Background: an optimization exercise with open tools, aiming at small area and a short achievable clock period. Do not read the settings as production practice. The RTL was checked by simulation tests, not by an equivalence proof against the original design. The series may have gaps, and a smaller design here may also do less where the tests do not look.

--- design/flow/flow/run.sh ---
#!/bin/bash
# The standard layout (standard.sh), with timing repair asked to overfix
# setup by a margin: the divider paths already meet the clock, and without a
# margin repair_timing leaves them at minimum size.
set -e
export SETUP_SLACK_MARGIN=58
bash standard.sh > standard.log 2>&1
--- design/flow/standard.sh ---
#!/bin/bash
# synth_recipe.tcl (not shown) runs the flow's synth.tcl, then flattens the netlist and writes it again
# the make line also repeats each setting of config.mk as NAME=value (left out here)
make -C /OpenROAD-flow-scripts/flow DESIGN_CONFIG=/design/flow/config.mk WORK_HOME=/design/flow/orfs CLKGATE_MAP_FILE= SYNTH_SCRIPT=/design/flow/synth_recipe.tcl "${@:-finish}"
--- design/flow/config.mk ---
export PLATFORM = sky130hd
export DESIGN_NAME = mips_core
export DESIGN_NICKNAME = mips_core
export VERILOG_FILES = /design/flow/design.v
export SDC_FILE = /design/flow/constraint.sdc
export NUM_CORES = 4
export LEC_CHECK = 0
export ABC_AREA = 1
export CAP_MARGIN = 35
export CORE_MARGIN = 2
export CORE_UTILIZATION = 55
export PLACE_DENSITY = 0.7
export SLEW_MARGIN = 30
--- design/flow/constraint.sdc ---
create_clock -name core_clock -period 92.0 [get_ports {clk}]
set_input_delay 18.4000 -clock core_clock [delete_from_list [all_inputs] [get_ports {clk}]]
set_output_delay 18.4000 -clock core_clock [all_outputs]
set_load 0.01 [all_outputs]
--- design/flow/design.v ---
module alu (
    data1,
    data2,
    shift_amount,
    alu_select,
    result
);
    input [31:0] data1;
    input [31:0] data2;
    input [4:0] shift_amount;
    input [5:0] alu_select;
    output reg [31:0] result;
    wire signed [31:0] signed_data1 = data1;
    wire signed [31:0] signed_data2 = data2;
    wire [31:0] product;
    bmul multiplier(.a(data1), .b(data2), .p(product));
    wire [31:0] quotient;
    rdiv divider(.a(data1), .b(data2), .q(quotient));
    always @(*) begin
        result = 0;
        case(alu_select)
            6'b000000 : result = data1 ^ data2;                        
            6'b000001 : result = data1 | data2;                        
            6'b000010 : result = ~(data1 | data2);                      
            6'b000011 : result = data1 & data2;                        
            6'b000100 : result = signed_data1 + signed_data2;          
            6'b000101 : result = signed_data1 - signed_data2;          
            6'b000110 : result = data2 + data1;                        
            6'b000111 : result = data1 - data2;                        
            6'b001000 : result = product;                              
            6'b001001 : result = quotient;                          
            6'b001010 : result = data2 << shift_amount;                
            6'b001011 : result = data2 << data1;                       
            6'b001100 : result = data2 >> shift_amount;                
            6'b001101 : result = data2 >> data1;                       
            6'b001110 : result = signed_data2 >>> shift_amount;                      
            6'b001111 : result = {31'b0, signed_data1 < signed_data2};                        
            6'b010000 : result = 1;                                    
            6'b010001 : result = 1;                                    
            6'b010010 : result = {31'b0, signed_data1 < signed_data2};                    
            6'b010011 : result = data2 << 16;                        
            6'b010100 : result = 32'b0;                                  
            6'b010101 : result = data1;                              
            default: ;
        endcase
    end
endmodule
module rdiv (
    input  [31:0] a,
    input  [31:0] b,
    output [31:0] q
);
    wire an = a[31], bn = b[31];
    wire [31:0] ua = an ? -a : a;
    wire [31:0] ub = bn ? -b : b;
    wire [34:0] M [0:7];
    assign M[0] = 35'd0;
    assign M[1] = {3'b0, ub};
    assign M[2] = {2'b0, ub, 1'b0};
    assign M[4] = {1'b0, ub, 2'b0};
    assign M[3] = M[1] + M[2];
    assign M[5] = M[1] + M[4];
    assign M[6] = {M[3][33:0], 1'b0};
    assign M[7] = M[4] + M[3];
    wire [31:0] uq;
    wire [1:0] R0 = ua[31:30];
    wire f01 = (ub < 32'd4);
    wire f02 = (ub < 32'd2);
    wire f03 = (ub < 32'd2);
    wire c01 = f01 & (R0 >= M[1][1:0]);
    wire c02 = f02 & (R0 >= M[2][1:0]);
    wire c03 = f03 & (R0 >= M[3][1:0]);
    wire [1:0] r0n = c03 ? R0 - M[3][1:0] : c02 ? R0 - M[2][1:0] : c01 ? R0 - M[1][1:0] : R0;
    assign uq[31] = c02;
    assign uq[30] = c03 | (c01 & ~c02);
    genvar t, k;
    generate
        for (t = 9; t >= 0; t = t - 1) begin : st
            localparam integer WR = 32 - 3 * t;            
            wire [WR-1:0] R8;
            wire [WR-1:0] rn;
            if (t == 9) begin : f
                assign R8 = {r0n, ua[29:27]};
            end else begin : n
                assign R8 = {st[t+1].rn, ua[3*t+2:3*t]};
            end
            wire [7:0] c;
            wire [WR:0] d [0:7];
            assign c[0] = 1'b1;
            assign d[0] = {1'b0, R8};
            for (k = 1; k < 8; k = k + 1) begin : cmp
                wire fk;
                if (WR >= 35) begin : wide
                    assign fk = 1'b1;
                end else begin : narrow
                    assign fk = ({3'b0, ub} < ((35'd1 << WR) + k - 1) / k);
                end
                assign d[k] = {1'b0, R8} - {1'b0, M[k][WR-1:0]};
                assign c[k] = fk & ~d[k][WR];
            end
            wire [7:0] s = c & ~{1'b0, c[7:1]};
            reg [WR-1:0] rsel;
            integer m;
            always @(*) begin
                rsel = {WR{1'b0}};
                for (m = 0; m < 8; m = m + 1)
                    rsel = rsel | ({WR{s[m]}} & d[m][WR-1:0]);
            end
            assign rn = rsel;
            assign uq[3*t+2] = c[4];
            assign uq[3*t+1] = (c[2] & ~c[4]) | c[6];
            assign uq[3*t] = (c[1] & ~c[2]) | (c[3] & ~c[4]) | (c[5] & ~c[6]) | c[7];
        end
    endgenerate
    wire [28:0] nhi = -uq[31:3];
    wire [2:0] m3 = uq[2:0];
    wire [31:0] nq = (m3 == 3'd0) ? {nhi, 3'b000} : {~uq[31:3], 3'd0 - m3};
    wire bz = (b == 32'b0);
    assign q = bz ? 32'b0 : (an ^ bn) ? nq : uq;
endmodule
module bmul (
    input  [31:0] a,
    input  [31:0] b,
    output [31:0] p
);
    wire [32:0] bx = {b, 1'b0};
    wire [31:0] pp [0:15];
    wire [31:0] negs;
    genvar i;
    generate
        for (i = 0; i < 16; i = i + 1) begin : row
            wire [2:0] t = bx[2*i+2:2*i];
            wire one = t[0] ^ t[1];
            wire two = (t == 3'b011) | (t == 3'b100);
            wire neg = t[2] & ~(t[1] & t[0]);
            localparam integer WI = 32 - 2 * i;
            wire [WI-1:0] ax = a[WI-1:0];
            wire [WI-1:0] a2 = {a[WI-2:0], 1'b0};
            wire [WI-1:0] mag = ({WI{one}} & ax) | ({WI{two}} & a2);
            wire [WI-1:0] sel = mag ^ {WI{neg}};
            if (i == 0) begin : r0
                assign pp[i] = sel;
            end else begin : rn
                assign pp[i] = {sel, {(2*i){1'b0}}};
            end
            assign negs[2*i] = neg;
            assign negs[2*i+1] = 1'b0;
        end
    endgenerate
    assign p = pp[0] + pp[1] + pp[2] + pp[3] + pp[4] + pp[5] + pp[6] + pp[7]
             + pp[8] + pp[9] + pp[10] + pp[11] + pp[12] + pp[13] + pp[14] + pp[15] + negs;
endmodule
module alu_ctrl (
    funct,
    alu_op,
    alu_select
);
    input [5:0] funct;
    input [4:0] alu_op;
    output reg [5:0] alu_select;
    always @(*) begin
        case(alu_op)
        5'b00000 : begin
            case(funct)
                6'b100110 : alu_select = 6'b000000;  
                6'b100101 : alu_select = 6'b000001;  
                6'b100111 : alu_select = 6'b000010;  
                6'b100100 : alu_select = 6'b000011;  
                6'b100000 : alu_select = 6'b000100;  
                6'b100010 : alu_select = 6'b000101;  
                6'b100001 : alu_select = 6'b000110;  
                6'b100011 : alu_select = 6'b000111;  
                6'b011000 : alu_select = 6'b001000;  
                6'b011010 : alu_select = 6'b001001;  
                6'b000000 : alu_select = 6'b001010;  
                6'b000100 : alu_select = 6'b001011;  
                6'b000010 : alu_select = 6'b001100;  
                6'b000110 : alu_select = 6'b001101;  
                6'b000011 : alu_select = 6'b001110;  
                6'b101010 : alu_select = 6'b001111;  
                6'b001100 : alu_select = 6'b010000;  
                6'b001000 : alu_select = 6'b010001;  
                default : alu_select = 6'b000000;
            endcase
        end
        5'b00001 : alu_select = 6'b000100;  
        5'b00010 : alu_select = 6'b000110;  
        5'b00011 : alu_select = 6'b000011;  
        5'b00100 : alu_select = 6'b000000;  
        5'b00101 : alu_select = 6'b000001;  
        5'b00110 : alu_select = 6'b010110;  
        5'b00111 : alu_select = 6'b010111;  
        5'b01000 : alu_select = 6'b011000;  
        5'b01001 : alu_select = 6'b011001;  
        5'b01010 : alu_select = 6'b011010;  
        5'b01011 : alu_select = 6'b000100;  
        5'b01100 : alu_select = 6'b000100;  
        5'b01101 : alu_select = 6'b000100;  
        5'b01110 : alu_select = 6'b000100;  
        5'b01111 : alu_select = 6'b010010;  
        5'b10000 : alu_select = 6'b010011;  
        5'b10001 : alu_select = 6'b010100;  
        5'b10010 : alu_select = 6'b010101;  
        5'b10011 : alu_select = 6'b010110;  
        5'b10100 : alu_select = 6'b010111;  
        5'b10101 : alu_select = 6'b011000;  
        5'b10110 : alu_select = 6'b011001;  
        5'b10111 : alu_select = 6'b011010;  
        5'b11000 : alu_select = 6'b011011;  
        5'b11001 : alu_select = 6'b011100;  
        5'b11010 : alu_select = 6'b011101;  
        5'b11011 : alu_select = 6'b011110;  
        5'b11100 : alu_select = 6'b010110;  
        5'b11101 : alu_select = 6'b010110;  
        5'b11110 : alu_select = 6'b010110;  
        default : alu_select = 6'b000000;
        endcase
    end
endmodule
module comparison_control (
    compare_op,
    compare_select
);
    input [4:0] compare_op;
    output reg [5:0] compare_select;
    always @(*) begin
        case(compare_op)
            5'b00110 : compare_select = 6'b010110;  
            5'b00111 : compare_select = 6'b010111;  
            5'b01000 : compare_select = 6'b011000;  
            5'b01001 : compare_select = 6'b011001;  
            5'b01010 : compare_select = 6'b011010;  
            default : compare_select = 6'b000000;
        endcase
    end
endmodule
module comparison_unit (
    compare_select,
    data1,
    data2,
    zero
);
    input [5:0] compare_select;
    input [31:0] data1, data2;
    output reg zero;
    wire signed [31:0] signed_data1;
    wire signed [31:0] signed_data2;
    assign signed_data1 = data1;
    assign signed_data2 = data2;
    always @(*) begin
        zero = 1'b0;
        case(compare_select)
            6'b010110 : zero = (signed_data1 == signed_data2);       
            6'b010111 : zero = (signed_data1 != signed_data2);       
            6'b011000 : zero = (signed_data1 <= 0);                  
            6'b011001 : zero = (signed_data1 > 0);                   
            6'b011010 : zero = (signed_data1 >= 0);                  
            default: ;
        endcase
    end
endmodule
module control_unit(
    is_hazard_detected,
    opcode,
    funct,
    reg_write_en,
    reg_dst,
    alu_src,
    alu_op,
    mem_write_en,
    mem_read_en,
    mem_to_reg,
    branch,
    halted,
    jr,
    jal,
    b,
    jump,
    unsign,
    load,
    cache_en
);
    input is_hazard_detected;
    input [5:0] opcode;
    input [5:0] funct;
    output reg reg_write_en;
    output reg [1:0] reg_dst;
    output reg alu_src;
    output reg [4:0] alu_op;
    output reg mem_write_en;
    output reg mem_read_en;
    output reg mem_to_reg;
    output reg branch;
    output reg halted;
    output reg b;
    output reg jr;
    output reg jal;
    output reg jump;
    output reg unsign;
    output reg load;
    output reg cache_en;
    always @(*) begin
        reg_write_en = 1'b0;
        reg_dst = 2'b00; 
        alu_src = 1'b0;
        alu_op = 5'b00000;
        mem_write_en = 1'b0;
        mem_read_en = 1'b0;
        mem_to_reg = 1'b0;
        branch = 1'b0;
        halted = 1'b0;
        b = 1'b0;
        jr = 1'b0;
        jal = 1'b0;
        jump = 1'b0;
        unsign = 1'b0;
        load = 1'b0;
        cache_en = 1'b0;
        if (is_hazard_detected == 1'b0) begin
            case(opcode)
                6'b000000 :  
                    case(funct)
                        6'b001100 :  
                            begin
                                reg_dst = 2'b01;
                                halted = 1'b1;
                            end
                        6'b001000 :  
                            begin
                                jr = 1'b1;
                            end
                        default : 
                            begin 
                                reg_write_en = 1'b1;
                                reg_dst = 2'b01;
                            end
                    endcase
                6'b001000 :  
                begin
                    reg_write_en = 1'b1;
                    alu_src = 1'b1;
                    alu_op = 5'b00001;
                end
                6'b001001 :  
                begin 
                    reg_write_en = 1'b1;
                    alu_src = 1'b1;
                    alu_op = 5'b00010;
                    unsign = 1'b1;
                end
                6'b001100 :  
                begin
                    reg_write_en = 1'b1;
                    alu_src = 1'b1;
                    alu_op = 5'b00011;
                end
                6'b001110 :  
                begin
                    reg_write_en = 1'b1;
                    alu_src = 1'b1;
                    alu_op = 5'b00100;
                end
                6'b001101 :  
                begin
                    reg_write_en = 1'b1;
                    alu_src = 1'b1;
                    alu_op = 5'b00101;
                    unsign = 1'b1;
                end
                6'b000100 :  
                begin
                    alu_src = 1'b0;
                    alu_op = 5'b00110;        
                    branch = 1'b1;
                end
                6'b000101 :  
                begin
                    alu_src = 1'b0;
                    alu_op = 5'b00111;        
                    branch = 1'b1;
                end
                6'b000110 :  
                begin
                    alu_src = 1'b1;
                    alu_op = 5'b01000;        
                    branch = 1'b1;
                end
                6'b000111 :  
                begin
                    alu_src = 1'b1;
                    alu_op = 5'b01001;        
                    branch = 1'b1;
                end
                6'b000001 :  
                begin
                    alu_src = 1'b1;
                    alu_op = 5'b01010;        
                    branch = 1'b1;
                end
                6'b100011 :  
                begin
                    reg_write_en = 1'b1;
                    reg_dst = 2'b00;
                    alu_src = 1'b1;
                    alu_op = 5'b01011;
                    mem_read_en = 1'b1;
                    mem_to_reg = 1'b1;
                    load = 1'b1;
                    cache_en = 1'b1;
                end
                6'b101011 :  
                begin
                    alu_src = 1'b1;
                    alu_op = 5'b01100;
                    cache_en = 1'b1;
                end
                6'b100000 :  
                begin
                    reg_write_en = 1'b1;
                    alu_src = 1'b1;
                    alu_op = 5'b01101;
                    mem_read_en = 1'b1;
                    mem_to_reg = 1'b1;
                    b = 1'b1;
                    load = 1'b1;
                    cache_en = 1'b1;
                end
                6'b101000 :  
                begin
                    alu_src = 1'b1;
                    alu_op = 5'b01110;
                    b = 1'b1;
                    cache_en = 1'b1;
                end
                6'b001010 :  
                begin
                    reg_write_en = 1'b1;
                    alu_src = 1'b1;
                    alu_op = 5'b01111;
                end
                6'b001111 :  
                begin
                    reg_write_en = 1'b1;
                    alu_src = 1'b1;
                    alu_op = 5'b10000;
                end
                6'b000010 :  
                begin
                    alu_src = 1'b1;
                    jump = 1'b1;
                end
                6'b000011 :  
                begin
                    reg_write_en = 1'b1;
                    reg_dst = 2'b10; 
                    alu_op = 5'b10010;
                    jal = 1'b1;
                    jump = 1'b1;
                end
                default : ;
            endcase
        end
    end
endmodule
module hazard_detection (
    src1_ID,
    src2_ID,
    write_reg_EXE,
    write_reg_MEM,
    reg_write_en_EXE,
    reg_write_en_MEM,
    mem_to_reg_EXE,
    opcode_ID,
    opcode_EXE,
    funct,
    is_hazard_detected
);
    input [4:0] src1_ID, src2_ID;
    input [4:0] write_reg_EXE, write_reg_MEM;
    input reg_write_en_EXE, reg_write_en_MEM, mem_to_reg_EXE;
    input [5:0] opcode_ID, funct, opcode_EXE;
    output is_hazard_detected;
    wire src1_is_valid, src2_is_valid, exe_has_hazard, mem_has_hazard, hazard, inst_is_branch, inst_is_store_or_beq_or_bne;
    assign inst_is_store_or_beq_or_bne = (opcode_ID == 6'b000100) || (opcode_ID == 6'b000101) ||  
    (opcode_ID == 6'b101011) || (opcode_ID == 6'b101000);  
    assign src2_is_valid = inst_is_store_or_beq_or_bne ||
    ((opcode_ID == 6'b000000) && (funct != 6'b001100) && (funct != 6'b001000));
    assign src1_is_valid = (opcode_ID != 6'b000010) && (opcode_ID != 6'b000011) && 
    ((opcode_ID == 6'b000000) && (funct != 6'b001100));
    assign inst_is_branch = (opcode_ID == 6'b000100) || (opcode_ID == 6'b000101) || 
    (opcode_ID == 6'b000110) || (opcode_ID == 6'b000111) || (opcode_ID == 6'b000001);
    assign exe_has_hazard = reg_write_en_EXE && write_reg_EXE != 5'b00000 && ((src1_is_valid && (src1_ID == write_reg_EXE)) || (src2_is_valid && (src2_ID == write_reg_EXE)));
    assign mem_has_hazard = reg_write_en_MEM && write_reg_MEM != 5'b00000 && ((src1_is_valid && (src1_ID == write_reg_MEM)) || (src2_is_valid && (src2_ID == write_reg_MEM)));
    assign hazard = exe_has_hazard || mem_has_hazard;
    assign is_hazard_detected = (inst_is_branch && hazard) || (mem_to_reg_EXE && mem_has_hazard);
endmodule
module Forwarding_EXE (
    src1_EXE,
    src2_EXE,
    store_src_EXE,
    write_reg_MEM,
    write_reg_WB,
    reg_write_en_MEM,
    reg_write_en_WB,
    alu_input1_sel,
    alu_input2_sel,
    store_val_sel
);
    input [4:0] src1_EXE, src2_EXE, store_src_EXE;
    input [4:0] write_reg_MEM, write_reg_WB;
    input reg_write_en_MEM, reg_write_en_WB;
    output reg [1:0] alu_input1_sel, alu_input2_sel, store_val_sel;
    always @(*) begin
        {alu_input1_sel, alu_input2_sel, store_val_sel} = 0;
        if ((store_src_EXE != 5'b00000) && reg_write_en_MEM && (store_src_EXE == write_reg_MEM)) begin
            store_val_sel = 2'b01;
        end
        else if ((store_src_EXE != 5'b00000) && reg_write_en_WB && (store_src_EXE == write_reg_WB)) begin
            store_val_sel = 2'b10;
        end
        if ((src1_EXE != 5'b00000) && reg_write_en_MEM && (src1_EXE == write_reg_MEM)) begin
            alu_input1_sel = 2'b01;
        end
        else if ((src1_EXE != 5'b00000) && reg_write_en_WB && (src1_EXE == write_reg_WB)) begin
            alu_input1_sel = 2'b10;
        end
        if ((src2_EXE != 5'b00000) && reg_write_en_MEM && (src2_EXE == write_reg_MEM)) begin
            alu_input2_sel = 2'b01;
        end
        else if ((src2_EXE != 5'b00000) && reg_write_en_WB && (src2_EXE == write_reg_WB)) begin
            alu_input2_sel = 2'b10;
        end
    end
endmodule
module complex_forwarding_EXE (
    src1_EXE,
    src2_EXE,
    src3_EXE,
    src4_EXE,
    store_src_EXE,
    store_src2_EXE,
    write_reg_MEM,
    write_reg2_MEM,
    write_reg_WB,
    write_reg2_WB,
    reg_write_en_MEM,
    reg_write_en_WB,
    alu_input1_sel,
    alu_input2_sel,
    alu_input3_sel,
    alu_input4_sel,
    store_val_sel,
    store_val2_sel  
);
    input [3:0] src1_EXE, src2_EXE, src3_EXE, src4_EXE, store_src_EXE, store_src2_EXE;
    input [3:0] write_reg_MEM, write_reg2_MEM, write_reg_WB, write_reg2_WB;
    input reg_write_en_MEM, reg_write_en_WB;
    output reg [2:0] alu_input1_sel, alu_input2_sel, alu_input3_sel, alu_input4_sel, store_val_sel, store_val2_sel;
    always @(*) begin
        {alu_input1_sel, alu_input2_sel, alu_input3_sel, alu_input4_sel, store_val_sel, store_val2_sel} = 0;
        if ((store_src_EXE != 4'b0000) && reg_write_en_MEM && (store_src_EXE == write_reg_MEM)) begin
            store_val_sel = 3'b001;
        end
        else if ((store_src_EXE != 4'b0000) && reg_write_en_WB && (store_src_EXE == write_reg_WB)) begin
            store_val_sel = 3'b010;
        end 
        if ((store_src2_EXE != 4'b0000) && reg_write_en_MEM && (store_src2_EXE == write_reg_MEM)) begin
            store_val2_sel = 3'b001;
        end
        else if ((store_src2_EXE != 4'b0000) && reg_write_en_WB && (store_src2_EXE == write_reg_WB)) begin
            store_val2_sel = 3'b010;
        end 
        if ((store_src_EXE != 4'b0000) && reg_write_en_MEM && (store_src_EXE == write_reg2_MEM)) begin
            store_val_sel = 3'b011;
        end
        else if ((store_src_EXE != 4'b0000) && reg_write_en_WB && (store_src_EXE == write_reg2_WB)) begin
            store_val_sel = 3'b100;
        end 
        if ((store_src2_EXE != 4'b0000) && reg_write_en_MEM && (store_src2_EXE == write_reg2_MEM)) begin
            store_val2_sel = 3'b011;
        end
        else if ((store_src2_EXE != 4'b0000) && reg_write_en_WB && (store_src2_EXE == write_reg2_WB)) begin
            store_val2_sel = 3'b100;
        end
        if ((src1_EXE != 4'b0000) && reg_write_en_MEM && (src1_EXE == write_reg_MEM)) begin
            alu_input1_sel = 3'b001;
        end
        else if ((src1_EXE != 4'b0000) && reg_write_en_WB && (src1_EXE == write_reg_WB)) begin
            alu_input1_sel = 3'b010;
        end 
        if ((src2_EXE != 4'b0000) && reg_write_en_MEM && (src2_EXE == write_reg_MEM)) begin
            alu_input2_sel = 3'b001;
        end
        else if ((src2_EXE != 4'b0000) && reg_write_en_WB && (src2_EXE == write_reg_WB)) begin
            alu_input2_sel = 3'b010;
        end 
        if ((src1_EXE != 4'b0000) && reg_write_en_MEM && (src1_EXE == write_reg2_MEM)) begin
            alu_input1_sel = 3'b011;
        end
        else if ((src1_EXE != 4'b0000) && reg_write_en_WB && (src1_EXE == write_reg2_WB)) begin
            alu_input1_sel = 3'b100;
        end 
        if ((src2_EXE != 4'b0000) && reg_write_en_MEM && (src2_EXE == write_reg2_MEM)) begin
            alu_input2_sel = 3'b011;
        end
        else if ((src2_EXE != 4'b0000) && reg_write_en_WB && (src2_EXE == write_reg2_WB)) begin
            alu_input2_sel = 3'b100;
        end
        if ((src3_EXE != 4'b0000) && reg_write_en_MEM && (src3_EXE == write_reg_MEM)) begin
            alu_input3_sel = 3'b001;
        end
        else if ((src3_EXE != 4'b0000) && reg_write_en_WB && (src3_EXE == write_reg_WB)) begin
            alu_input3_sel = 3'b010;
        end 
        if ((src4_EXE != 4'b0000) && reg_write_en_MEM && (src4_EXE == write_reg_MEM)) begin
            alu_input4_sel = 3'b001;
        end
        else if ((src4_EXE != 4'b0000) && reg_write_en_WB && (src4_EXE == write_reg_WB)) begin
            alu_input4_sel = 3'b010;
        end 
        if ((src3_EXE != 4'b0000) && reg_write_en_MEM && (src3_EXE == write_reg2_MEM)) begin
            alu_input3_sel = 3'b011;
        end
        else if ((src3_EXE != 4'b0000) && reg_write_en_WB && (src3_EXE == write_reg2_WB)) begin
            alu_input3_sel = 3'b100;
        end 
        if ((src4_EXE != 4'b0000) && reg_write_en_MEM && (src4_EXE == write_reg2_MEM)) begin
            alu_input4_sel = 3'b011;
        end
        else if ((src4_EXE != 4'b0000) && reg_write_en_WB && (src4_EXE == write_reg2_WB)) begin
            alu_input4_sel = 3'b100;
        end
    end
endmodule
module regfile(
    rs_data,
    rt_data,
    rs_num,
    rt_num,
    rd_num,
    rd_data,
    rd_we,
    clk,
    rst_b
);
    parameter XLEN=32, size=32;
    output [XLEN-1:0] rs_data;
    output [XLEN-1:0] rt_data;
    input       [4:0] rs_num;
    input       [4:0] rt_num;
    input       [4:0] rd_num;
    input  [XLEN-1:0] rd_data;
    input             rd_we;
    input             clk;
    input             rst_b;
    reg [XLEN-1:0] data[1:size-1];
    reg [size-1:1] valid;
    assign rs_data = (rs_num != 0 && valid[rs_num]) ? data[rs_num] : {XLEN{1'b0}};
    assign rt_data = (rt_num != 0 && valid[rt_num]) ? data[rt_num] : {XLEN{1'b0}};
    always @(posedge clk, negedge rst_b) begin
        if (rst_b == 0)
            valid <= 0;
        else if (rd_we && (rd_num != 0))
            valid[rd_num] <= 1'b1;
    end
    always @(posedge clk) begin
        if (rd_we && (rd_num != 0))
            data[rd_num] <= rd_data;
    end
endmodule
module cache(
    clk,
    rst_b,
    cache_addr,
    cache_data_out,
    cache_data_in,
    mem_write_en,
    mem_addr,
    mem_data_in,
    mem_data_out,
    load,
    cache_en
);
    input clk;
    input rst_b;
    input [31:0] cache_addr;
    output reg [31:0] cache_data_out;
    input [31:0] cache_data_in;
    output reg mem_write_en;
    output reg [31:0] mem_addr;
    output reg [31:0] mem_data_in;
    input [31:0] mem_data_out;
    input load;
    input cache_en;
    reg [31:0] cache_memory[0:15];
    reg [25:0] tag_array[0:15];
    reg [15:0] valid_array;
    reg [15:0] dirty_array;
    reg [3:0] cycle;
    wire [25:0] address_tag = cache_addr[31:6];
    wire [3:0] address_block = cache_addr[5:2];
    wire [25:0] line_tag = tag_array[address_block];
    wire line_valid = valid_array[address_block];
    wire tag_match = (address_tag == line_tag);
    wire hit = tag_match && line_valid;
    wire st0 = (cycle == 4'd0);
    wire st1 = (cycle == 4'd1);
    wire st5 = (cycle == 4'd5);
    wire st9 = (cycle == 4'd9);
    wire wr_data = cache_en && ((st0 && hit && !load) || (st5 && !load) || st9);
    wire [31:0] wdata = st9 ? mem_data_out : cache_data_in;
    wire wr_tag = cache_en && ((st5 && !load) || st9);
    wire set_dirty = cache_en && ((st0 && hit && !load) || (st5 && !load));
    always @(posedge clk) begin
        if (wr_data)
            cache_memory[address_block] <= wdata;
        if (wr_tag)
            tag_array[address_block] <= address_tag;
    end
    always @(posedge clk, negedge rst_b) begin
        if (!rst_b) begin
            valid_array <= 16'b0;
            dirty_array <= 16'b0;
        end else begin
            if (wr_tag)
                valid_array[address_block] <= 1'b1;
            if (set_dirty)
                dirty_array[address_block] <= 1'b1;
        end
    end
    always @(posedge clk, negedge rst_b) begin
        if (!rst_b) begin
            cycle <= 4'b0;
            mem_write_en <= 1'b0;
            cache_data_out <= 32'b0;
            mem_addr <= 32'b0;
            mem_data_in <= 32'b0;
        end
        else begin
            if (cache_en) begin
                case(cycle)
                    4'b0: begin
                        if (hit) begin
                            if (load)
                                cache_data_out <= cache_memory[address_block];
                        end
                        else
                            cycle <= 4'b0001;
                    end
                    4'b0001: begin
                        if (!tag_match && line_valid) begin
                            if (dirty_array[address_block]) begin
                                mem_data_in <= cache_memory[address_block];
                                mem_addr <= {line_tag, address_block, 2'b0};
                                mem_write_en <= 1'b1;
                                cycle <= 4'b0010;  
                            end
                            else
                                cycle <= 4'b0101;
                        end
                        else cycle <= 4'b0101;
                    end
                    4'b0010: cycle <= 4'b0011;
                    4'b0011: cycle <= 4'b0100;
                    4'b0100: cycle <= 4'b0101;
                    4'b0101: begin
                        if (load) begin
                            mem_write_en <= 1'b0;
                            mem_addr <= cache_addr;
                            cycle <= 4'b0110;
                        end
                        else
                            cycle <= 4'b1010;
                    end
                    4'b0110: cycle <= 4'b0111;
                    4'b0111: cycle <= 4'b1000;
                    4'b1000: cycle <= 4'b1001;
                    4'b1001: cycle <= 4'b1010;
                    4'b1010: cycle <= 4'b0;
                    default: cycle <= 4'b0;
                endcase
            end
        end
    end
endmodule
module IFStage (
    clk,
    rst_b,
    is_hazard_detected,
    new_PC,
    PC
);
    input clk, rst_b, is_hazard_detected;
    input [31:0] new_PC;
    output reg [31:0] PC;
    always @(posedge clk, negedge rst_b) begin
        if (rst_b == 1'b0)
            PC <= 32'b0;
        else if (is_hazard_detected)
            PC <= PC;
        else
            PC <= new_PC;
    end
endmodule
module IF2ID (
    clk,
    rst_b,
    freeze,
    flush,
    PC_in,
    inst_in,
    inst,
    PC_add_4
);
    input clk, rst_b, freeze, flush;
    input [31:0] PC_in, inst_in;
    output reg [31:0] inst, PC_add_4;    
    always @(posedge clk, negedge rst_b) begin
        if (rst_b == 1'b0) begin
            PC_add_4 <= 32'd4;
            inst <= 32'b0;
        end
        else if (freeze == 1'b0) begin
            if (flush) begin
                PC_add_4 <= PC_in;
                inst <= 32'b0;
            end
            else begin
                PC_add_4 <= PC_in + 4;
                inst <= inst_in;
            end
        end
        else begin
            PC_add_4 <= PC_add_4;
            inst <= inst;
        end
    end
endmodule
module IDStage (
    is_hazard_detected,
    inst,
    PC_add_4,
    rs_data,
    rt_data,
    halted,
    mem_to_reg,
    reg_write_en,
    b,
    jal,
    is_load,
    cache_en,
    program_flow_change_taken,
    alu_select,
    rs_num,
    rt_num,
    src2_forwarding,
    opcode,
    val1,
    val2,
    new_PC,
    write_register,
    shift_amount,
    func
);
    input is_hazard_detected;
    input [31:0] inst, PC_add_4, rs_data, rt_data;
    output halted;
    output mem_to_reg, reg_write_en, b, jal, is_load, cache_en, program_flow_change_taken;
    output [5:0] alu_select;
    output [5:0] opcode, func;
    output [31:0] new_PC;
    output [4:0] shift_amount;
    output [4:0] rs_num, rt_num, src2_forwarding;
    output reg [4:0] write_register;
    output [31:0] val1;
    output [31:0] val2;
    wire [4:0] rd_num;
    wire [31:0] signed_extend_immediate;
    wire [31:0] zero_extend_immediate;
    wire [31:0] shifted_immediate;
    wire [27:0] jump_shifted;
    wire [31:0] jump_address;
    wire [31:0] PC_4_immediate;
    wire [31:0] extended_immediate;
    assign opcode = inst[31:26];
    assign rs_num = inst[25:21];
    assign rt_num = inst[20:16];
    assign rd_num = inst[15:11];
    assign shift_amount = inst[10:6];
    assign func = inst[5:0];
    assign signed_extend_immediate = {{16{inst[15]}}, inst[15:0]};
    assign zero_extend_immediate = {16'b0, inst[15:0]};
    assign extended_immediate = unsign ? zero_extend_immediate : signed_extend_immediate;
    assign shifted_immediate = signed_extend_immediate << 2;
    assign PC_4_immediate = PC_add_4 + shifted_immediate;
    assign jump_shifted = {inst[25:0], 2'b0};
    assign jump_address = {PC_add_4[31:28], jump_shifted};
    assign program_flow_change_taken = (branch && zero) || jump || jr;
    wire branch;
    wire alu_src;
    wire jr;
    wire jump;
    wire unsign;
    wire mem_write_en;
    wire mem_read_en;
    wire [1:0] reg_dst;
    wire [4:0] alu_op;
    wire [5:0] compare_select;
    wire zero;
    wire [31:0] PC_temp1, PC_temp2;
    control_unit controlUnit(
        .is_hazard_detected(is_hazard_detected),
        .opcode(opcode),
        .funct(func),
        .reg_write_en(reg_write_en),
        .reg_dst(reg_dst),
        .alu_src(alu_src),
        .alu_op(alu_op),
        .mem_write_en(mem_write_en),
        .mem_read_en(mem_read_en),
        .mem_to_reg(mem_to_reg),
        .branch(branch),
        .halted(halted),
        .b(b),
        .jr(jr),
        .jal(jal),
        .jump(jump),
        .unsign(unsign),
        .load(is_load),
        .cache_en(cache_en)
    );
    alu_ctrl aluControl(
        .funct(func),
        .alu_op(alu_op),
        .alu_select(alu_select)
    );
    comparison_control compare_ctrl(
        .compare_op(alu_op),
        .compare_select(compare_select)
    );
    comparison_unit compare_unit(
        .compare_select(compare_select),
        .data1(rs_data),
        .data2(rt_data),
        .zero(zero)
    );
    assign PC_temp1 = (branch && zero) ? PC_4_immediate : PC_add_4;
    assign PC_temp2 = (jump) ? jump_address : PC_temp1;
    assign new_PC = (jr) ? rs_data : PC_temp2;
    always @(*) begin
        case (reg_dst) 
            2'b0 : write_register = rt_num;
            2'b01 : write_register = rd_num;
            2'b10 : write_register = 5'b11111;
            default : write_register = 5'b00000;
        endcase
    end
    assign val1 = rs_data;
    assign val2 = jal ? new_PC : (alu_src ? extended_immediate : rt_data);
    assign src2_forwarding = ((alu_src == 1'b0) || (opcode == 6'b101011) || (opcode == 6'b101000)) ? rt_num : 5'b00000;
endmodule
module ID2EXE (
    clk,
    rst_b,
    mem_to_reg_in,
    reg_write_en_in,
    write_register_in,
    val1_in,
    val2_in,
    rt_data_in,
    alu_select_in,
    shift_amount_in,
    jal_in,
    b_in,
    is_load_in,
    cache_en_in,
    halted_in,
    fwd1_in,
    fwd2_in,
    fwds_in,
    mem_to_reg,
    reg_write_en,
    write_register,
    val1_out,
    val2_out,
    rt_data,
    alu_select,
    shift_amount,
    jal,
    b,
    is_load,
    cache_en,
    halted,
    fwd1,
    fwd2,
    fwds
);
    input clk, rst_b, mem_to_reg_in, reg_write_en_in, jal_in, b_in, is_load_in, cache_en_in, halted_in;
    input [4:0] write_register_in, shift_amount_in;
    input [5:0] alu_select_in;
    input [31:0] val1_in, val2_in, rt_data_in;
    input [1:0] fwd1_in, fwd2_in, fwds_in;
    output reg mem_to_reg, reg_write_en, jal, b, is_load, cache_en, halted;
    output reg [4:0] write_register, shift_amount;
    output reg [5:0] alu_select;
    output reg [31:0] val1_out, val2_out, rt_data;
    output reg [1:0] fwd1, fwd2, fwds;
    always @(posedge clk, negedge rst_b) begin
        if (rst_b == 1'b0) begin
            {mem_to_reg, reg_write_en, jal, b, is_load, cache_en, halted, fwd1, fwd2, fwds} <= 0;
        end
        else begin
            mem_to_reg <= mem_to_reg_in;
            reg_write_en <= reg_write_en_in;
            jal <= jal_in;
            b <= b_in;
            is_load <= is_load_in;
            cache_en <= cache_en_in;
            halted <= halted_in;
            fwd1 <= fwd1_in;
            fwd2 <= fwd2_in;
            fwds <= fwds_in;
        end
    end
    always @(posedge clk) begin
        write_register <= write_register_in;
        shift_amount <= shift_amount_in;
        alu_select <= alu_select_in;
        val1_out <= val1_in;
        val2_out <= val2_in;
        rt_data <= rt_data_in;
    end
endmodule
module EXEStage (
    val1,
    val2,
    rt_data,
    alu_result_MEM,
    rd_data_WB,
    fwd1,
    fwd2,
    fwds,
    jal,
    is_load,
    alu_select,
    shift_amount,
    alu_result,
    aux
);
    input [31:0] val1, val2, rt_data, alu_result_MEM, rd_data_WB;
    input [1:0] fwd1, fwd2, fwds;
    input jal, is_load;
    input [5:0] alu_select;
    input [4:0] shift_amount;
    output [31:0] alu_result;
    output [31:0] aux;
    reg [31:0] alu_input1, alu_input2, store_val;
    always @(*) begin
        case (fwd1)
            2'b01: alu_input1 = alu_result_MEM;
            2'b10: alu_input1 = rd_data_WB;
            default: alu_input1 = val1;
        endcase
        case (fwd2)
            2'b01: alu_input2 = alu_result_MEM;
            2'b10: alu_input2 = rd_data_WB;
            default: alu_input2 = val2;
        endcase
        case (fwds)
            2'b01: store_val = alu_result_MEM;
            2'b10: store_val = rd_data_WB;
            default: store_val = rt_data;
        endcase
    end
    assign aux = jal ? val2 : (is_load ? rt_data : store_val);
    alu alu(
        .data1(alu_input1),
        .data2(alu_input2),
        .shift_amount(shift_amount),
        .alu_select(alu_select),
        .result(alu_result)
    );
endmodule
module EXE2MEM (
    clk,
    rst_b,
    mem_to_reg_in,
    reg_write_en_in,
    is_load_in,
    cache_en_in,
    jal_in,
    b_in,
    write_register_in,
    aux_in,
    alu_result_in,
    halted_in,
    mem_to_reg,
    reg_write_en,
    is_load,
    cache_en,
    jal,
    b,
    write_register,
    aux,
    alu_result,
    halted
);
    input clk, rst_b, mem_to_reg_in, reg_write_en_in, is_load_in, cache_en_in, jal_in, b_in, halted_in;
    input [4:0] write_register_in;
    input [31:0] aux_in, alu_result_in;
    output reg mem_to_reg, reg_write_en, is_load, cache_en, jal, b, halted;
    output reg [4:0] write_register;
    output reg [31:0] aux, alu_result;
    always @(posedge clk, negedge rst_b) begin
        if (rst_b == 1'b0) begin
            {mem_to_reg, reg_write_en, is_load, cache_en, jal, b, halted} <= 0;
        end
        else begin
            mem_to_reg <= mem_to_reg_in;
            reg_write_en <= reg_write_en_in;
            is_load <= is_load_in;
            cache_en <= cache_en_in;
            jal <= jal_in;
            b <= b_in;
            halted <= halted_in;
        end
    end
    always @(posedge clk) begin
        write_register <= write_register_in;
        aux <= aux_in;
        alu_result <= alu_result_in;
    end
endmodule
module MEMStage (
    clk,
    rst_b,
    cache_addr,
    store_val,
    cache_en,
    is_load,
    mem_write_en,
    b,
    mem_data_out,
    mem_addr,
    cache_data_out,
    mem_data_in
);
    input clk, rst_b, cache_en, is_load, b;
    input [31:0] cache_addr, store_val;
    input [31:0] mem_data_out;
    output [31:0] mem_data_in;
    output [31:0] mem_addr, cache_data_out;
    output mem_write_en;
    wire [31:0] cache_data_in;
    assign cache_data_in[7:0] = b ? (cache_addr[1:0] == 2'd3 ? store_val[7:0] : cache_data_out[7:0]) : store_val[7:0];
    assign cache_data_in[15:8] = b ? (cache_addr[1:0] == 2'd2 ? store_val[7:0] : cache_data_out[15:8]) : store_val[15:8];
    assign cache_data_in[23:16] = b ? (cache_addr[1:0] == 2'd1 ? store_val[7:0] : cache_data_out[23:16]) : store_val[23:16];
    assign cache_data_in[31:24] = b ? (cache_addr[1:0] == 2'd0 ? store_val[7:0] : cache_data_out[31:24]) : store_val[31:24];
    cache cache_memory(
        .clk(clk),
        .rst_b(rst_b),
        .cache_addr(cache_addr),
        .cache_data_out(cache_data_out),
        .cache_data_in(cache_data_in),
        .mem_write_en(mem_write_en),
        .mem_addr(mem_addr),
        .mem_data_in(mem_data_in),
        .mem_data_out(mem_data_out),
        .load(is_load),
        .cache_en(cache_en)
    );
endmodule
module MEM2WB (
    clk,
    rst_b,
    reg_write_en_in,
    write_register_in,
    rd_data_in,
    reg_write_en,
    write_register,
    rd_data
);
    input clk, rst_b, reg_write_en_in;
    input [4:0] write_register_in;
    input [31:0] rd_data_in;
    output reg reg_write_en;
    output reg [4:0] write_register;
    output reg [31:0] rd_data;
    always @(posedge clk, negedge rst_b) begin
        if (rst_b == 1'b0) begin
            reg_write_en <= 1'b0;
        end
        else begin
            reg_write_en <= reg_write_en_in;
        end
    end
    always @(posedge clk) begin
        write_register <= write_register_in;
        rd_data <= rd_data_in;
    end
endmodule
module WBStage (
    mem_to_reg,
    b,
    jal,
    cache_data_out,
    alu_result,
    aux,
    rd_data
);
    input mem_to_reg, b, jal;
    input [31:0] cache_data_out, alu_result;
    input [31:0] aux;             
    output [31:0] rd_data;
    reg [7:0] low;
    always @(*) begin
        if (mem_to_reg) begin
            if (b) begin
                case (alu_result[1:0])
                    2'd0: low = cache_data_out[31:24];
                    2'd1: low = cache_data_out[23:16];
                    2'd2: low = cache_data_out[15:8];
                    default: low = cache_data_out[7:0];
                endcase
            end
            else low = cache_data_out[7:0];
        end
        else low = alu_result[7:0];
    end
    wire [31:8] high = b ? aux[31:8] : (mem_to_reg ? cache_data_out[31:8] : alu_result[31:8]);
    assign rd_data = jal ? aux : {high, low};
endmodule
module mips_core(
    inst_addr,
    inst,
    mem_addr,
    mem_data_out,
    mem_data_in,
    mem_write_en,
    halted,
    clk,
    rst_b
);
    output  [31:0] inst_addr;
    input   [31:0] inst;
    output  [31:0] mem_addr;
    input   [31:0] mem_data_out;
    output  [31:0] mem_data_in;
    output         mem_write_en;
    output         halted;
    input          clk;
    input          rst_b;
    wire is_hazard_detected;
    wire [31:0] PC_IF, PC_ID, new_PC_ID;
    assign inst_addr = PC_IF;
    wire [31:0] inst_ID;
    wire prog_fl_chg_tkn_ID;
    wire mem_to_reg_ID, reg_write_en_ID, b_ID, jal_ID, is_load_ID, cache_en_ID, halted_ID;
    wire [5:0] alu_select_ID, opcode_ID, inst_func_ID;
    wire [4:0] rs_num_ID, rt_num_ID, src2_forwarding_ID, write_register_ID, shift_amount_ID;
    wire [31:0] val1_ID, val2_ID, rs_data_ID, rt_data_ID;
    wire [1:0] fwd1_ID, fwd2_ID, fwds_ID;
    wire mem_to_reg_EXE, reg_write_en_EXE, b_EXE, jal_EXE, is_load_EXE, cache_en_EXE, halted_EXE;
    wire [5:0] alu_select_EXE;
    wire [4:0] write_register_EXE, shift_amount_EXE;
    wire [31:0] val1_EXE, val2_EXE, rt_data_EXE;
    wire [1:0] fwd1_EXE, fwd2_EXE, fwds_EXE;
    wire [31:0] alu_result_EXE, aux_EXE;
    wire mem_to_reg_MEM, reg_write_en_MEM, b_MEM, jal_MEM, is_load_MEM, cache_en_MEM;
    wire [4:0] write_register_MEM;
    wire [31:0] alu_result_MEM, aux_MEM, cache_data_out_MEM, rd_data_MEM;
    wire reg_write_en_WB;
    wire [4:0] write_register_WB;
    wire [31:0] rd_data_WB;
    IFStage ifstage(
        .clk(clk),
        .rst_b(rst_b),
        .is_hazard_detected(is_hazard_detected),
        .new_PC(new_PC_ID),
        .PC(PC_IF)
    );
    IF2ID if2id(
        .clk(clk),
        .rst_b(rst_b),
        .freeze(is_hazard_detected),
        .flush(prog_fl_chg_tkn_ID),
        .PC_in(PC_IF),
        .inst_in(inst),
        .inst(inst_ID),
        .PC_add_4(PC_ID)
    );
    IDStage idstage(
        .is_hazard_detected(is_hazard_detected),
        .inst(inst_ID),
        .PC_add_4(PC_ID),
        .rs_data(rs_data_ID),
        .rt_data(rt_data_ID),
        .halted(halted_ID),
        .mem_to_reg(mem_to_reg_ID),
        .reg_write_en(reg_write_en_ID),
        .b(b_ID),
        .jal(jal_ID),
        .is_load(is_load_ID),
        .cache_en(cache_en_ID),
        .program_flow_change_taken(prog_fl_chg_tkn_ID),
        .alu_select(alu_select_ID),
        .rs_num(rs_num_ID),
        .rt_num(rt_num_ID),
        .src2_forwarding(src2_forwarding_ID),
        .opcode(opcode_ID),
        .val1(val1_ID),
        .val2(val2_ID),
        .new_PC(new_PC_ID),
        .write_register(write_register_ID),
        .shift_amount(shift_amount_ID),
        .func(inst_func_ID)
    );
    Forwarding_EXE forwarding_EXE(
        .src1_EXE(rs_num_ID),
        .src2_EXE(src2_forwarding_ID),
        .store_src_EXE(write_register_ID),
        .write_reg_MEM(write_register_EXE),
        .write_reg_WB(write_register_MEM),
        .reg_write_en_MEM(reg_write_en_EXE),
        .reg_write_en_WB(reg_write_en_MEM),
        .alu_input1_sel(fwd1_ID),
        .alu_input2_sel(fwd2_ID),
        .store_val_sel(fwds_ID)
    );
    ID2EXE id2exe(
        .clk(clk),
        .rst_b(rst_b),
        .mem_to_reg_in(mem_to_reg_ID),
        .reg_write_en_in(reg_write_en_ID),
        .write_register_in(write_register_ID),
        .val1_in(val1_ID),
        .val2_in(val2_ID),
        .rt_data_in(rt_data_ID),
        .alu_select_in(alu_select_ID),
        .shift_amount_in(shift_amount_ID),
        .jal_in(jal_ID),
        .b_in(b_ID),
        .is_load_in(is_load_ID),
        .cache_en_in(cache_en_ID),
        .halted_in(halted_ID),
        .fwd1_in(fwd1_ID),
        .fwd2_in(fwd2_ID),
        .fwds_in(fwds_ID),
        .mem_to_reg(mem_to_reg_EXE),
        .reg_write_en(reg_write_en_EXE),
        .write_register(write_register_EXE),
        .val1_out(val1_EXE),
        .val2_out(val2_EXE),
        .rt_data(rt_data_EXE),
        .alu_select(alu_select_EXE),
        .shift_amount(shift_amount_EXE),
        .jal(jal_EXE),
        .b(b_EXE),
        .is_load(is_load_EXE),
        .cache_en(cache_en_EXE),
        .halted(halted_EXE),
        .fwd1(fwd1_EXE),
        .fwd2(fwd2_EXE),
        .fwds(fwds_EXE)
    );
    EXEStage exestage(
        .val1(val1_EXE),
        .val2(val2_EXE),
        .rt_data(rt_data_EXE),
        .alu_result_MEM(alu_result_MEM),
        .rd_data_WB(rd_data_WB),
        .fwd1(fwd1_EXE),
        .fwd2(fwd2_EXE),
        .fwds(fwds_EXE),
        .jal(jal_EXE),
        .is_load(is_load_EXE),
        .alu_select(alu_select_EXE),
        .shift_amount(shift_amount_EXE),
        .alu_result(alu_result_EXE),
        .aux(aux_EXE)
    );
    EXE2MEM exe2mem(
        .clk(clk),
        .rst_b(rst_b),
        .mem_to_reg_in(mem_to_reg_EXE),
        .reg_write_en_in(reg_write_en_EXE),
        .is_load_in(is_load_EXE),
        .cache_en_in(cache_en_EXE),
        .jal_in(jal_EXE),
        .b_in(b_EXE),
        .write_register_in(write_register_EXE),
        .aux_in(aux_EXE),
        .alu_result_in(alu_result_EXE),
        .halted_in(halted_EXE),
        .mem_to_reg(mem_to_reg_MEM),
        .reg_write_en(reg_write_en_MEM),
        .is_load(is_load_MEM),
        .cache_en(cache_en_MEM),
        .jal(jal_MEM),
        .b(b_MEM),
        .write_register(write_register_MEM),
        .aux(aux_MEM),
        .alu_result(alu_result_MEM),
        .halted(halted)
    );
    MEMStage memstage(
        .clk(clk),
        .rst_b(rst_b),
        .cache_addr(alu_result_MEM),
        .store_val(aux_MEM),
        .cache_en(cache_en_MEM),
        .is_load(is_load_MEM),
        .b(b_MEM),
        .mem_data_out(mem_data_out),
        .mem_addr(mem_addr),
        .mem_write_en(mem_write_en),
        .cache_data_out(cache_data_out_MEM),
        .mem_data_in(mem_data_in)
    );
    WBStage wbstage(
        .mem_to_reg(mem_to_reg_MEM),
        .b(b_MEM),
        .jal(jal_MEM),
        .cache_data_out(cache_data_out_MEM),
        .alu_result(alu_result_MEM),
        .aux(aux_MEM),
        .rd_data(rd_data_MEM)
    );
    MEM2WB mem2wb(
        .clk(clk),
        .rst_b(rst_b),
        .reg_write_en_in(reg_write_en_MEM),
        .write_register_in(write_register_MEM),
        .rd_data_in(rd_data_MEM),
        .reg_write_en(reg_write_en_WB),
        .write_register(write_register_WB),
        .rd_data(rd_data_WB)
    );
    regfile RegisterFile(
        .rs_data(rs_data_ID),
        .rt_data(rt_data_ID),
        .rs_num(rs_num_ID),
        .rt_num(rt_num_ID),
        .rd_num(write_register_WB),
        .rd_data(rd_data_WB),
        .rd_we(reg_write_en_WB),
        .clk(clk),
        .rst_b(rst_b)
    );
    hazard_detection hazard_detection_unit(
        .src1_ID(rs_num_ID),
        .src2_ID(rt_num_ID),
        .write_reg_EXE(write_register_EXE),
        .write_reg_MEM(write_register_MEM),
        .reg_write_en_EXE(reg_write_en_EXE),
        .reg_write_en_MEM(reg_write_en_MEM),
        .mem_to_reg_EXE(mem_to_reg_EXE),
        .opcode_ID(opcode_ID),
        .opcode_EXE(6'b0),
        .funct(inst_func_ID),
        .is_hazard_detected(is_hazard_detected)
    );
endmodule
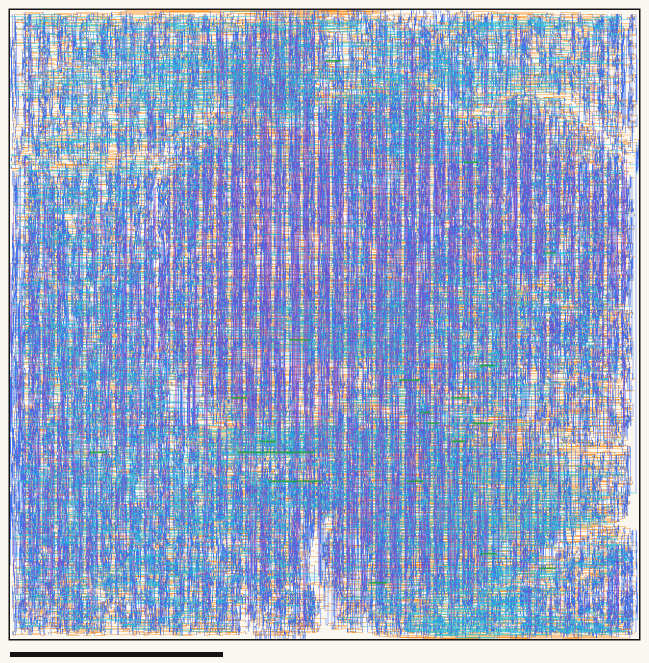
run_1/layers.png
Scale bar: 200 um.
M3: in cyan, wire length 144 mm. M5: in green, wire length 363 um. M1: in orange, wire length 322 mm. M4: in purple, wire length 94.9 mm. M2: in blue, wire length 369 mm.
via count: 196k
total wire length: 930 mm
Overall Global Routing Usage: 0.510
wire per inst: 32.3 um

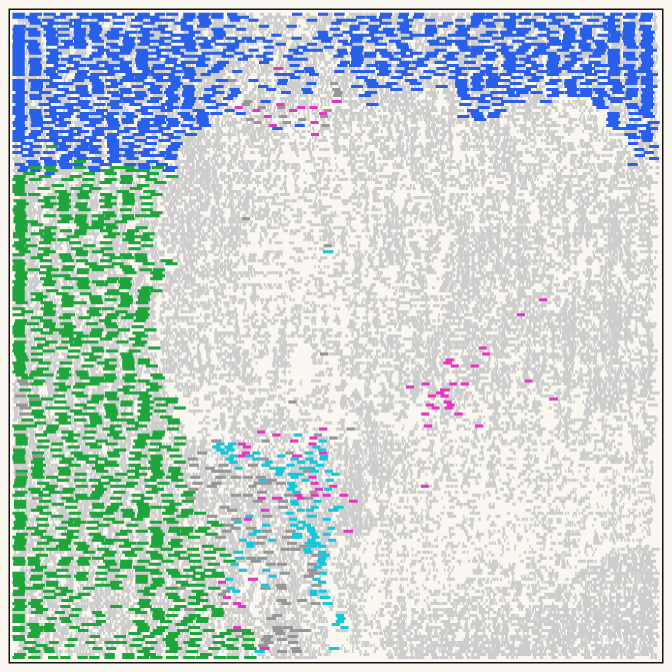
run_1/blocks.png
Other sequential cells in the stronger gray, the rest of the logic in the fainter gray.
exe2mem: in magenta, sequential cells 75. memstage: in blue, sequential cells 1,061, where a horizontal strip, top. id2exe: in cyan, sequential cells 123, where south. RegisterFile: in green, sequential cells 1,023, where a column on the left.
Another 134 sequential cells are not colored.
die footprint: 0.348 mm^2
Layout Utilization: 0.641
Final Instance Count excl. Fillers: 28.8k

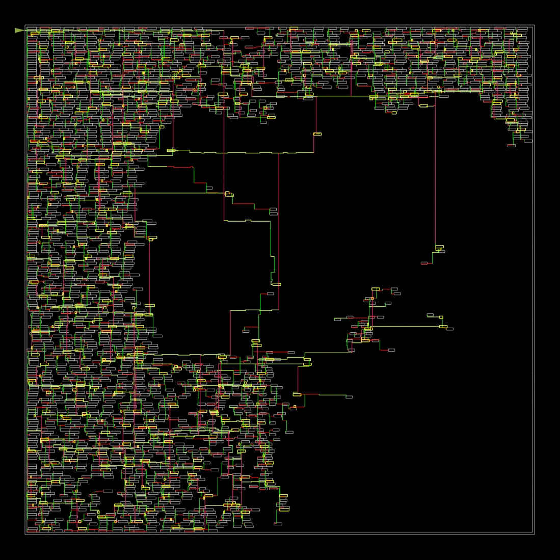
run_1/clock_nets.png
number of clock sinks: 2,416
FFs & Latches: 2,416

==> results.sh, run 1 <==
export IMPL_placedInstanceArea_mm2=0.199
export IMPL_htreeDepth=4
export IMPL_skew_ps=134
export IMPL_dp_cells=27500
export IMPL_clk_latency_ps=1040
export IMPL_largestRegisters="RegisterFile.data: 992 flops, memstage.cache_memory.cache_memory: 512 flops, memstage.cache_memory.tag_array: 416 flops"
export IMPL_drv_slew=0
export IMPL_largestClassByArea="multi-input combinational cells"
export IMPL_synthFlopType="edfxtp_1"
export IMPL_netlist_area_mm2=0.189
export IMPL_route_detailed_drc=0
export IMPL_area_growth_pct=16.2
export IMPL_cts_hold_buf=0
export IMPL_hold_violations=0
export IMPL_setup_slack_ps=54670
export IMPL_critPathArrivalTime_ps=38150
export IMPL_synth_edf_count=1920
export IMPL_grt_util_met3=0.180
export IMPL_multi_input_comb_cells=17500
export IMPL_grt_pass1_vias=179000
export IMPL_via_per_inst=6.81
export IMPL_worstHoldPathCells=0
export IMPL_grt_first_pass_wirelength_mm=1280
export IMPL_slowest_stage="ha_1"
export IMPL_path_max_fanout=21
export IMPL_synth_async_sr_flop_share=0.115
export IMPL_diodes=227
export IMPL_drtIter0Drc=32200
export IMPL_layout_drive_gt1_share=0.133
export IMPL_fmax_mhz=26.8
export IMPL_r2r_cells=255
export IMPL_r2r_start="exe2mem.alu_result[13]"
export IMPL_pre_cts_slack_ps=42940
export IMPL_cts_made_buffers=244
export IMPL_dr_wl_met3_mm=144
export IMPL_port_buffers=163
export IMPL_worstMarginPinSlew_ps=1260
export IMPL_synth_top_cells_by_area="edfxtp_1 31%, ha_1 11%, nand2_1 7.8%"
export IMPL_tritoncts="yes"
export IMPL_dr_pass1_iters=7
export IMPL_nets=25800
export IMPL_grt_busiest_layer="met2"
export IMPL_core_rowCount=215
export IMPL_synth_top_area_frac=0.305
export IMPL_yosys_area_share_adder=0.134
export IMPL_clk_share=0.0367
export IMPL_ys_seq_elements=2416
export IMPL_clock_path_buffers=4
export IMPL_antenna_left=0
export IMPL_worstSetupStartpointType="flip-flop"
export IMPL_fillers=28700
export IMPL_cp_slowest_stage_delay_ps=590
export IMPL_synth_top_area_cell="edfxtp_1"
export IMPL_die_h_um=590
export IMPL_antenna_found_initial=105
export IMPL_path_delay_family="compound AO/OA/AOI/OAI gates"
export IMPL_status="no timing/DRC/antenna violations"
export IMPL_clockBufferCount=326
export IMPL_nonClkBufAreaFrac=0.0596
export IMPL_fin_setup_tns_ps=0
export IMPL_hp_start="id2exe.halted"
export IMPL_pin_count=164
export IMPL_multi_input_area_share=0.522
export IMPL_largest_reg_flops=992
export IMPL_dr_wl_met2_mm=369
export IMPL_synthSimpleGateAreaFrac=0.162
export IMPL_critPathMostFrequentCell="nand2_1"
export IMPL_place_congestion=1.16
export IMPL_r2r_slack_ps=54670
export IMPL_cp_end_kind="flip-flop"
export IMPL_muxShareOfSynthArea=0.00382
export IMPL_cts_root_buffer="clkbuf_16"
export IMPL_max_cap_violations=0
export IMPL_startpoint="exe2mem.alu_result[13]"
export IMPL_grt_max_degree=232
export IMPL_highest_layer="met5"
export IMPL_sh_seq_area=0.315
export IMPL_final_common_cell="nand2_1"
export IMPL_worstSetupEndpoint="exe2mem.alu_result[19]"
export IMPL_critPathBufInv=43
## Run 2: what changed since run 1
--- a/design/flow/design.v
+++ b/design/flow/design.v
@@ -3,13 +3,16 @@
     data2,
     shift_amount,
     alu_select,
+    is_div,
     result
 );
     input [31:0] data1;
     input [31:0] data2;
     input [4:0] shift_amount;
     input [5:0] alu_select;
-    output reg [31:0] result;
+    input is_div;                 
+    output [31:0] result;
+    reg [31:0] other;
     wire signed [31:0] signed_data1 = data1;
     wire signed [31:0] signed_data2 = data2;
     wire [31:0] product;
@@ -17,33 +20,33 @@
     wire [31:0] quotient;
     rdiv divider(.a(data1), .b(data2), .q(quotient));
     always @(*) begin
-        result = 0;
+        other = 0;
         case(alu_select)
-            6'b000000 : result = data1 ^ data2;                        
-            6'b000001 : result = data1 | data2;                        
-            6'b000010 : result = ~(data1 | data2);                      
-            6'b000011 : result = data1 & data2;                        
-            6'b000100 : result = signed_data1 + signed_data2;          
-            6'b000101 : result = signed_data1 - signed_data2;          
-            6'b000110 : result = data2 + data1;                        
-            6'b000111 : result = data1 - data2;                        
-            6'b001000 : result = product;                              
-            6'b001001 : result = quotient;                          
-            6'b001010 : result = data2 << shift_amount;                
-            6'b001011 : result = data2 << data1;                       
-            6'b001100 : result = data2 >> shift_amount;                
-            6'b001101 : result = data2 >> data1;                       
-            6'b001110 : result = signed_data2 >>> shift_amount;                      
-            6'b001111 : result = {31'b0, signed_data1 < signed_data2};                        
-            6'b010000 : result = 1;                                    
-            6'b010001 : result = 1;                                    
-            6'b010010 : result = {31'b0, signed_data1 < signed_data2};                    
-            6'b010011 : result = data2 << 16;                        
-            6'b010100 : result = 32'b0;                                  
-            6'b010101 : result = data1;                              
+            6'b000000 : other = data1 ^ data2;                        
+            6'b000001 : other = data1 | data2;                        
+            6'b000010 : other = ~(data1 | data2);                      
+            6'b000011 : other = data1 & data2;                        
+            6'b000100 : other = signed_data1 + signed_data2;          
+            6'b000101 : other = signed_data1 - signed_data2;          
+            6'b000110 : other = data2 + data1;                        
+            6'b000111 : other = data1 - data2;                        
+            6'b001000 : other = product;                              
+            6'b001010 : other = data2 << shift_amount;                
+            6'b001011 : other = data2 << data1;                       
+            6'b001100 : other = data2 >> shift_amount;                
+            6'b001101 : other = data2 >> data1;                       
+            6'b001110 : other = signed_data2 >>> shift_amount;                      
+            6'b001111 : other = {31'b0, signed_data1 < signed_data2};                        
+            6'b010000 : other = 1;                                    
+            6'b010001 : other = 1;                                    
+            6'b010010 : other = {31'b0, signed_data1 < signed_data2};                    
+            6'b010011 : other = data2 << 16;                        
+            6'b010100 : other = 32'b0;                                  
+            6'b010101 : other = data1;                              
             default: ;
         endcase
     end
+    assign result = is_div ? quotient : other;
 endmodule
 module rdiv (
     input  [31:0] a,
@@ -969,6 +972,7 @@
     val2_in,
     rt_data_in,
     alu_select_in,
+    is_div_in,
     shift_amount_in,
     jal_in,
     b_in,
@@ -985,6 +989,7 @@
     val2_out,
     rt_data,
     alu_select,
+    is_div,
     shift_amount,
     jal,
     b,
@@ -998,11 +1003,13 @@
     input clk, rst_b, mem_to_reg_in, reg_write_en_in, jal_in, b_in, is_load_in, cache_en_in, halted_in;
     input [4:0] write_register_in, shift_amount_in;
     input [5:0] alu_select_in;
+    input is_div_in;
     input [31:0] val1_in, val2_in, rt_data_in;
     input [1:0] fwd1_in, fwd2_in, fwds_in;
     output reg mem_to_reg, reg_write_en, jal, b, is_load, cache_en, halted;
     output reg [4:0] write_register, shift_amount;
     output reg [5:0] alu_select;
+    output reg is_div;
     output reg [31:0] val1_out, val2_out, rt_data;
     output reg [1:0] fwd1, fwd2, fwds;
     always @(posedge clk, negedge rst_b) begin
@@ -1026,6 +1033,7 @@
         write_register <= write_register_in;
         shift_amount <= shift_amount_in;
         alu_select <= alu_select_in;
+        is_div <= is_div_in;
         val1_out <= val1_in;
         val2_out <= val2_in;
         rt_data <= rt_data_in;
@@ -1043,6 +1051,7 @@
     jal,
     is_load,
     alu_select,
+    is_div,
     shift_amount,
     alu_result,
     aux
@@ -1051,6 +1060,7 @@
     input [1:0] fwd1, fwd2, fwds;
     input jal, is_load;
     input [5:0] alu_select;
+    input is_div;
     input [4:0] shift_amount;
     output [31:0] alu_result;
     output [31:0] aux;
@@ -1078,6 +1088,7 @@
         .data2(alu_input2),
         .shift_amount(shift_amount),
         .alu_select(alu_select),
+        .is_div(is_div),
         .result(alu_result)
     );
 endmodule
@@ -1262,6 +1273,7 @@
     wire [1:0] fwd1_ID, fwd2_ID, fwds_ID;
     wire mem_to_reg_EXE, reg_write_en_EXE, b_EXE, jal_EXE, is_load_EXE, cache_en_EXE, halted_EXE;
     wire [5:0] alu_select_EXE;
+    wire is_div_EXE;
     wire [4:0] write_register_EXE, shift_amount_EXE;
     wire [31:0] val1_EXE, val2_EXE, rt_data_EXE;
     wire [1:0] fwd1_EXE, fwd2_EXE, fwds_EXE;
@@ -1337,6 +1349,7 @@
         .val2_in(val2_ID),
         .rt_data_in(rt_data_ID),
         .alu_select_in(alu_select_ID),
+        .is_div_in(alu_select_ID == 6'b001001),
         .shift_amount_in(shift_amount_ID),
         .jal_in(jal_ID),
         .b_in(b_ID),
@@ -1353,6 +1366,7 @@
         .val2_out(val2_EXE),
         .rt_data(rt_data_EXE),
         .alu_select(alu_select_EXE),
+        .is_div(is_div_EXE),
         .shift_amount(shift_amount_EXE),
         .jal(jal_EXE),
         .b(b_EXE),
@@ -1375,6 +1389,7 @@
         .jal(jal_EXE),
         .is_load(is_load_EXE),
         .alu_select(alu_select_EXE),
+        .is_div(is_div_EXE),
         .shift_amount(shift_amount_EXE),
         .alu_result(alu_result_EXE),
         .aux(aux_EXE)
==> design/flow/run.sh (new file) <==
#!/bin/bash
# synth_recipe.tcl (not shown) runs the flow's synth.tcl, then flattens the netlist and writes it again
# the make line also repeats each setting of config.mk as NAME=value (left out here)
make -C /OpenROAD-flow-scripts/flow DESIGN_CONFIG=/design/flow/config.mk WORK_HOME=/design/flow/orfs CLKGATE_MAP_FILE= SYNTH_SCRIPT=/design/flow/synth_recipe.tcl finish
--- a/design/flow/config.mk
+++ b/design/flow/config.mk
@@ -8,6 +8,6 @@
 export ABC_AREA = 1
 export CAP_MARGIN = 35
 export CORE_MARGIN = 2
-export CORE_UTILIZATION = 55
-export PLACE_DENSITY = 0.7
+export CORE_UTILIZATION = 40
+export PLACE_DENSITY = 0.6
 export SLEW_MARGIN = 30
removed: design/flow/flow/run.sh
removed: design/flow/standard.sh
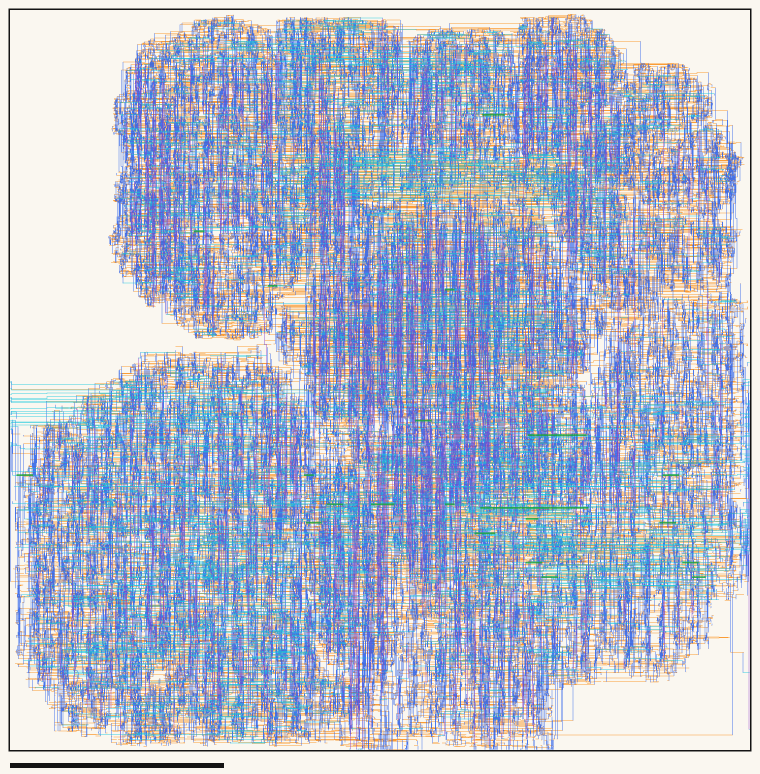
run_2/layers.png
Scale bar: 200 um.
M1: in orange, wire length 355 mm. M5: in green, wire length 392 um. M2: in blue, wire length 364 mm. M4: in purple, wire length 50.9 mm. M3: in cyan, wire length 111 mm.
Overall Global Routing Usage: 0.353
total wire length: 881 mm
via count: 185k

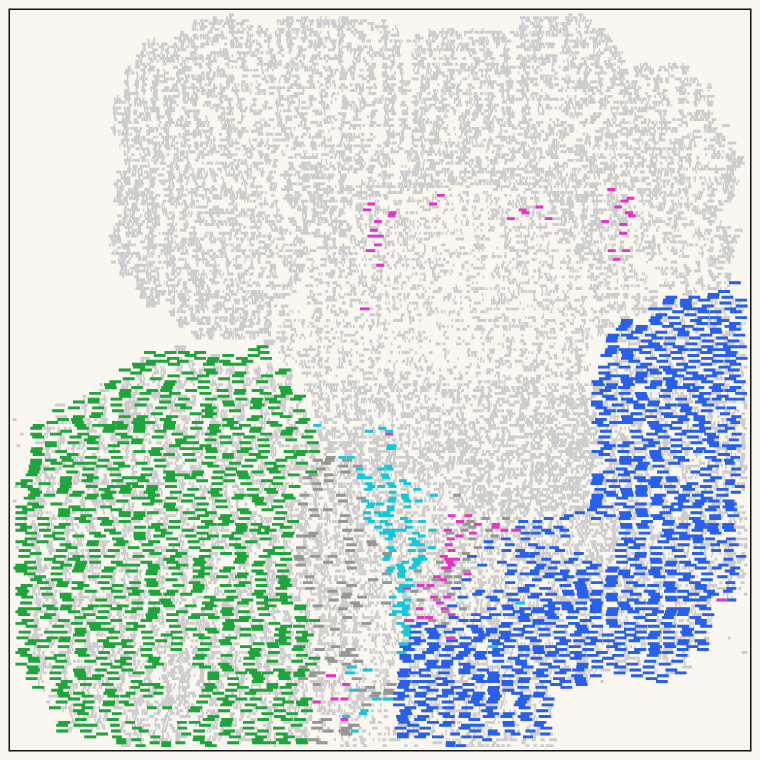
run_2/blocks.png
Other sequential cells in the stronger gray, the rest of the logic in the fainter gray.
exe2mem: in magenta, sequential cells 75. RegisterFile: in green, sequential cells 1,023. memstage: in blue, sequential cells 1,061. id2exe: in cyan, sequential cells 124.
die footprint: 0.478 mm^2
Final Instance Count excl. Fillers: 29.7k

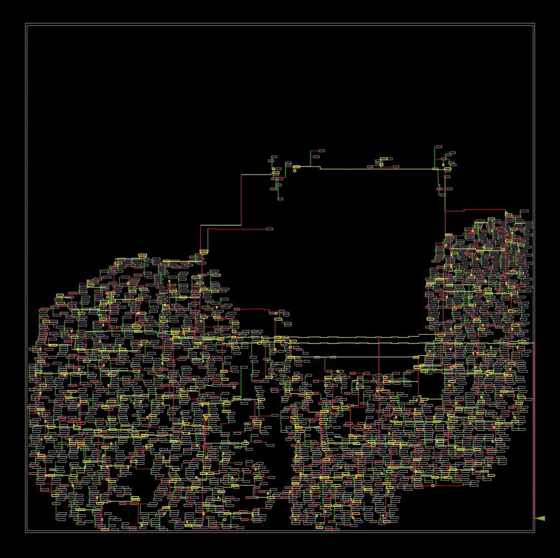
run_2/clock_nets.png
FFs & Latches: 2,417
number of clock sinks: 2,417
total CTS buffers: 245
Max Clock Skew: 83.8 ps

==> results.sh, run 2 <==
export IMPL_syn_avg_cell_area_um2=8.14
export IMPL_multi_input_comb_cells=17600
export IMPL_drv_slew=0
export IMPL_yosys_area_share_adder=0.134
export IMPL_largest_reg_flops=992
export IMPL_synth_top_area_cell="edfxtp_1"
export IMPL_nets=25200
export IMPL_clockBufferCount=319
export IMPL_largestClassByArea="multi-input combinational cells"
export IMPL_startpoint="id2exe.fwd2[0]"
export IMPL_cp_slowest_stage_delay_ps=950
export IMPL_routedWlPerCell_um=29.7
export IMPL_cts_root_buffer="clkbuf_16"
export IMPL_clk_latency_ps=980
export IMPL_fin_setup_tns_ps=0
export IMPL_worstSetupEndpoint="exe2mem.alu_result[25]"
export IMPL_dr_pass1_iters=10
export IMPL_core_rowCount=252
export IMPL_nonClkBufAreaFrac=0.0335
export IMPL_drtIter0Drc=26800
export IMPL_fmax_mhz=18.9
export IMPL_r2r_cells=253
export IMPL_port_buffers=163
export IMPL_diodes=37
export IMPL_grt_pass1_vias=171000
export IMPL_highest_layer="met5"
export IMPL_crit_cells=253
export IMPL_area_growth_pct=10.5
export IMPL_hold_violations=0
export IMPL_pin_count=164
export IMPL_setup_slack_ps=39110
export IMPL_critPathArrivalTime_ps=53700
export IMPL_synth_top_area_frac=0.305
export IMPL_muxShareOfSynthArea=0.00350
export IMPL_worstSetupStartpointType="flip-flop"
export IMPL_fillers=46400
export IMPL_synth_async_sr_flop_share=0.115
export IMPL_antenna_left=0
export IMPL_status="no timing/DRC/antenna violations"
export IMPL_r2r_slack_ps=39110
export IMPL_netlist_area_mm2=0.189
export IMPL_synth_top_cells_by_area="edfxtp_1 31%, ha_1 11%, nand2_1 7.9%"
export IMPL_grt_max_degree=184
export IMPL_synthSimpleGateAreaFrac=0.165
export IMPL_synth_edf_count=1920
export IMPL_dp_cells=29200
export IMPL_synthFlopType="edfxtp_1"
export IMPL_place_congestion=1.05
export IMPL_worstHoldPathCells=0
export IMPL_r2r_end="exe2mem.alu_result[25]"
export IMPL_largestRegisters="RegisterFile.data: 992 flops, memstage.cache_memory.cache_memory: 512 flops, memstage.cache_memory.tag_array: 416 flops"
export IMPL_grt_util_met3=0.100
export IMPL_die_h_um=691
export IMPL_grt_busiest_layer="met2"
export IMPL_htreeDepth=4
export IMPL_dr_wl_met2_mm=364
export IMPL_rsz0062_at_grt="false"
export IMPL_multi_input_area_share=0.521
export IMPL_hp_class="reg -> reg"
export IMPL_placedInstanceArea_mm2=0.201
export IMPL_layout_drive_gt1_share=0.0679
export IMPL_buffers=840
export IMPL_cts_hold_buf=0
export IMPL_critPathMostFrequentCell="nand2_1"
export IMPL_path_delay_family="compound AO/OA/AOI/OAI gates"
export IMPL_r2r_start="id2exe.fwd2[0]"
export IMPL_clk_share=0.0376
export IMPL_max_cap_violations=0
export IMPL_via_per_inst=6.23
export IMPL_tritoncts="yes"
export IMPL_final_core_util=0.443
export IMPL_layout_common_cells="3,972 x nand2_1, 2,533 x a21oi_1, 2,196 x o21ai_0"
export IMPL_path_max_fanout=48
export IMPL_slowest_stage="o2111ai_1"
export IMPL_worstMarginPinSlew_ps=1150
export IMPL_pre_cts_slack_ps=40610
export IMPL_synth_nets=25200
export IMPL_final_common_cell="nand2_1"
export IMPL_hp_start="id2exe.b"
export IMPL_grt_first_pass_wirelength_mm=1240
export IMPL_sh_seq_area=0.331
export IMPL_clock_path_buffers=4
export IMPL_critPathBufInv=40
export IMPL_ys_seq_elements=2417
export IMPL_route_detailed_drc=0
export IMPL_dr_wl_met3_mm=111
## Run 3: what changed since run 2
==> design/flow/flow/run.sh (new file) <==
#!/bin/bash
# The standard layout (standard.sh), with timing repair asked to overfix
# setup by a margin, using gate sizing only (no buffering, cloning or pin
# swaps), so the netlist keeps the synthesized structure.
set -e
export SETUP_SLACK_MARGIN=58
export SETUP_MOVE_SEQUENCE=sizeup
export SKIP_GATE_CLONING=1
export SKIP_PIN_SWAP=1
export SKIP_BUFFER_REMOVAL=1
export SKIP_LAST_GASP=1
bash standard.sh > standard.log 2>&1
==> design/flow/standard.sh (new file) <==
#!/bin/bash
# synth_recipe.tcl (not shown) runs the flow's synth.tcl, then flattens the netlist and writes it again
# the make line also repeats each setting of config.mk as NAME=value (left out here)
make -C /OpenROAD-flow-scripts/flow DESIGN_CONFIG=/design/flow/config.mk WORK_HOME=/design/flow/orfs CLKGATE_MAP_FILE= SYNTH_SCRIPT=/design/flow/synth_recipe.tcl "${@:-finish}"
removed: design/flow/run.sh
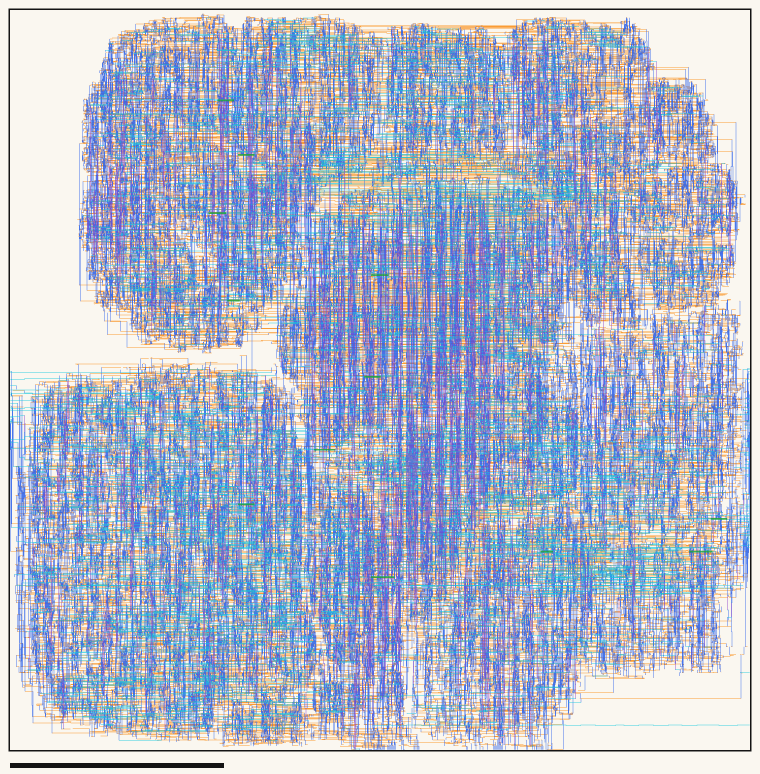
run_3/layers.png
Scale bar: 200 um.
total wire length: 901 mm
Overall Global Routing Usage: 0.361
wire per inst: 30.3 um
via count: 186k

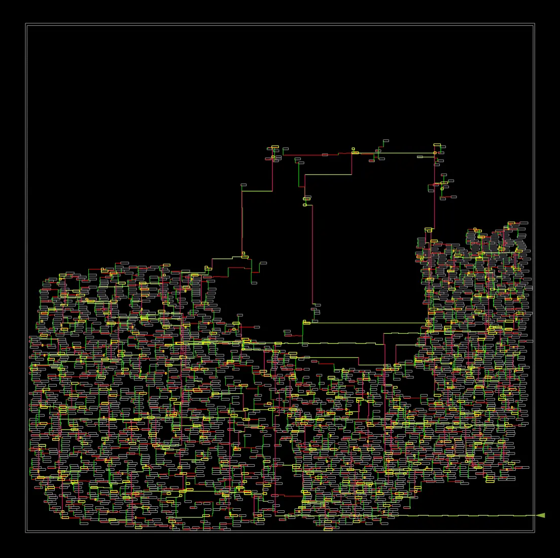
run_3/clock_nets.png
clock latency (worst-skew pair): 1010 ps
total CTS buffers: 266

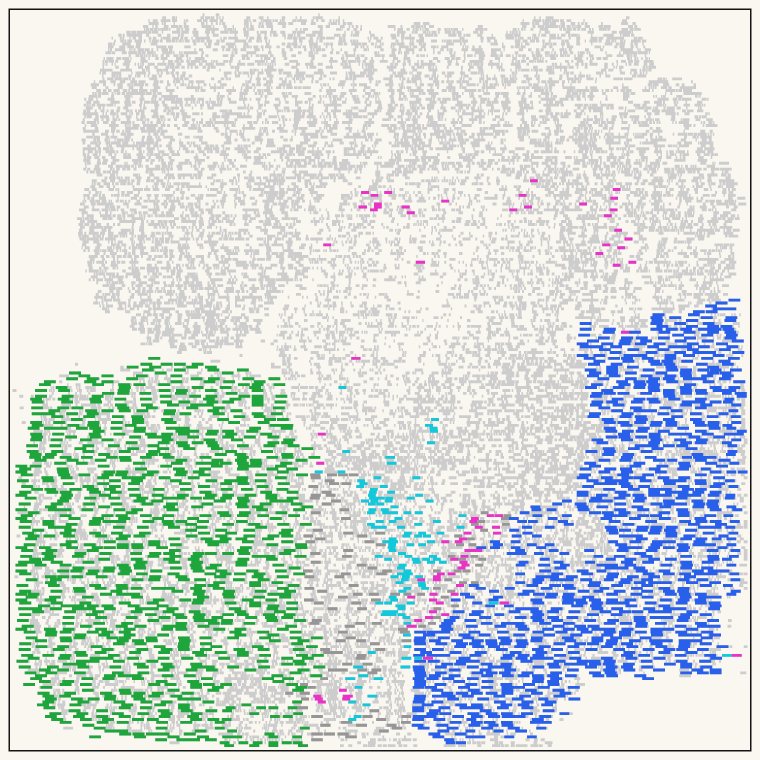
run_3/blocks.png
Other sequential cells in the stronger gray, the rest of the logic in the fainter gray.
id2exe: in cyan, sequential cells 124, where south. memstage: in blue, sequential cells 1,061. RegisterFile: in green, sequential cells 1,023. exe2mem: in magenta, sequential cells 75.
Another 134 sequential cells are not colored.
Final Instance Count excl. Fillers: 29.7k
Layout Utilization: 0.455

==> results.sh, run 3 <==
export IMPL_worstHoldPathCells=0
export IMPL_multi_input_comb_cells=17600
export IMPL_slowest_stage="nand4_1"
export IMPL_clk_share=0.0405
export IMPL_dr_wl_met2_mm=372
export IMPL_layout_common_cells="3,875 x nand2_1, 2,431 x a21oi_1, 2,097 x o21ai_0"
export IMPL_cts_root_buffer="clkbuf_16"
export IMPL_area_growth_pct=13.3
export IMPL_drv_slew=0
export IMPL_worstSetupEndpoint="exe2mem.alu_result[25]"
export IMPL_grt_pass1_vias=172000
export IMPL_diodes=20
export IMPL_netlist_area_mm2=0.189
export IMPL_die_h_um=691
export IMPL_final_common_cell="nand2_1"
export IMPL_pin_count=164
export IMPL_via_per_inst=6.27
export IMPL_r2r_start="id2exe.fwd2[0]"
export IMPL_setup_slack_ps=49620
export IMPL_path_max_fanout=48
export IMPL_crit_cells=257
export IMPL_synth_nets=25200
export IMPL_nonClkBufAreaFrac=0.0335
export IMPL_clock_path_buffers=4
export IMPL_dr_wl_met3_mm=110
export IMPL_cp_slowest_stage_delay_ps=880
export IMPL_n_sequential_cell=2417
export IMPL_layout_drive_gt1_share=0.0973
export IMPL_antenna_left=0
export IMPL_route_detailed_drc=0
export IMPL_buffers=837
export IMPL_max_cap_violations=0
export IMPL_rsz0062_at_grt="true"
export IMPL_port_buffers=163
export IMPL_status="no timing/DRC/antenna violations"
export IMPL_fin_setup_tns_ps=0
export IMPL_grt_first_pass_wirelength_mm=1260
export IMPL_synth_edf_count=1920
export IMPL_largest_reg_flops=992
export IMPL_skew_ps=103
export IMPL_clockBufferCount=352
export IMPL_placedInstanceArea_mm2=0.201
## Run 4: what changed since run 3
--- a/design/flow/design.v
+++ b/design/flow/design.v
@@ -15,8 +15,7 @@
     reg [31:0] other;
     wire signed [31:0] signed_data1 = data1;
     wire signed [31:0] signed_data2 = data2;
-    wire [31:0] product;
-    bmul multiplier(.a(data1), .b(data2), .p(product));
+    wire [31:0] product = signed_data1 * signed_data2;
     wire [31:0] quotient;
     rdiv divider(.a(data1), .b(data2), .q(quotient));
     always @(*) begin
@@ -121,38 +120,6 @@
     wire bz = (b == 32'b0);
     assign q = bz ? 32'b0 : (an ^ bn) ? nq : uq;
 endmodule
-module bmul (
-    input  [31:0] a,
-    input  [31:0] b,
-    output [31:0] p
-);
-    wire [32:0] bx = {b, 1'b0};
-    wire [31:0] pp [0:15];
-    wire [31:0] negs;
-    genvar i;
-    generate
-        for (i = 0; i < 16; i = i + 1) begin : row
-            wire [2:0] t = bx[2*i+2:2*i];
-            wire one = t[0] ^ t[1];
-            wire two = (t == 3'b011) | (t == 3'b100);
-            wire neg = t[2] & ~(t[1] & t[0]);
-            localparam integer WI = 32 - 2 * i;
-            wire [WI-1:0] ax = a[WI-1:0];
-            wire [WI-1:0] a2 = {a[WI-2:0], 1'b0};
-            wire [WI-1:0] mag = ({WI{one}} & ax) | ({WI{two}} & a2);
-            wire [WI-1:0] sel = mag ^ {WI{neg}};
-            if (i == 0) begin : r0
-                assign pp[i] = sel;
-            end else begin : rn
-                assign pp[i] = {sel, {(2*i){1'b0}}};
-            end
-            assign negs[2*i] = neg;
-            assign negs[2*i+1] = 1'b0;
-        end
-    endgenerate
-    assign p = pp[0] + pp[1] + pp[2] + pp[3] + pp[4] + pp[5] + pp[6] + pp[7]
-             + pp[8] + pp[9] + pp[10] + pp[11] + pp[12] + pp[13] + pp[14] + pp[15] + negs;
-endmodule
 module alu_ctrl (
     funct,
     alu_op,
==> design/flow/flow/run.sh (replaced) <==
#!/bin/bash
# The standard layout (standard.sh), with timing repair asked to overfix
# setup by a margin: the divider paths already meet the clock, and without a
# margin repair_timing leaves them at minimum size.
set -e
export SETUP_SLACK_MARGIN=58
bash standard.sh > standard.log 2>&1
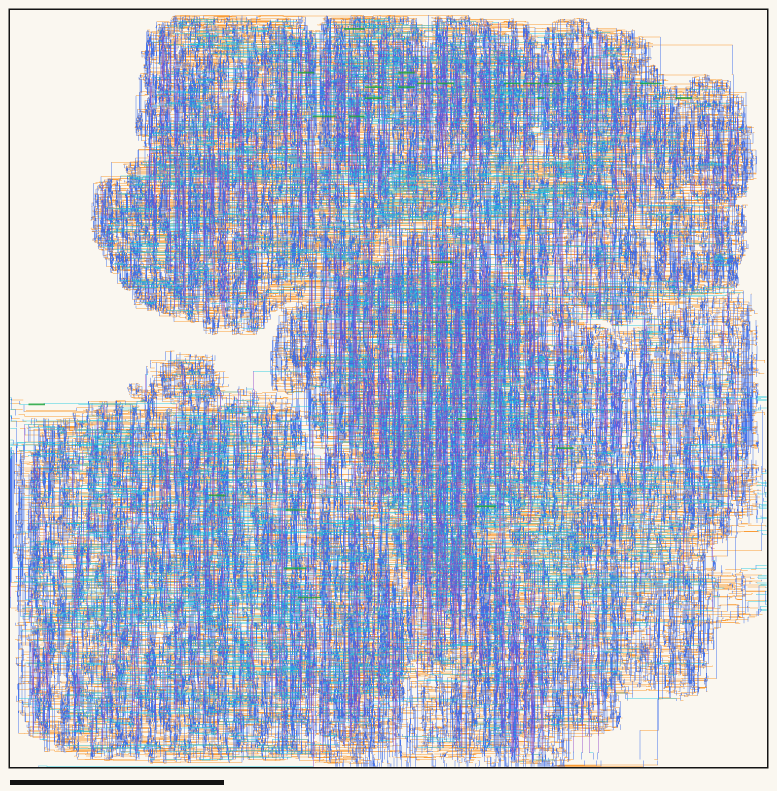
run_4/layers.png
Scale bar: 200 um.
M1: in orange, wire length 371 mm. M4: in purple, wire length 62.1 mm. M3: in cyan, wire length 118 mm. M2: in blue, wire length 390 mm. M5: in green, wire length 379 um.
wire per inst: 29.4 um
via count: 197k

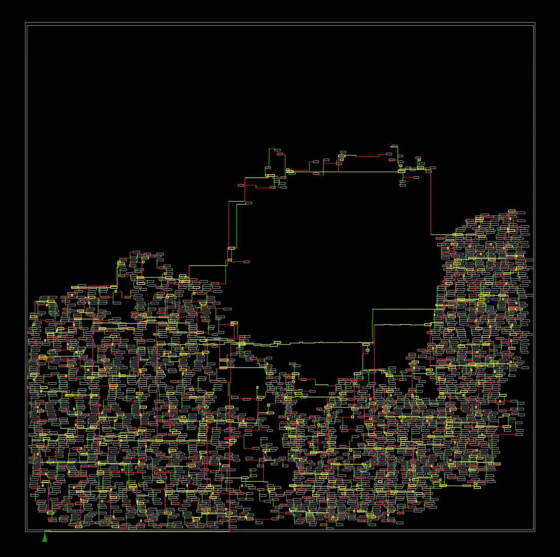
run_4/clock_nets.png
total CTS buffers: 244
CLK BUF: 313
Max Clock Skew: 92.8 ps

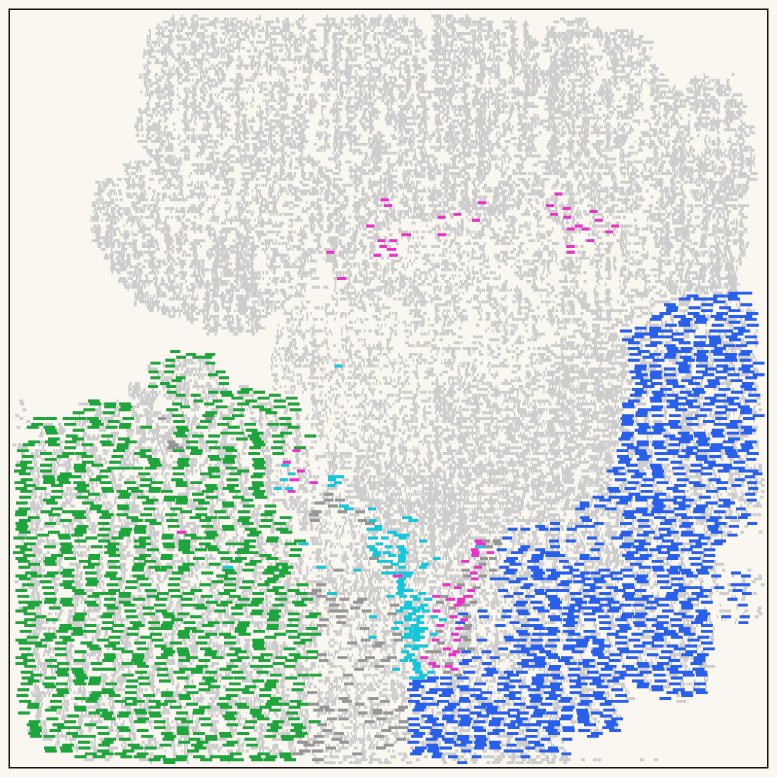
run_4/blocks.png
Other sequential cells in the stronger gray, the rest of the logic in the fainter gray.
Layout Utilization: 0.466
die footprint: 0.499 mm^2
Final Instance Count excl. Fillers: 32.0k

==> results.sh, run 4 <==
export IMPL_status="no timing/DRC/antenna violations"
export IMPL_path_delay_family="compound AO/OA/AOI/OAI gates"
export IMPL_tritoncts="yes"
export IMPL_layout_common_cells="4,727 x nand2_1, 2,385 x a21oi_1, 2,288 x inv_1"
export IMPL_worstMarginPinSlew_ps=1150
export IMPL_cp_end_kind="flip-flop"
export IMPL_final_common_cell="nand2_1"
export IMPL_ys_seq_elements=2417
export IMPL_route_detailed_drc=0
export IMPL_r2r_start="id2exe.fwd2[1]"
export IMPL_synth_nets=26900
export IMPL_grt_first_pass_wirelength_mm=1310
export IMPL_slowest_stage="o211ai_1"
export IMPL_clk_share=0.0347
export IMPL_grt_pass1_vias=181000
export IMPL_multi_input_comb_cells=18700
export IMPL_sh_seq_area=0.302
export IMPL_antenna_left=0
export IMPL_synth_top_family_by_area="compound AO/OA/AOI/OAI gates"
export IMPL_layout_drive_gt1_share=0.124
export IMPL_grt_busiest_layer="met2"
export IMPL_final_area_mm2=0.229
export IMPL_n_sequential_cell=2417
export IMPL_fin_setup_tns_ps=0
export IMPL_synth_edf_count=1920
export IMPL_via_per_inst=6.16
export IMPL_dr_wl_met3_mm=118
export IMPL_synthFlopType="edfxtp_1"
export IMPL_pin_count=164
export IMPL_max_cap_violations=0
export IMPL_synth_compound_area_frac=0.202
export IMPL_groute_usage_overall=0.359
export IMPL_clk_latency_ps=1000
export IMPL_worstSetupPathType="reg -> reg"
export IMPL_netlist_area_mm2=0.197
export IMPL_diodes=32
export IMPL_area_growth_pct=15.9
export IMPL_setup_slack_ps=58790
export IMPL_worstSetupEndpoint="exe2mem.alu_result[12]"
export IMPL_drt_total_wl_mm=941
export IMPL_placedInstanceArea_mm2=0.209
export IMPL_largest_reg_flops=992
export IMPL_synth_top_area_frac=0.292
export IMPL_path_max_fanout=17
export IMPL_drv_slew=0
export IMPL_nonClkBufAreaFrac=0.0560
export IMPL_clock_path_buffers=4
export IMPL_cts_root_buffer="clkbuf_16"
export IMPL_cp_slowest_stage_delay_ps=800
export IMPL_r2r_slack_ps=58790
export IMPL_dr_wl_met2_mm=390
export IMPL_synth_top_cells_by_area="edfxtp_1 29%, ha_1 11%, nand2_1 9.3%"
export IMPL_synth_async_sr_flop_share=0.115
export IMPL_die_h_um=706
export IMPL_rsz0062_at_grt="true"
export IMPL_crit_cells=198
export IMPL_port_buffers=163

[port drivers added, routing unchanged]
The results above use ideal ports. As a check the final layouts listed here were re-extracted and re-timed, cells and wires unchanged. Step 1 sets driving cells, clkbuf_16 on the clock port and buf_2 on the other inputs (assumed; they add their load-dependent delay and slew). Step 2, shift: input delay + t, output delay - t, t = (earliest + latest rising clock arrival at the registers) / 2. This alone moves slack from input paths to output paths. Three values: ideal ports, drivers, drivers and shift; two values: the first two.
run	t (ns)	setup slack, ns	worst setup path at the end	slew at the worst register clock pin (ns)	worst slew at a driven data input, ns
run 1	1.100	54.667 / 54.667 / 54.667	register to register	0.08 / 0.08	0.17
run 2	1.060	39.105 / 39.105 / 39.105	register to register	0.08 / 0.08	0.15
run 3	1.070	49.624 / 49.624 / 49.624	register to register	0.09 / 0.09	0.18
run 4	1.053	58.788 / 58.788 / 58.788	register to register	0.09 / 0.09	0.11
After both steps every run listed still meets setup and hold.
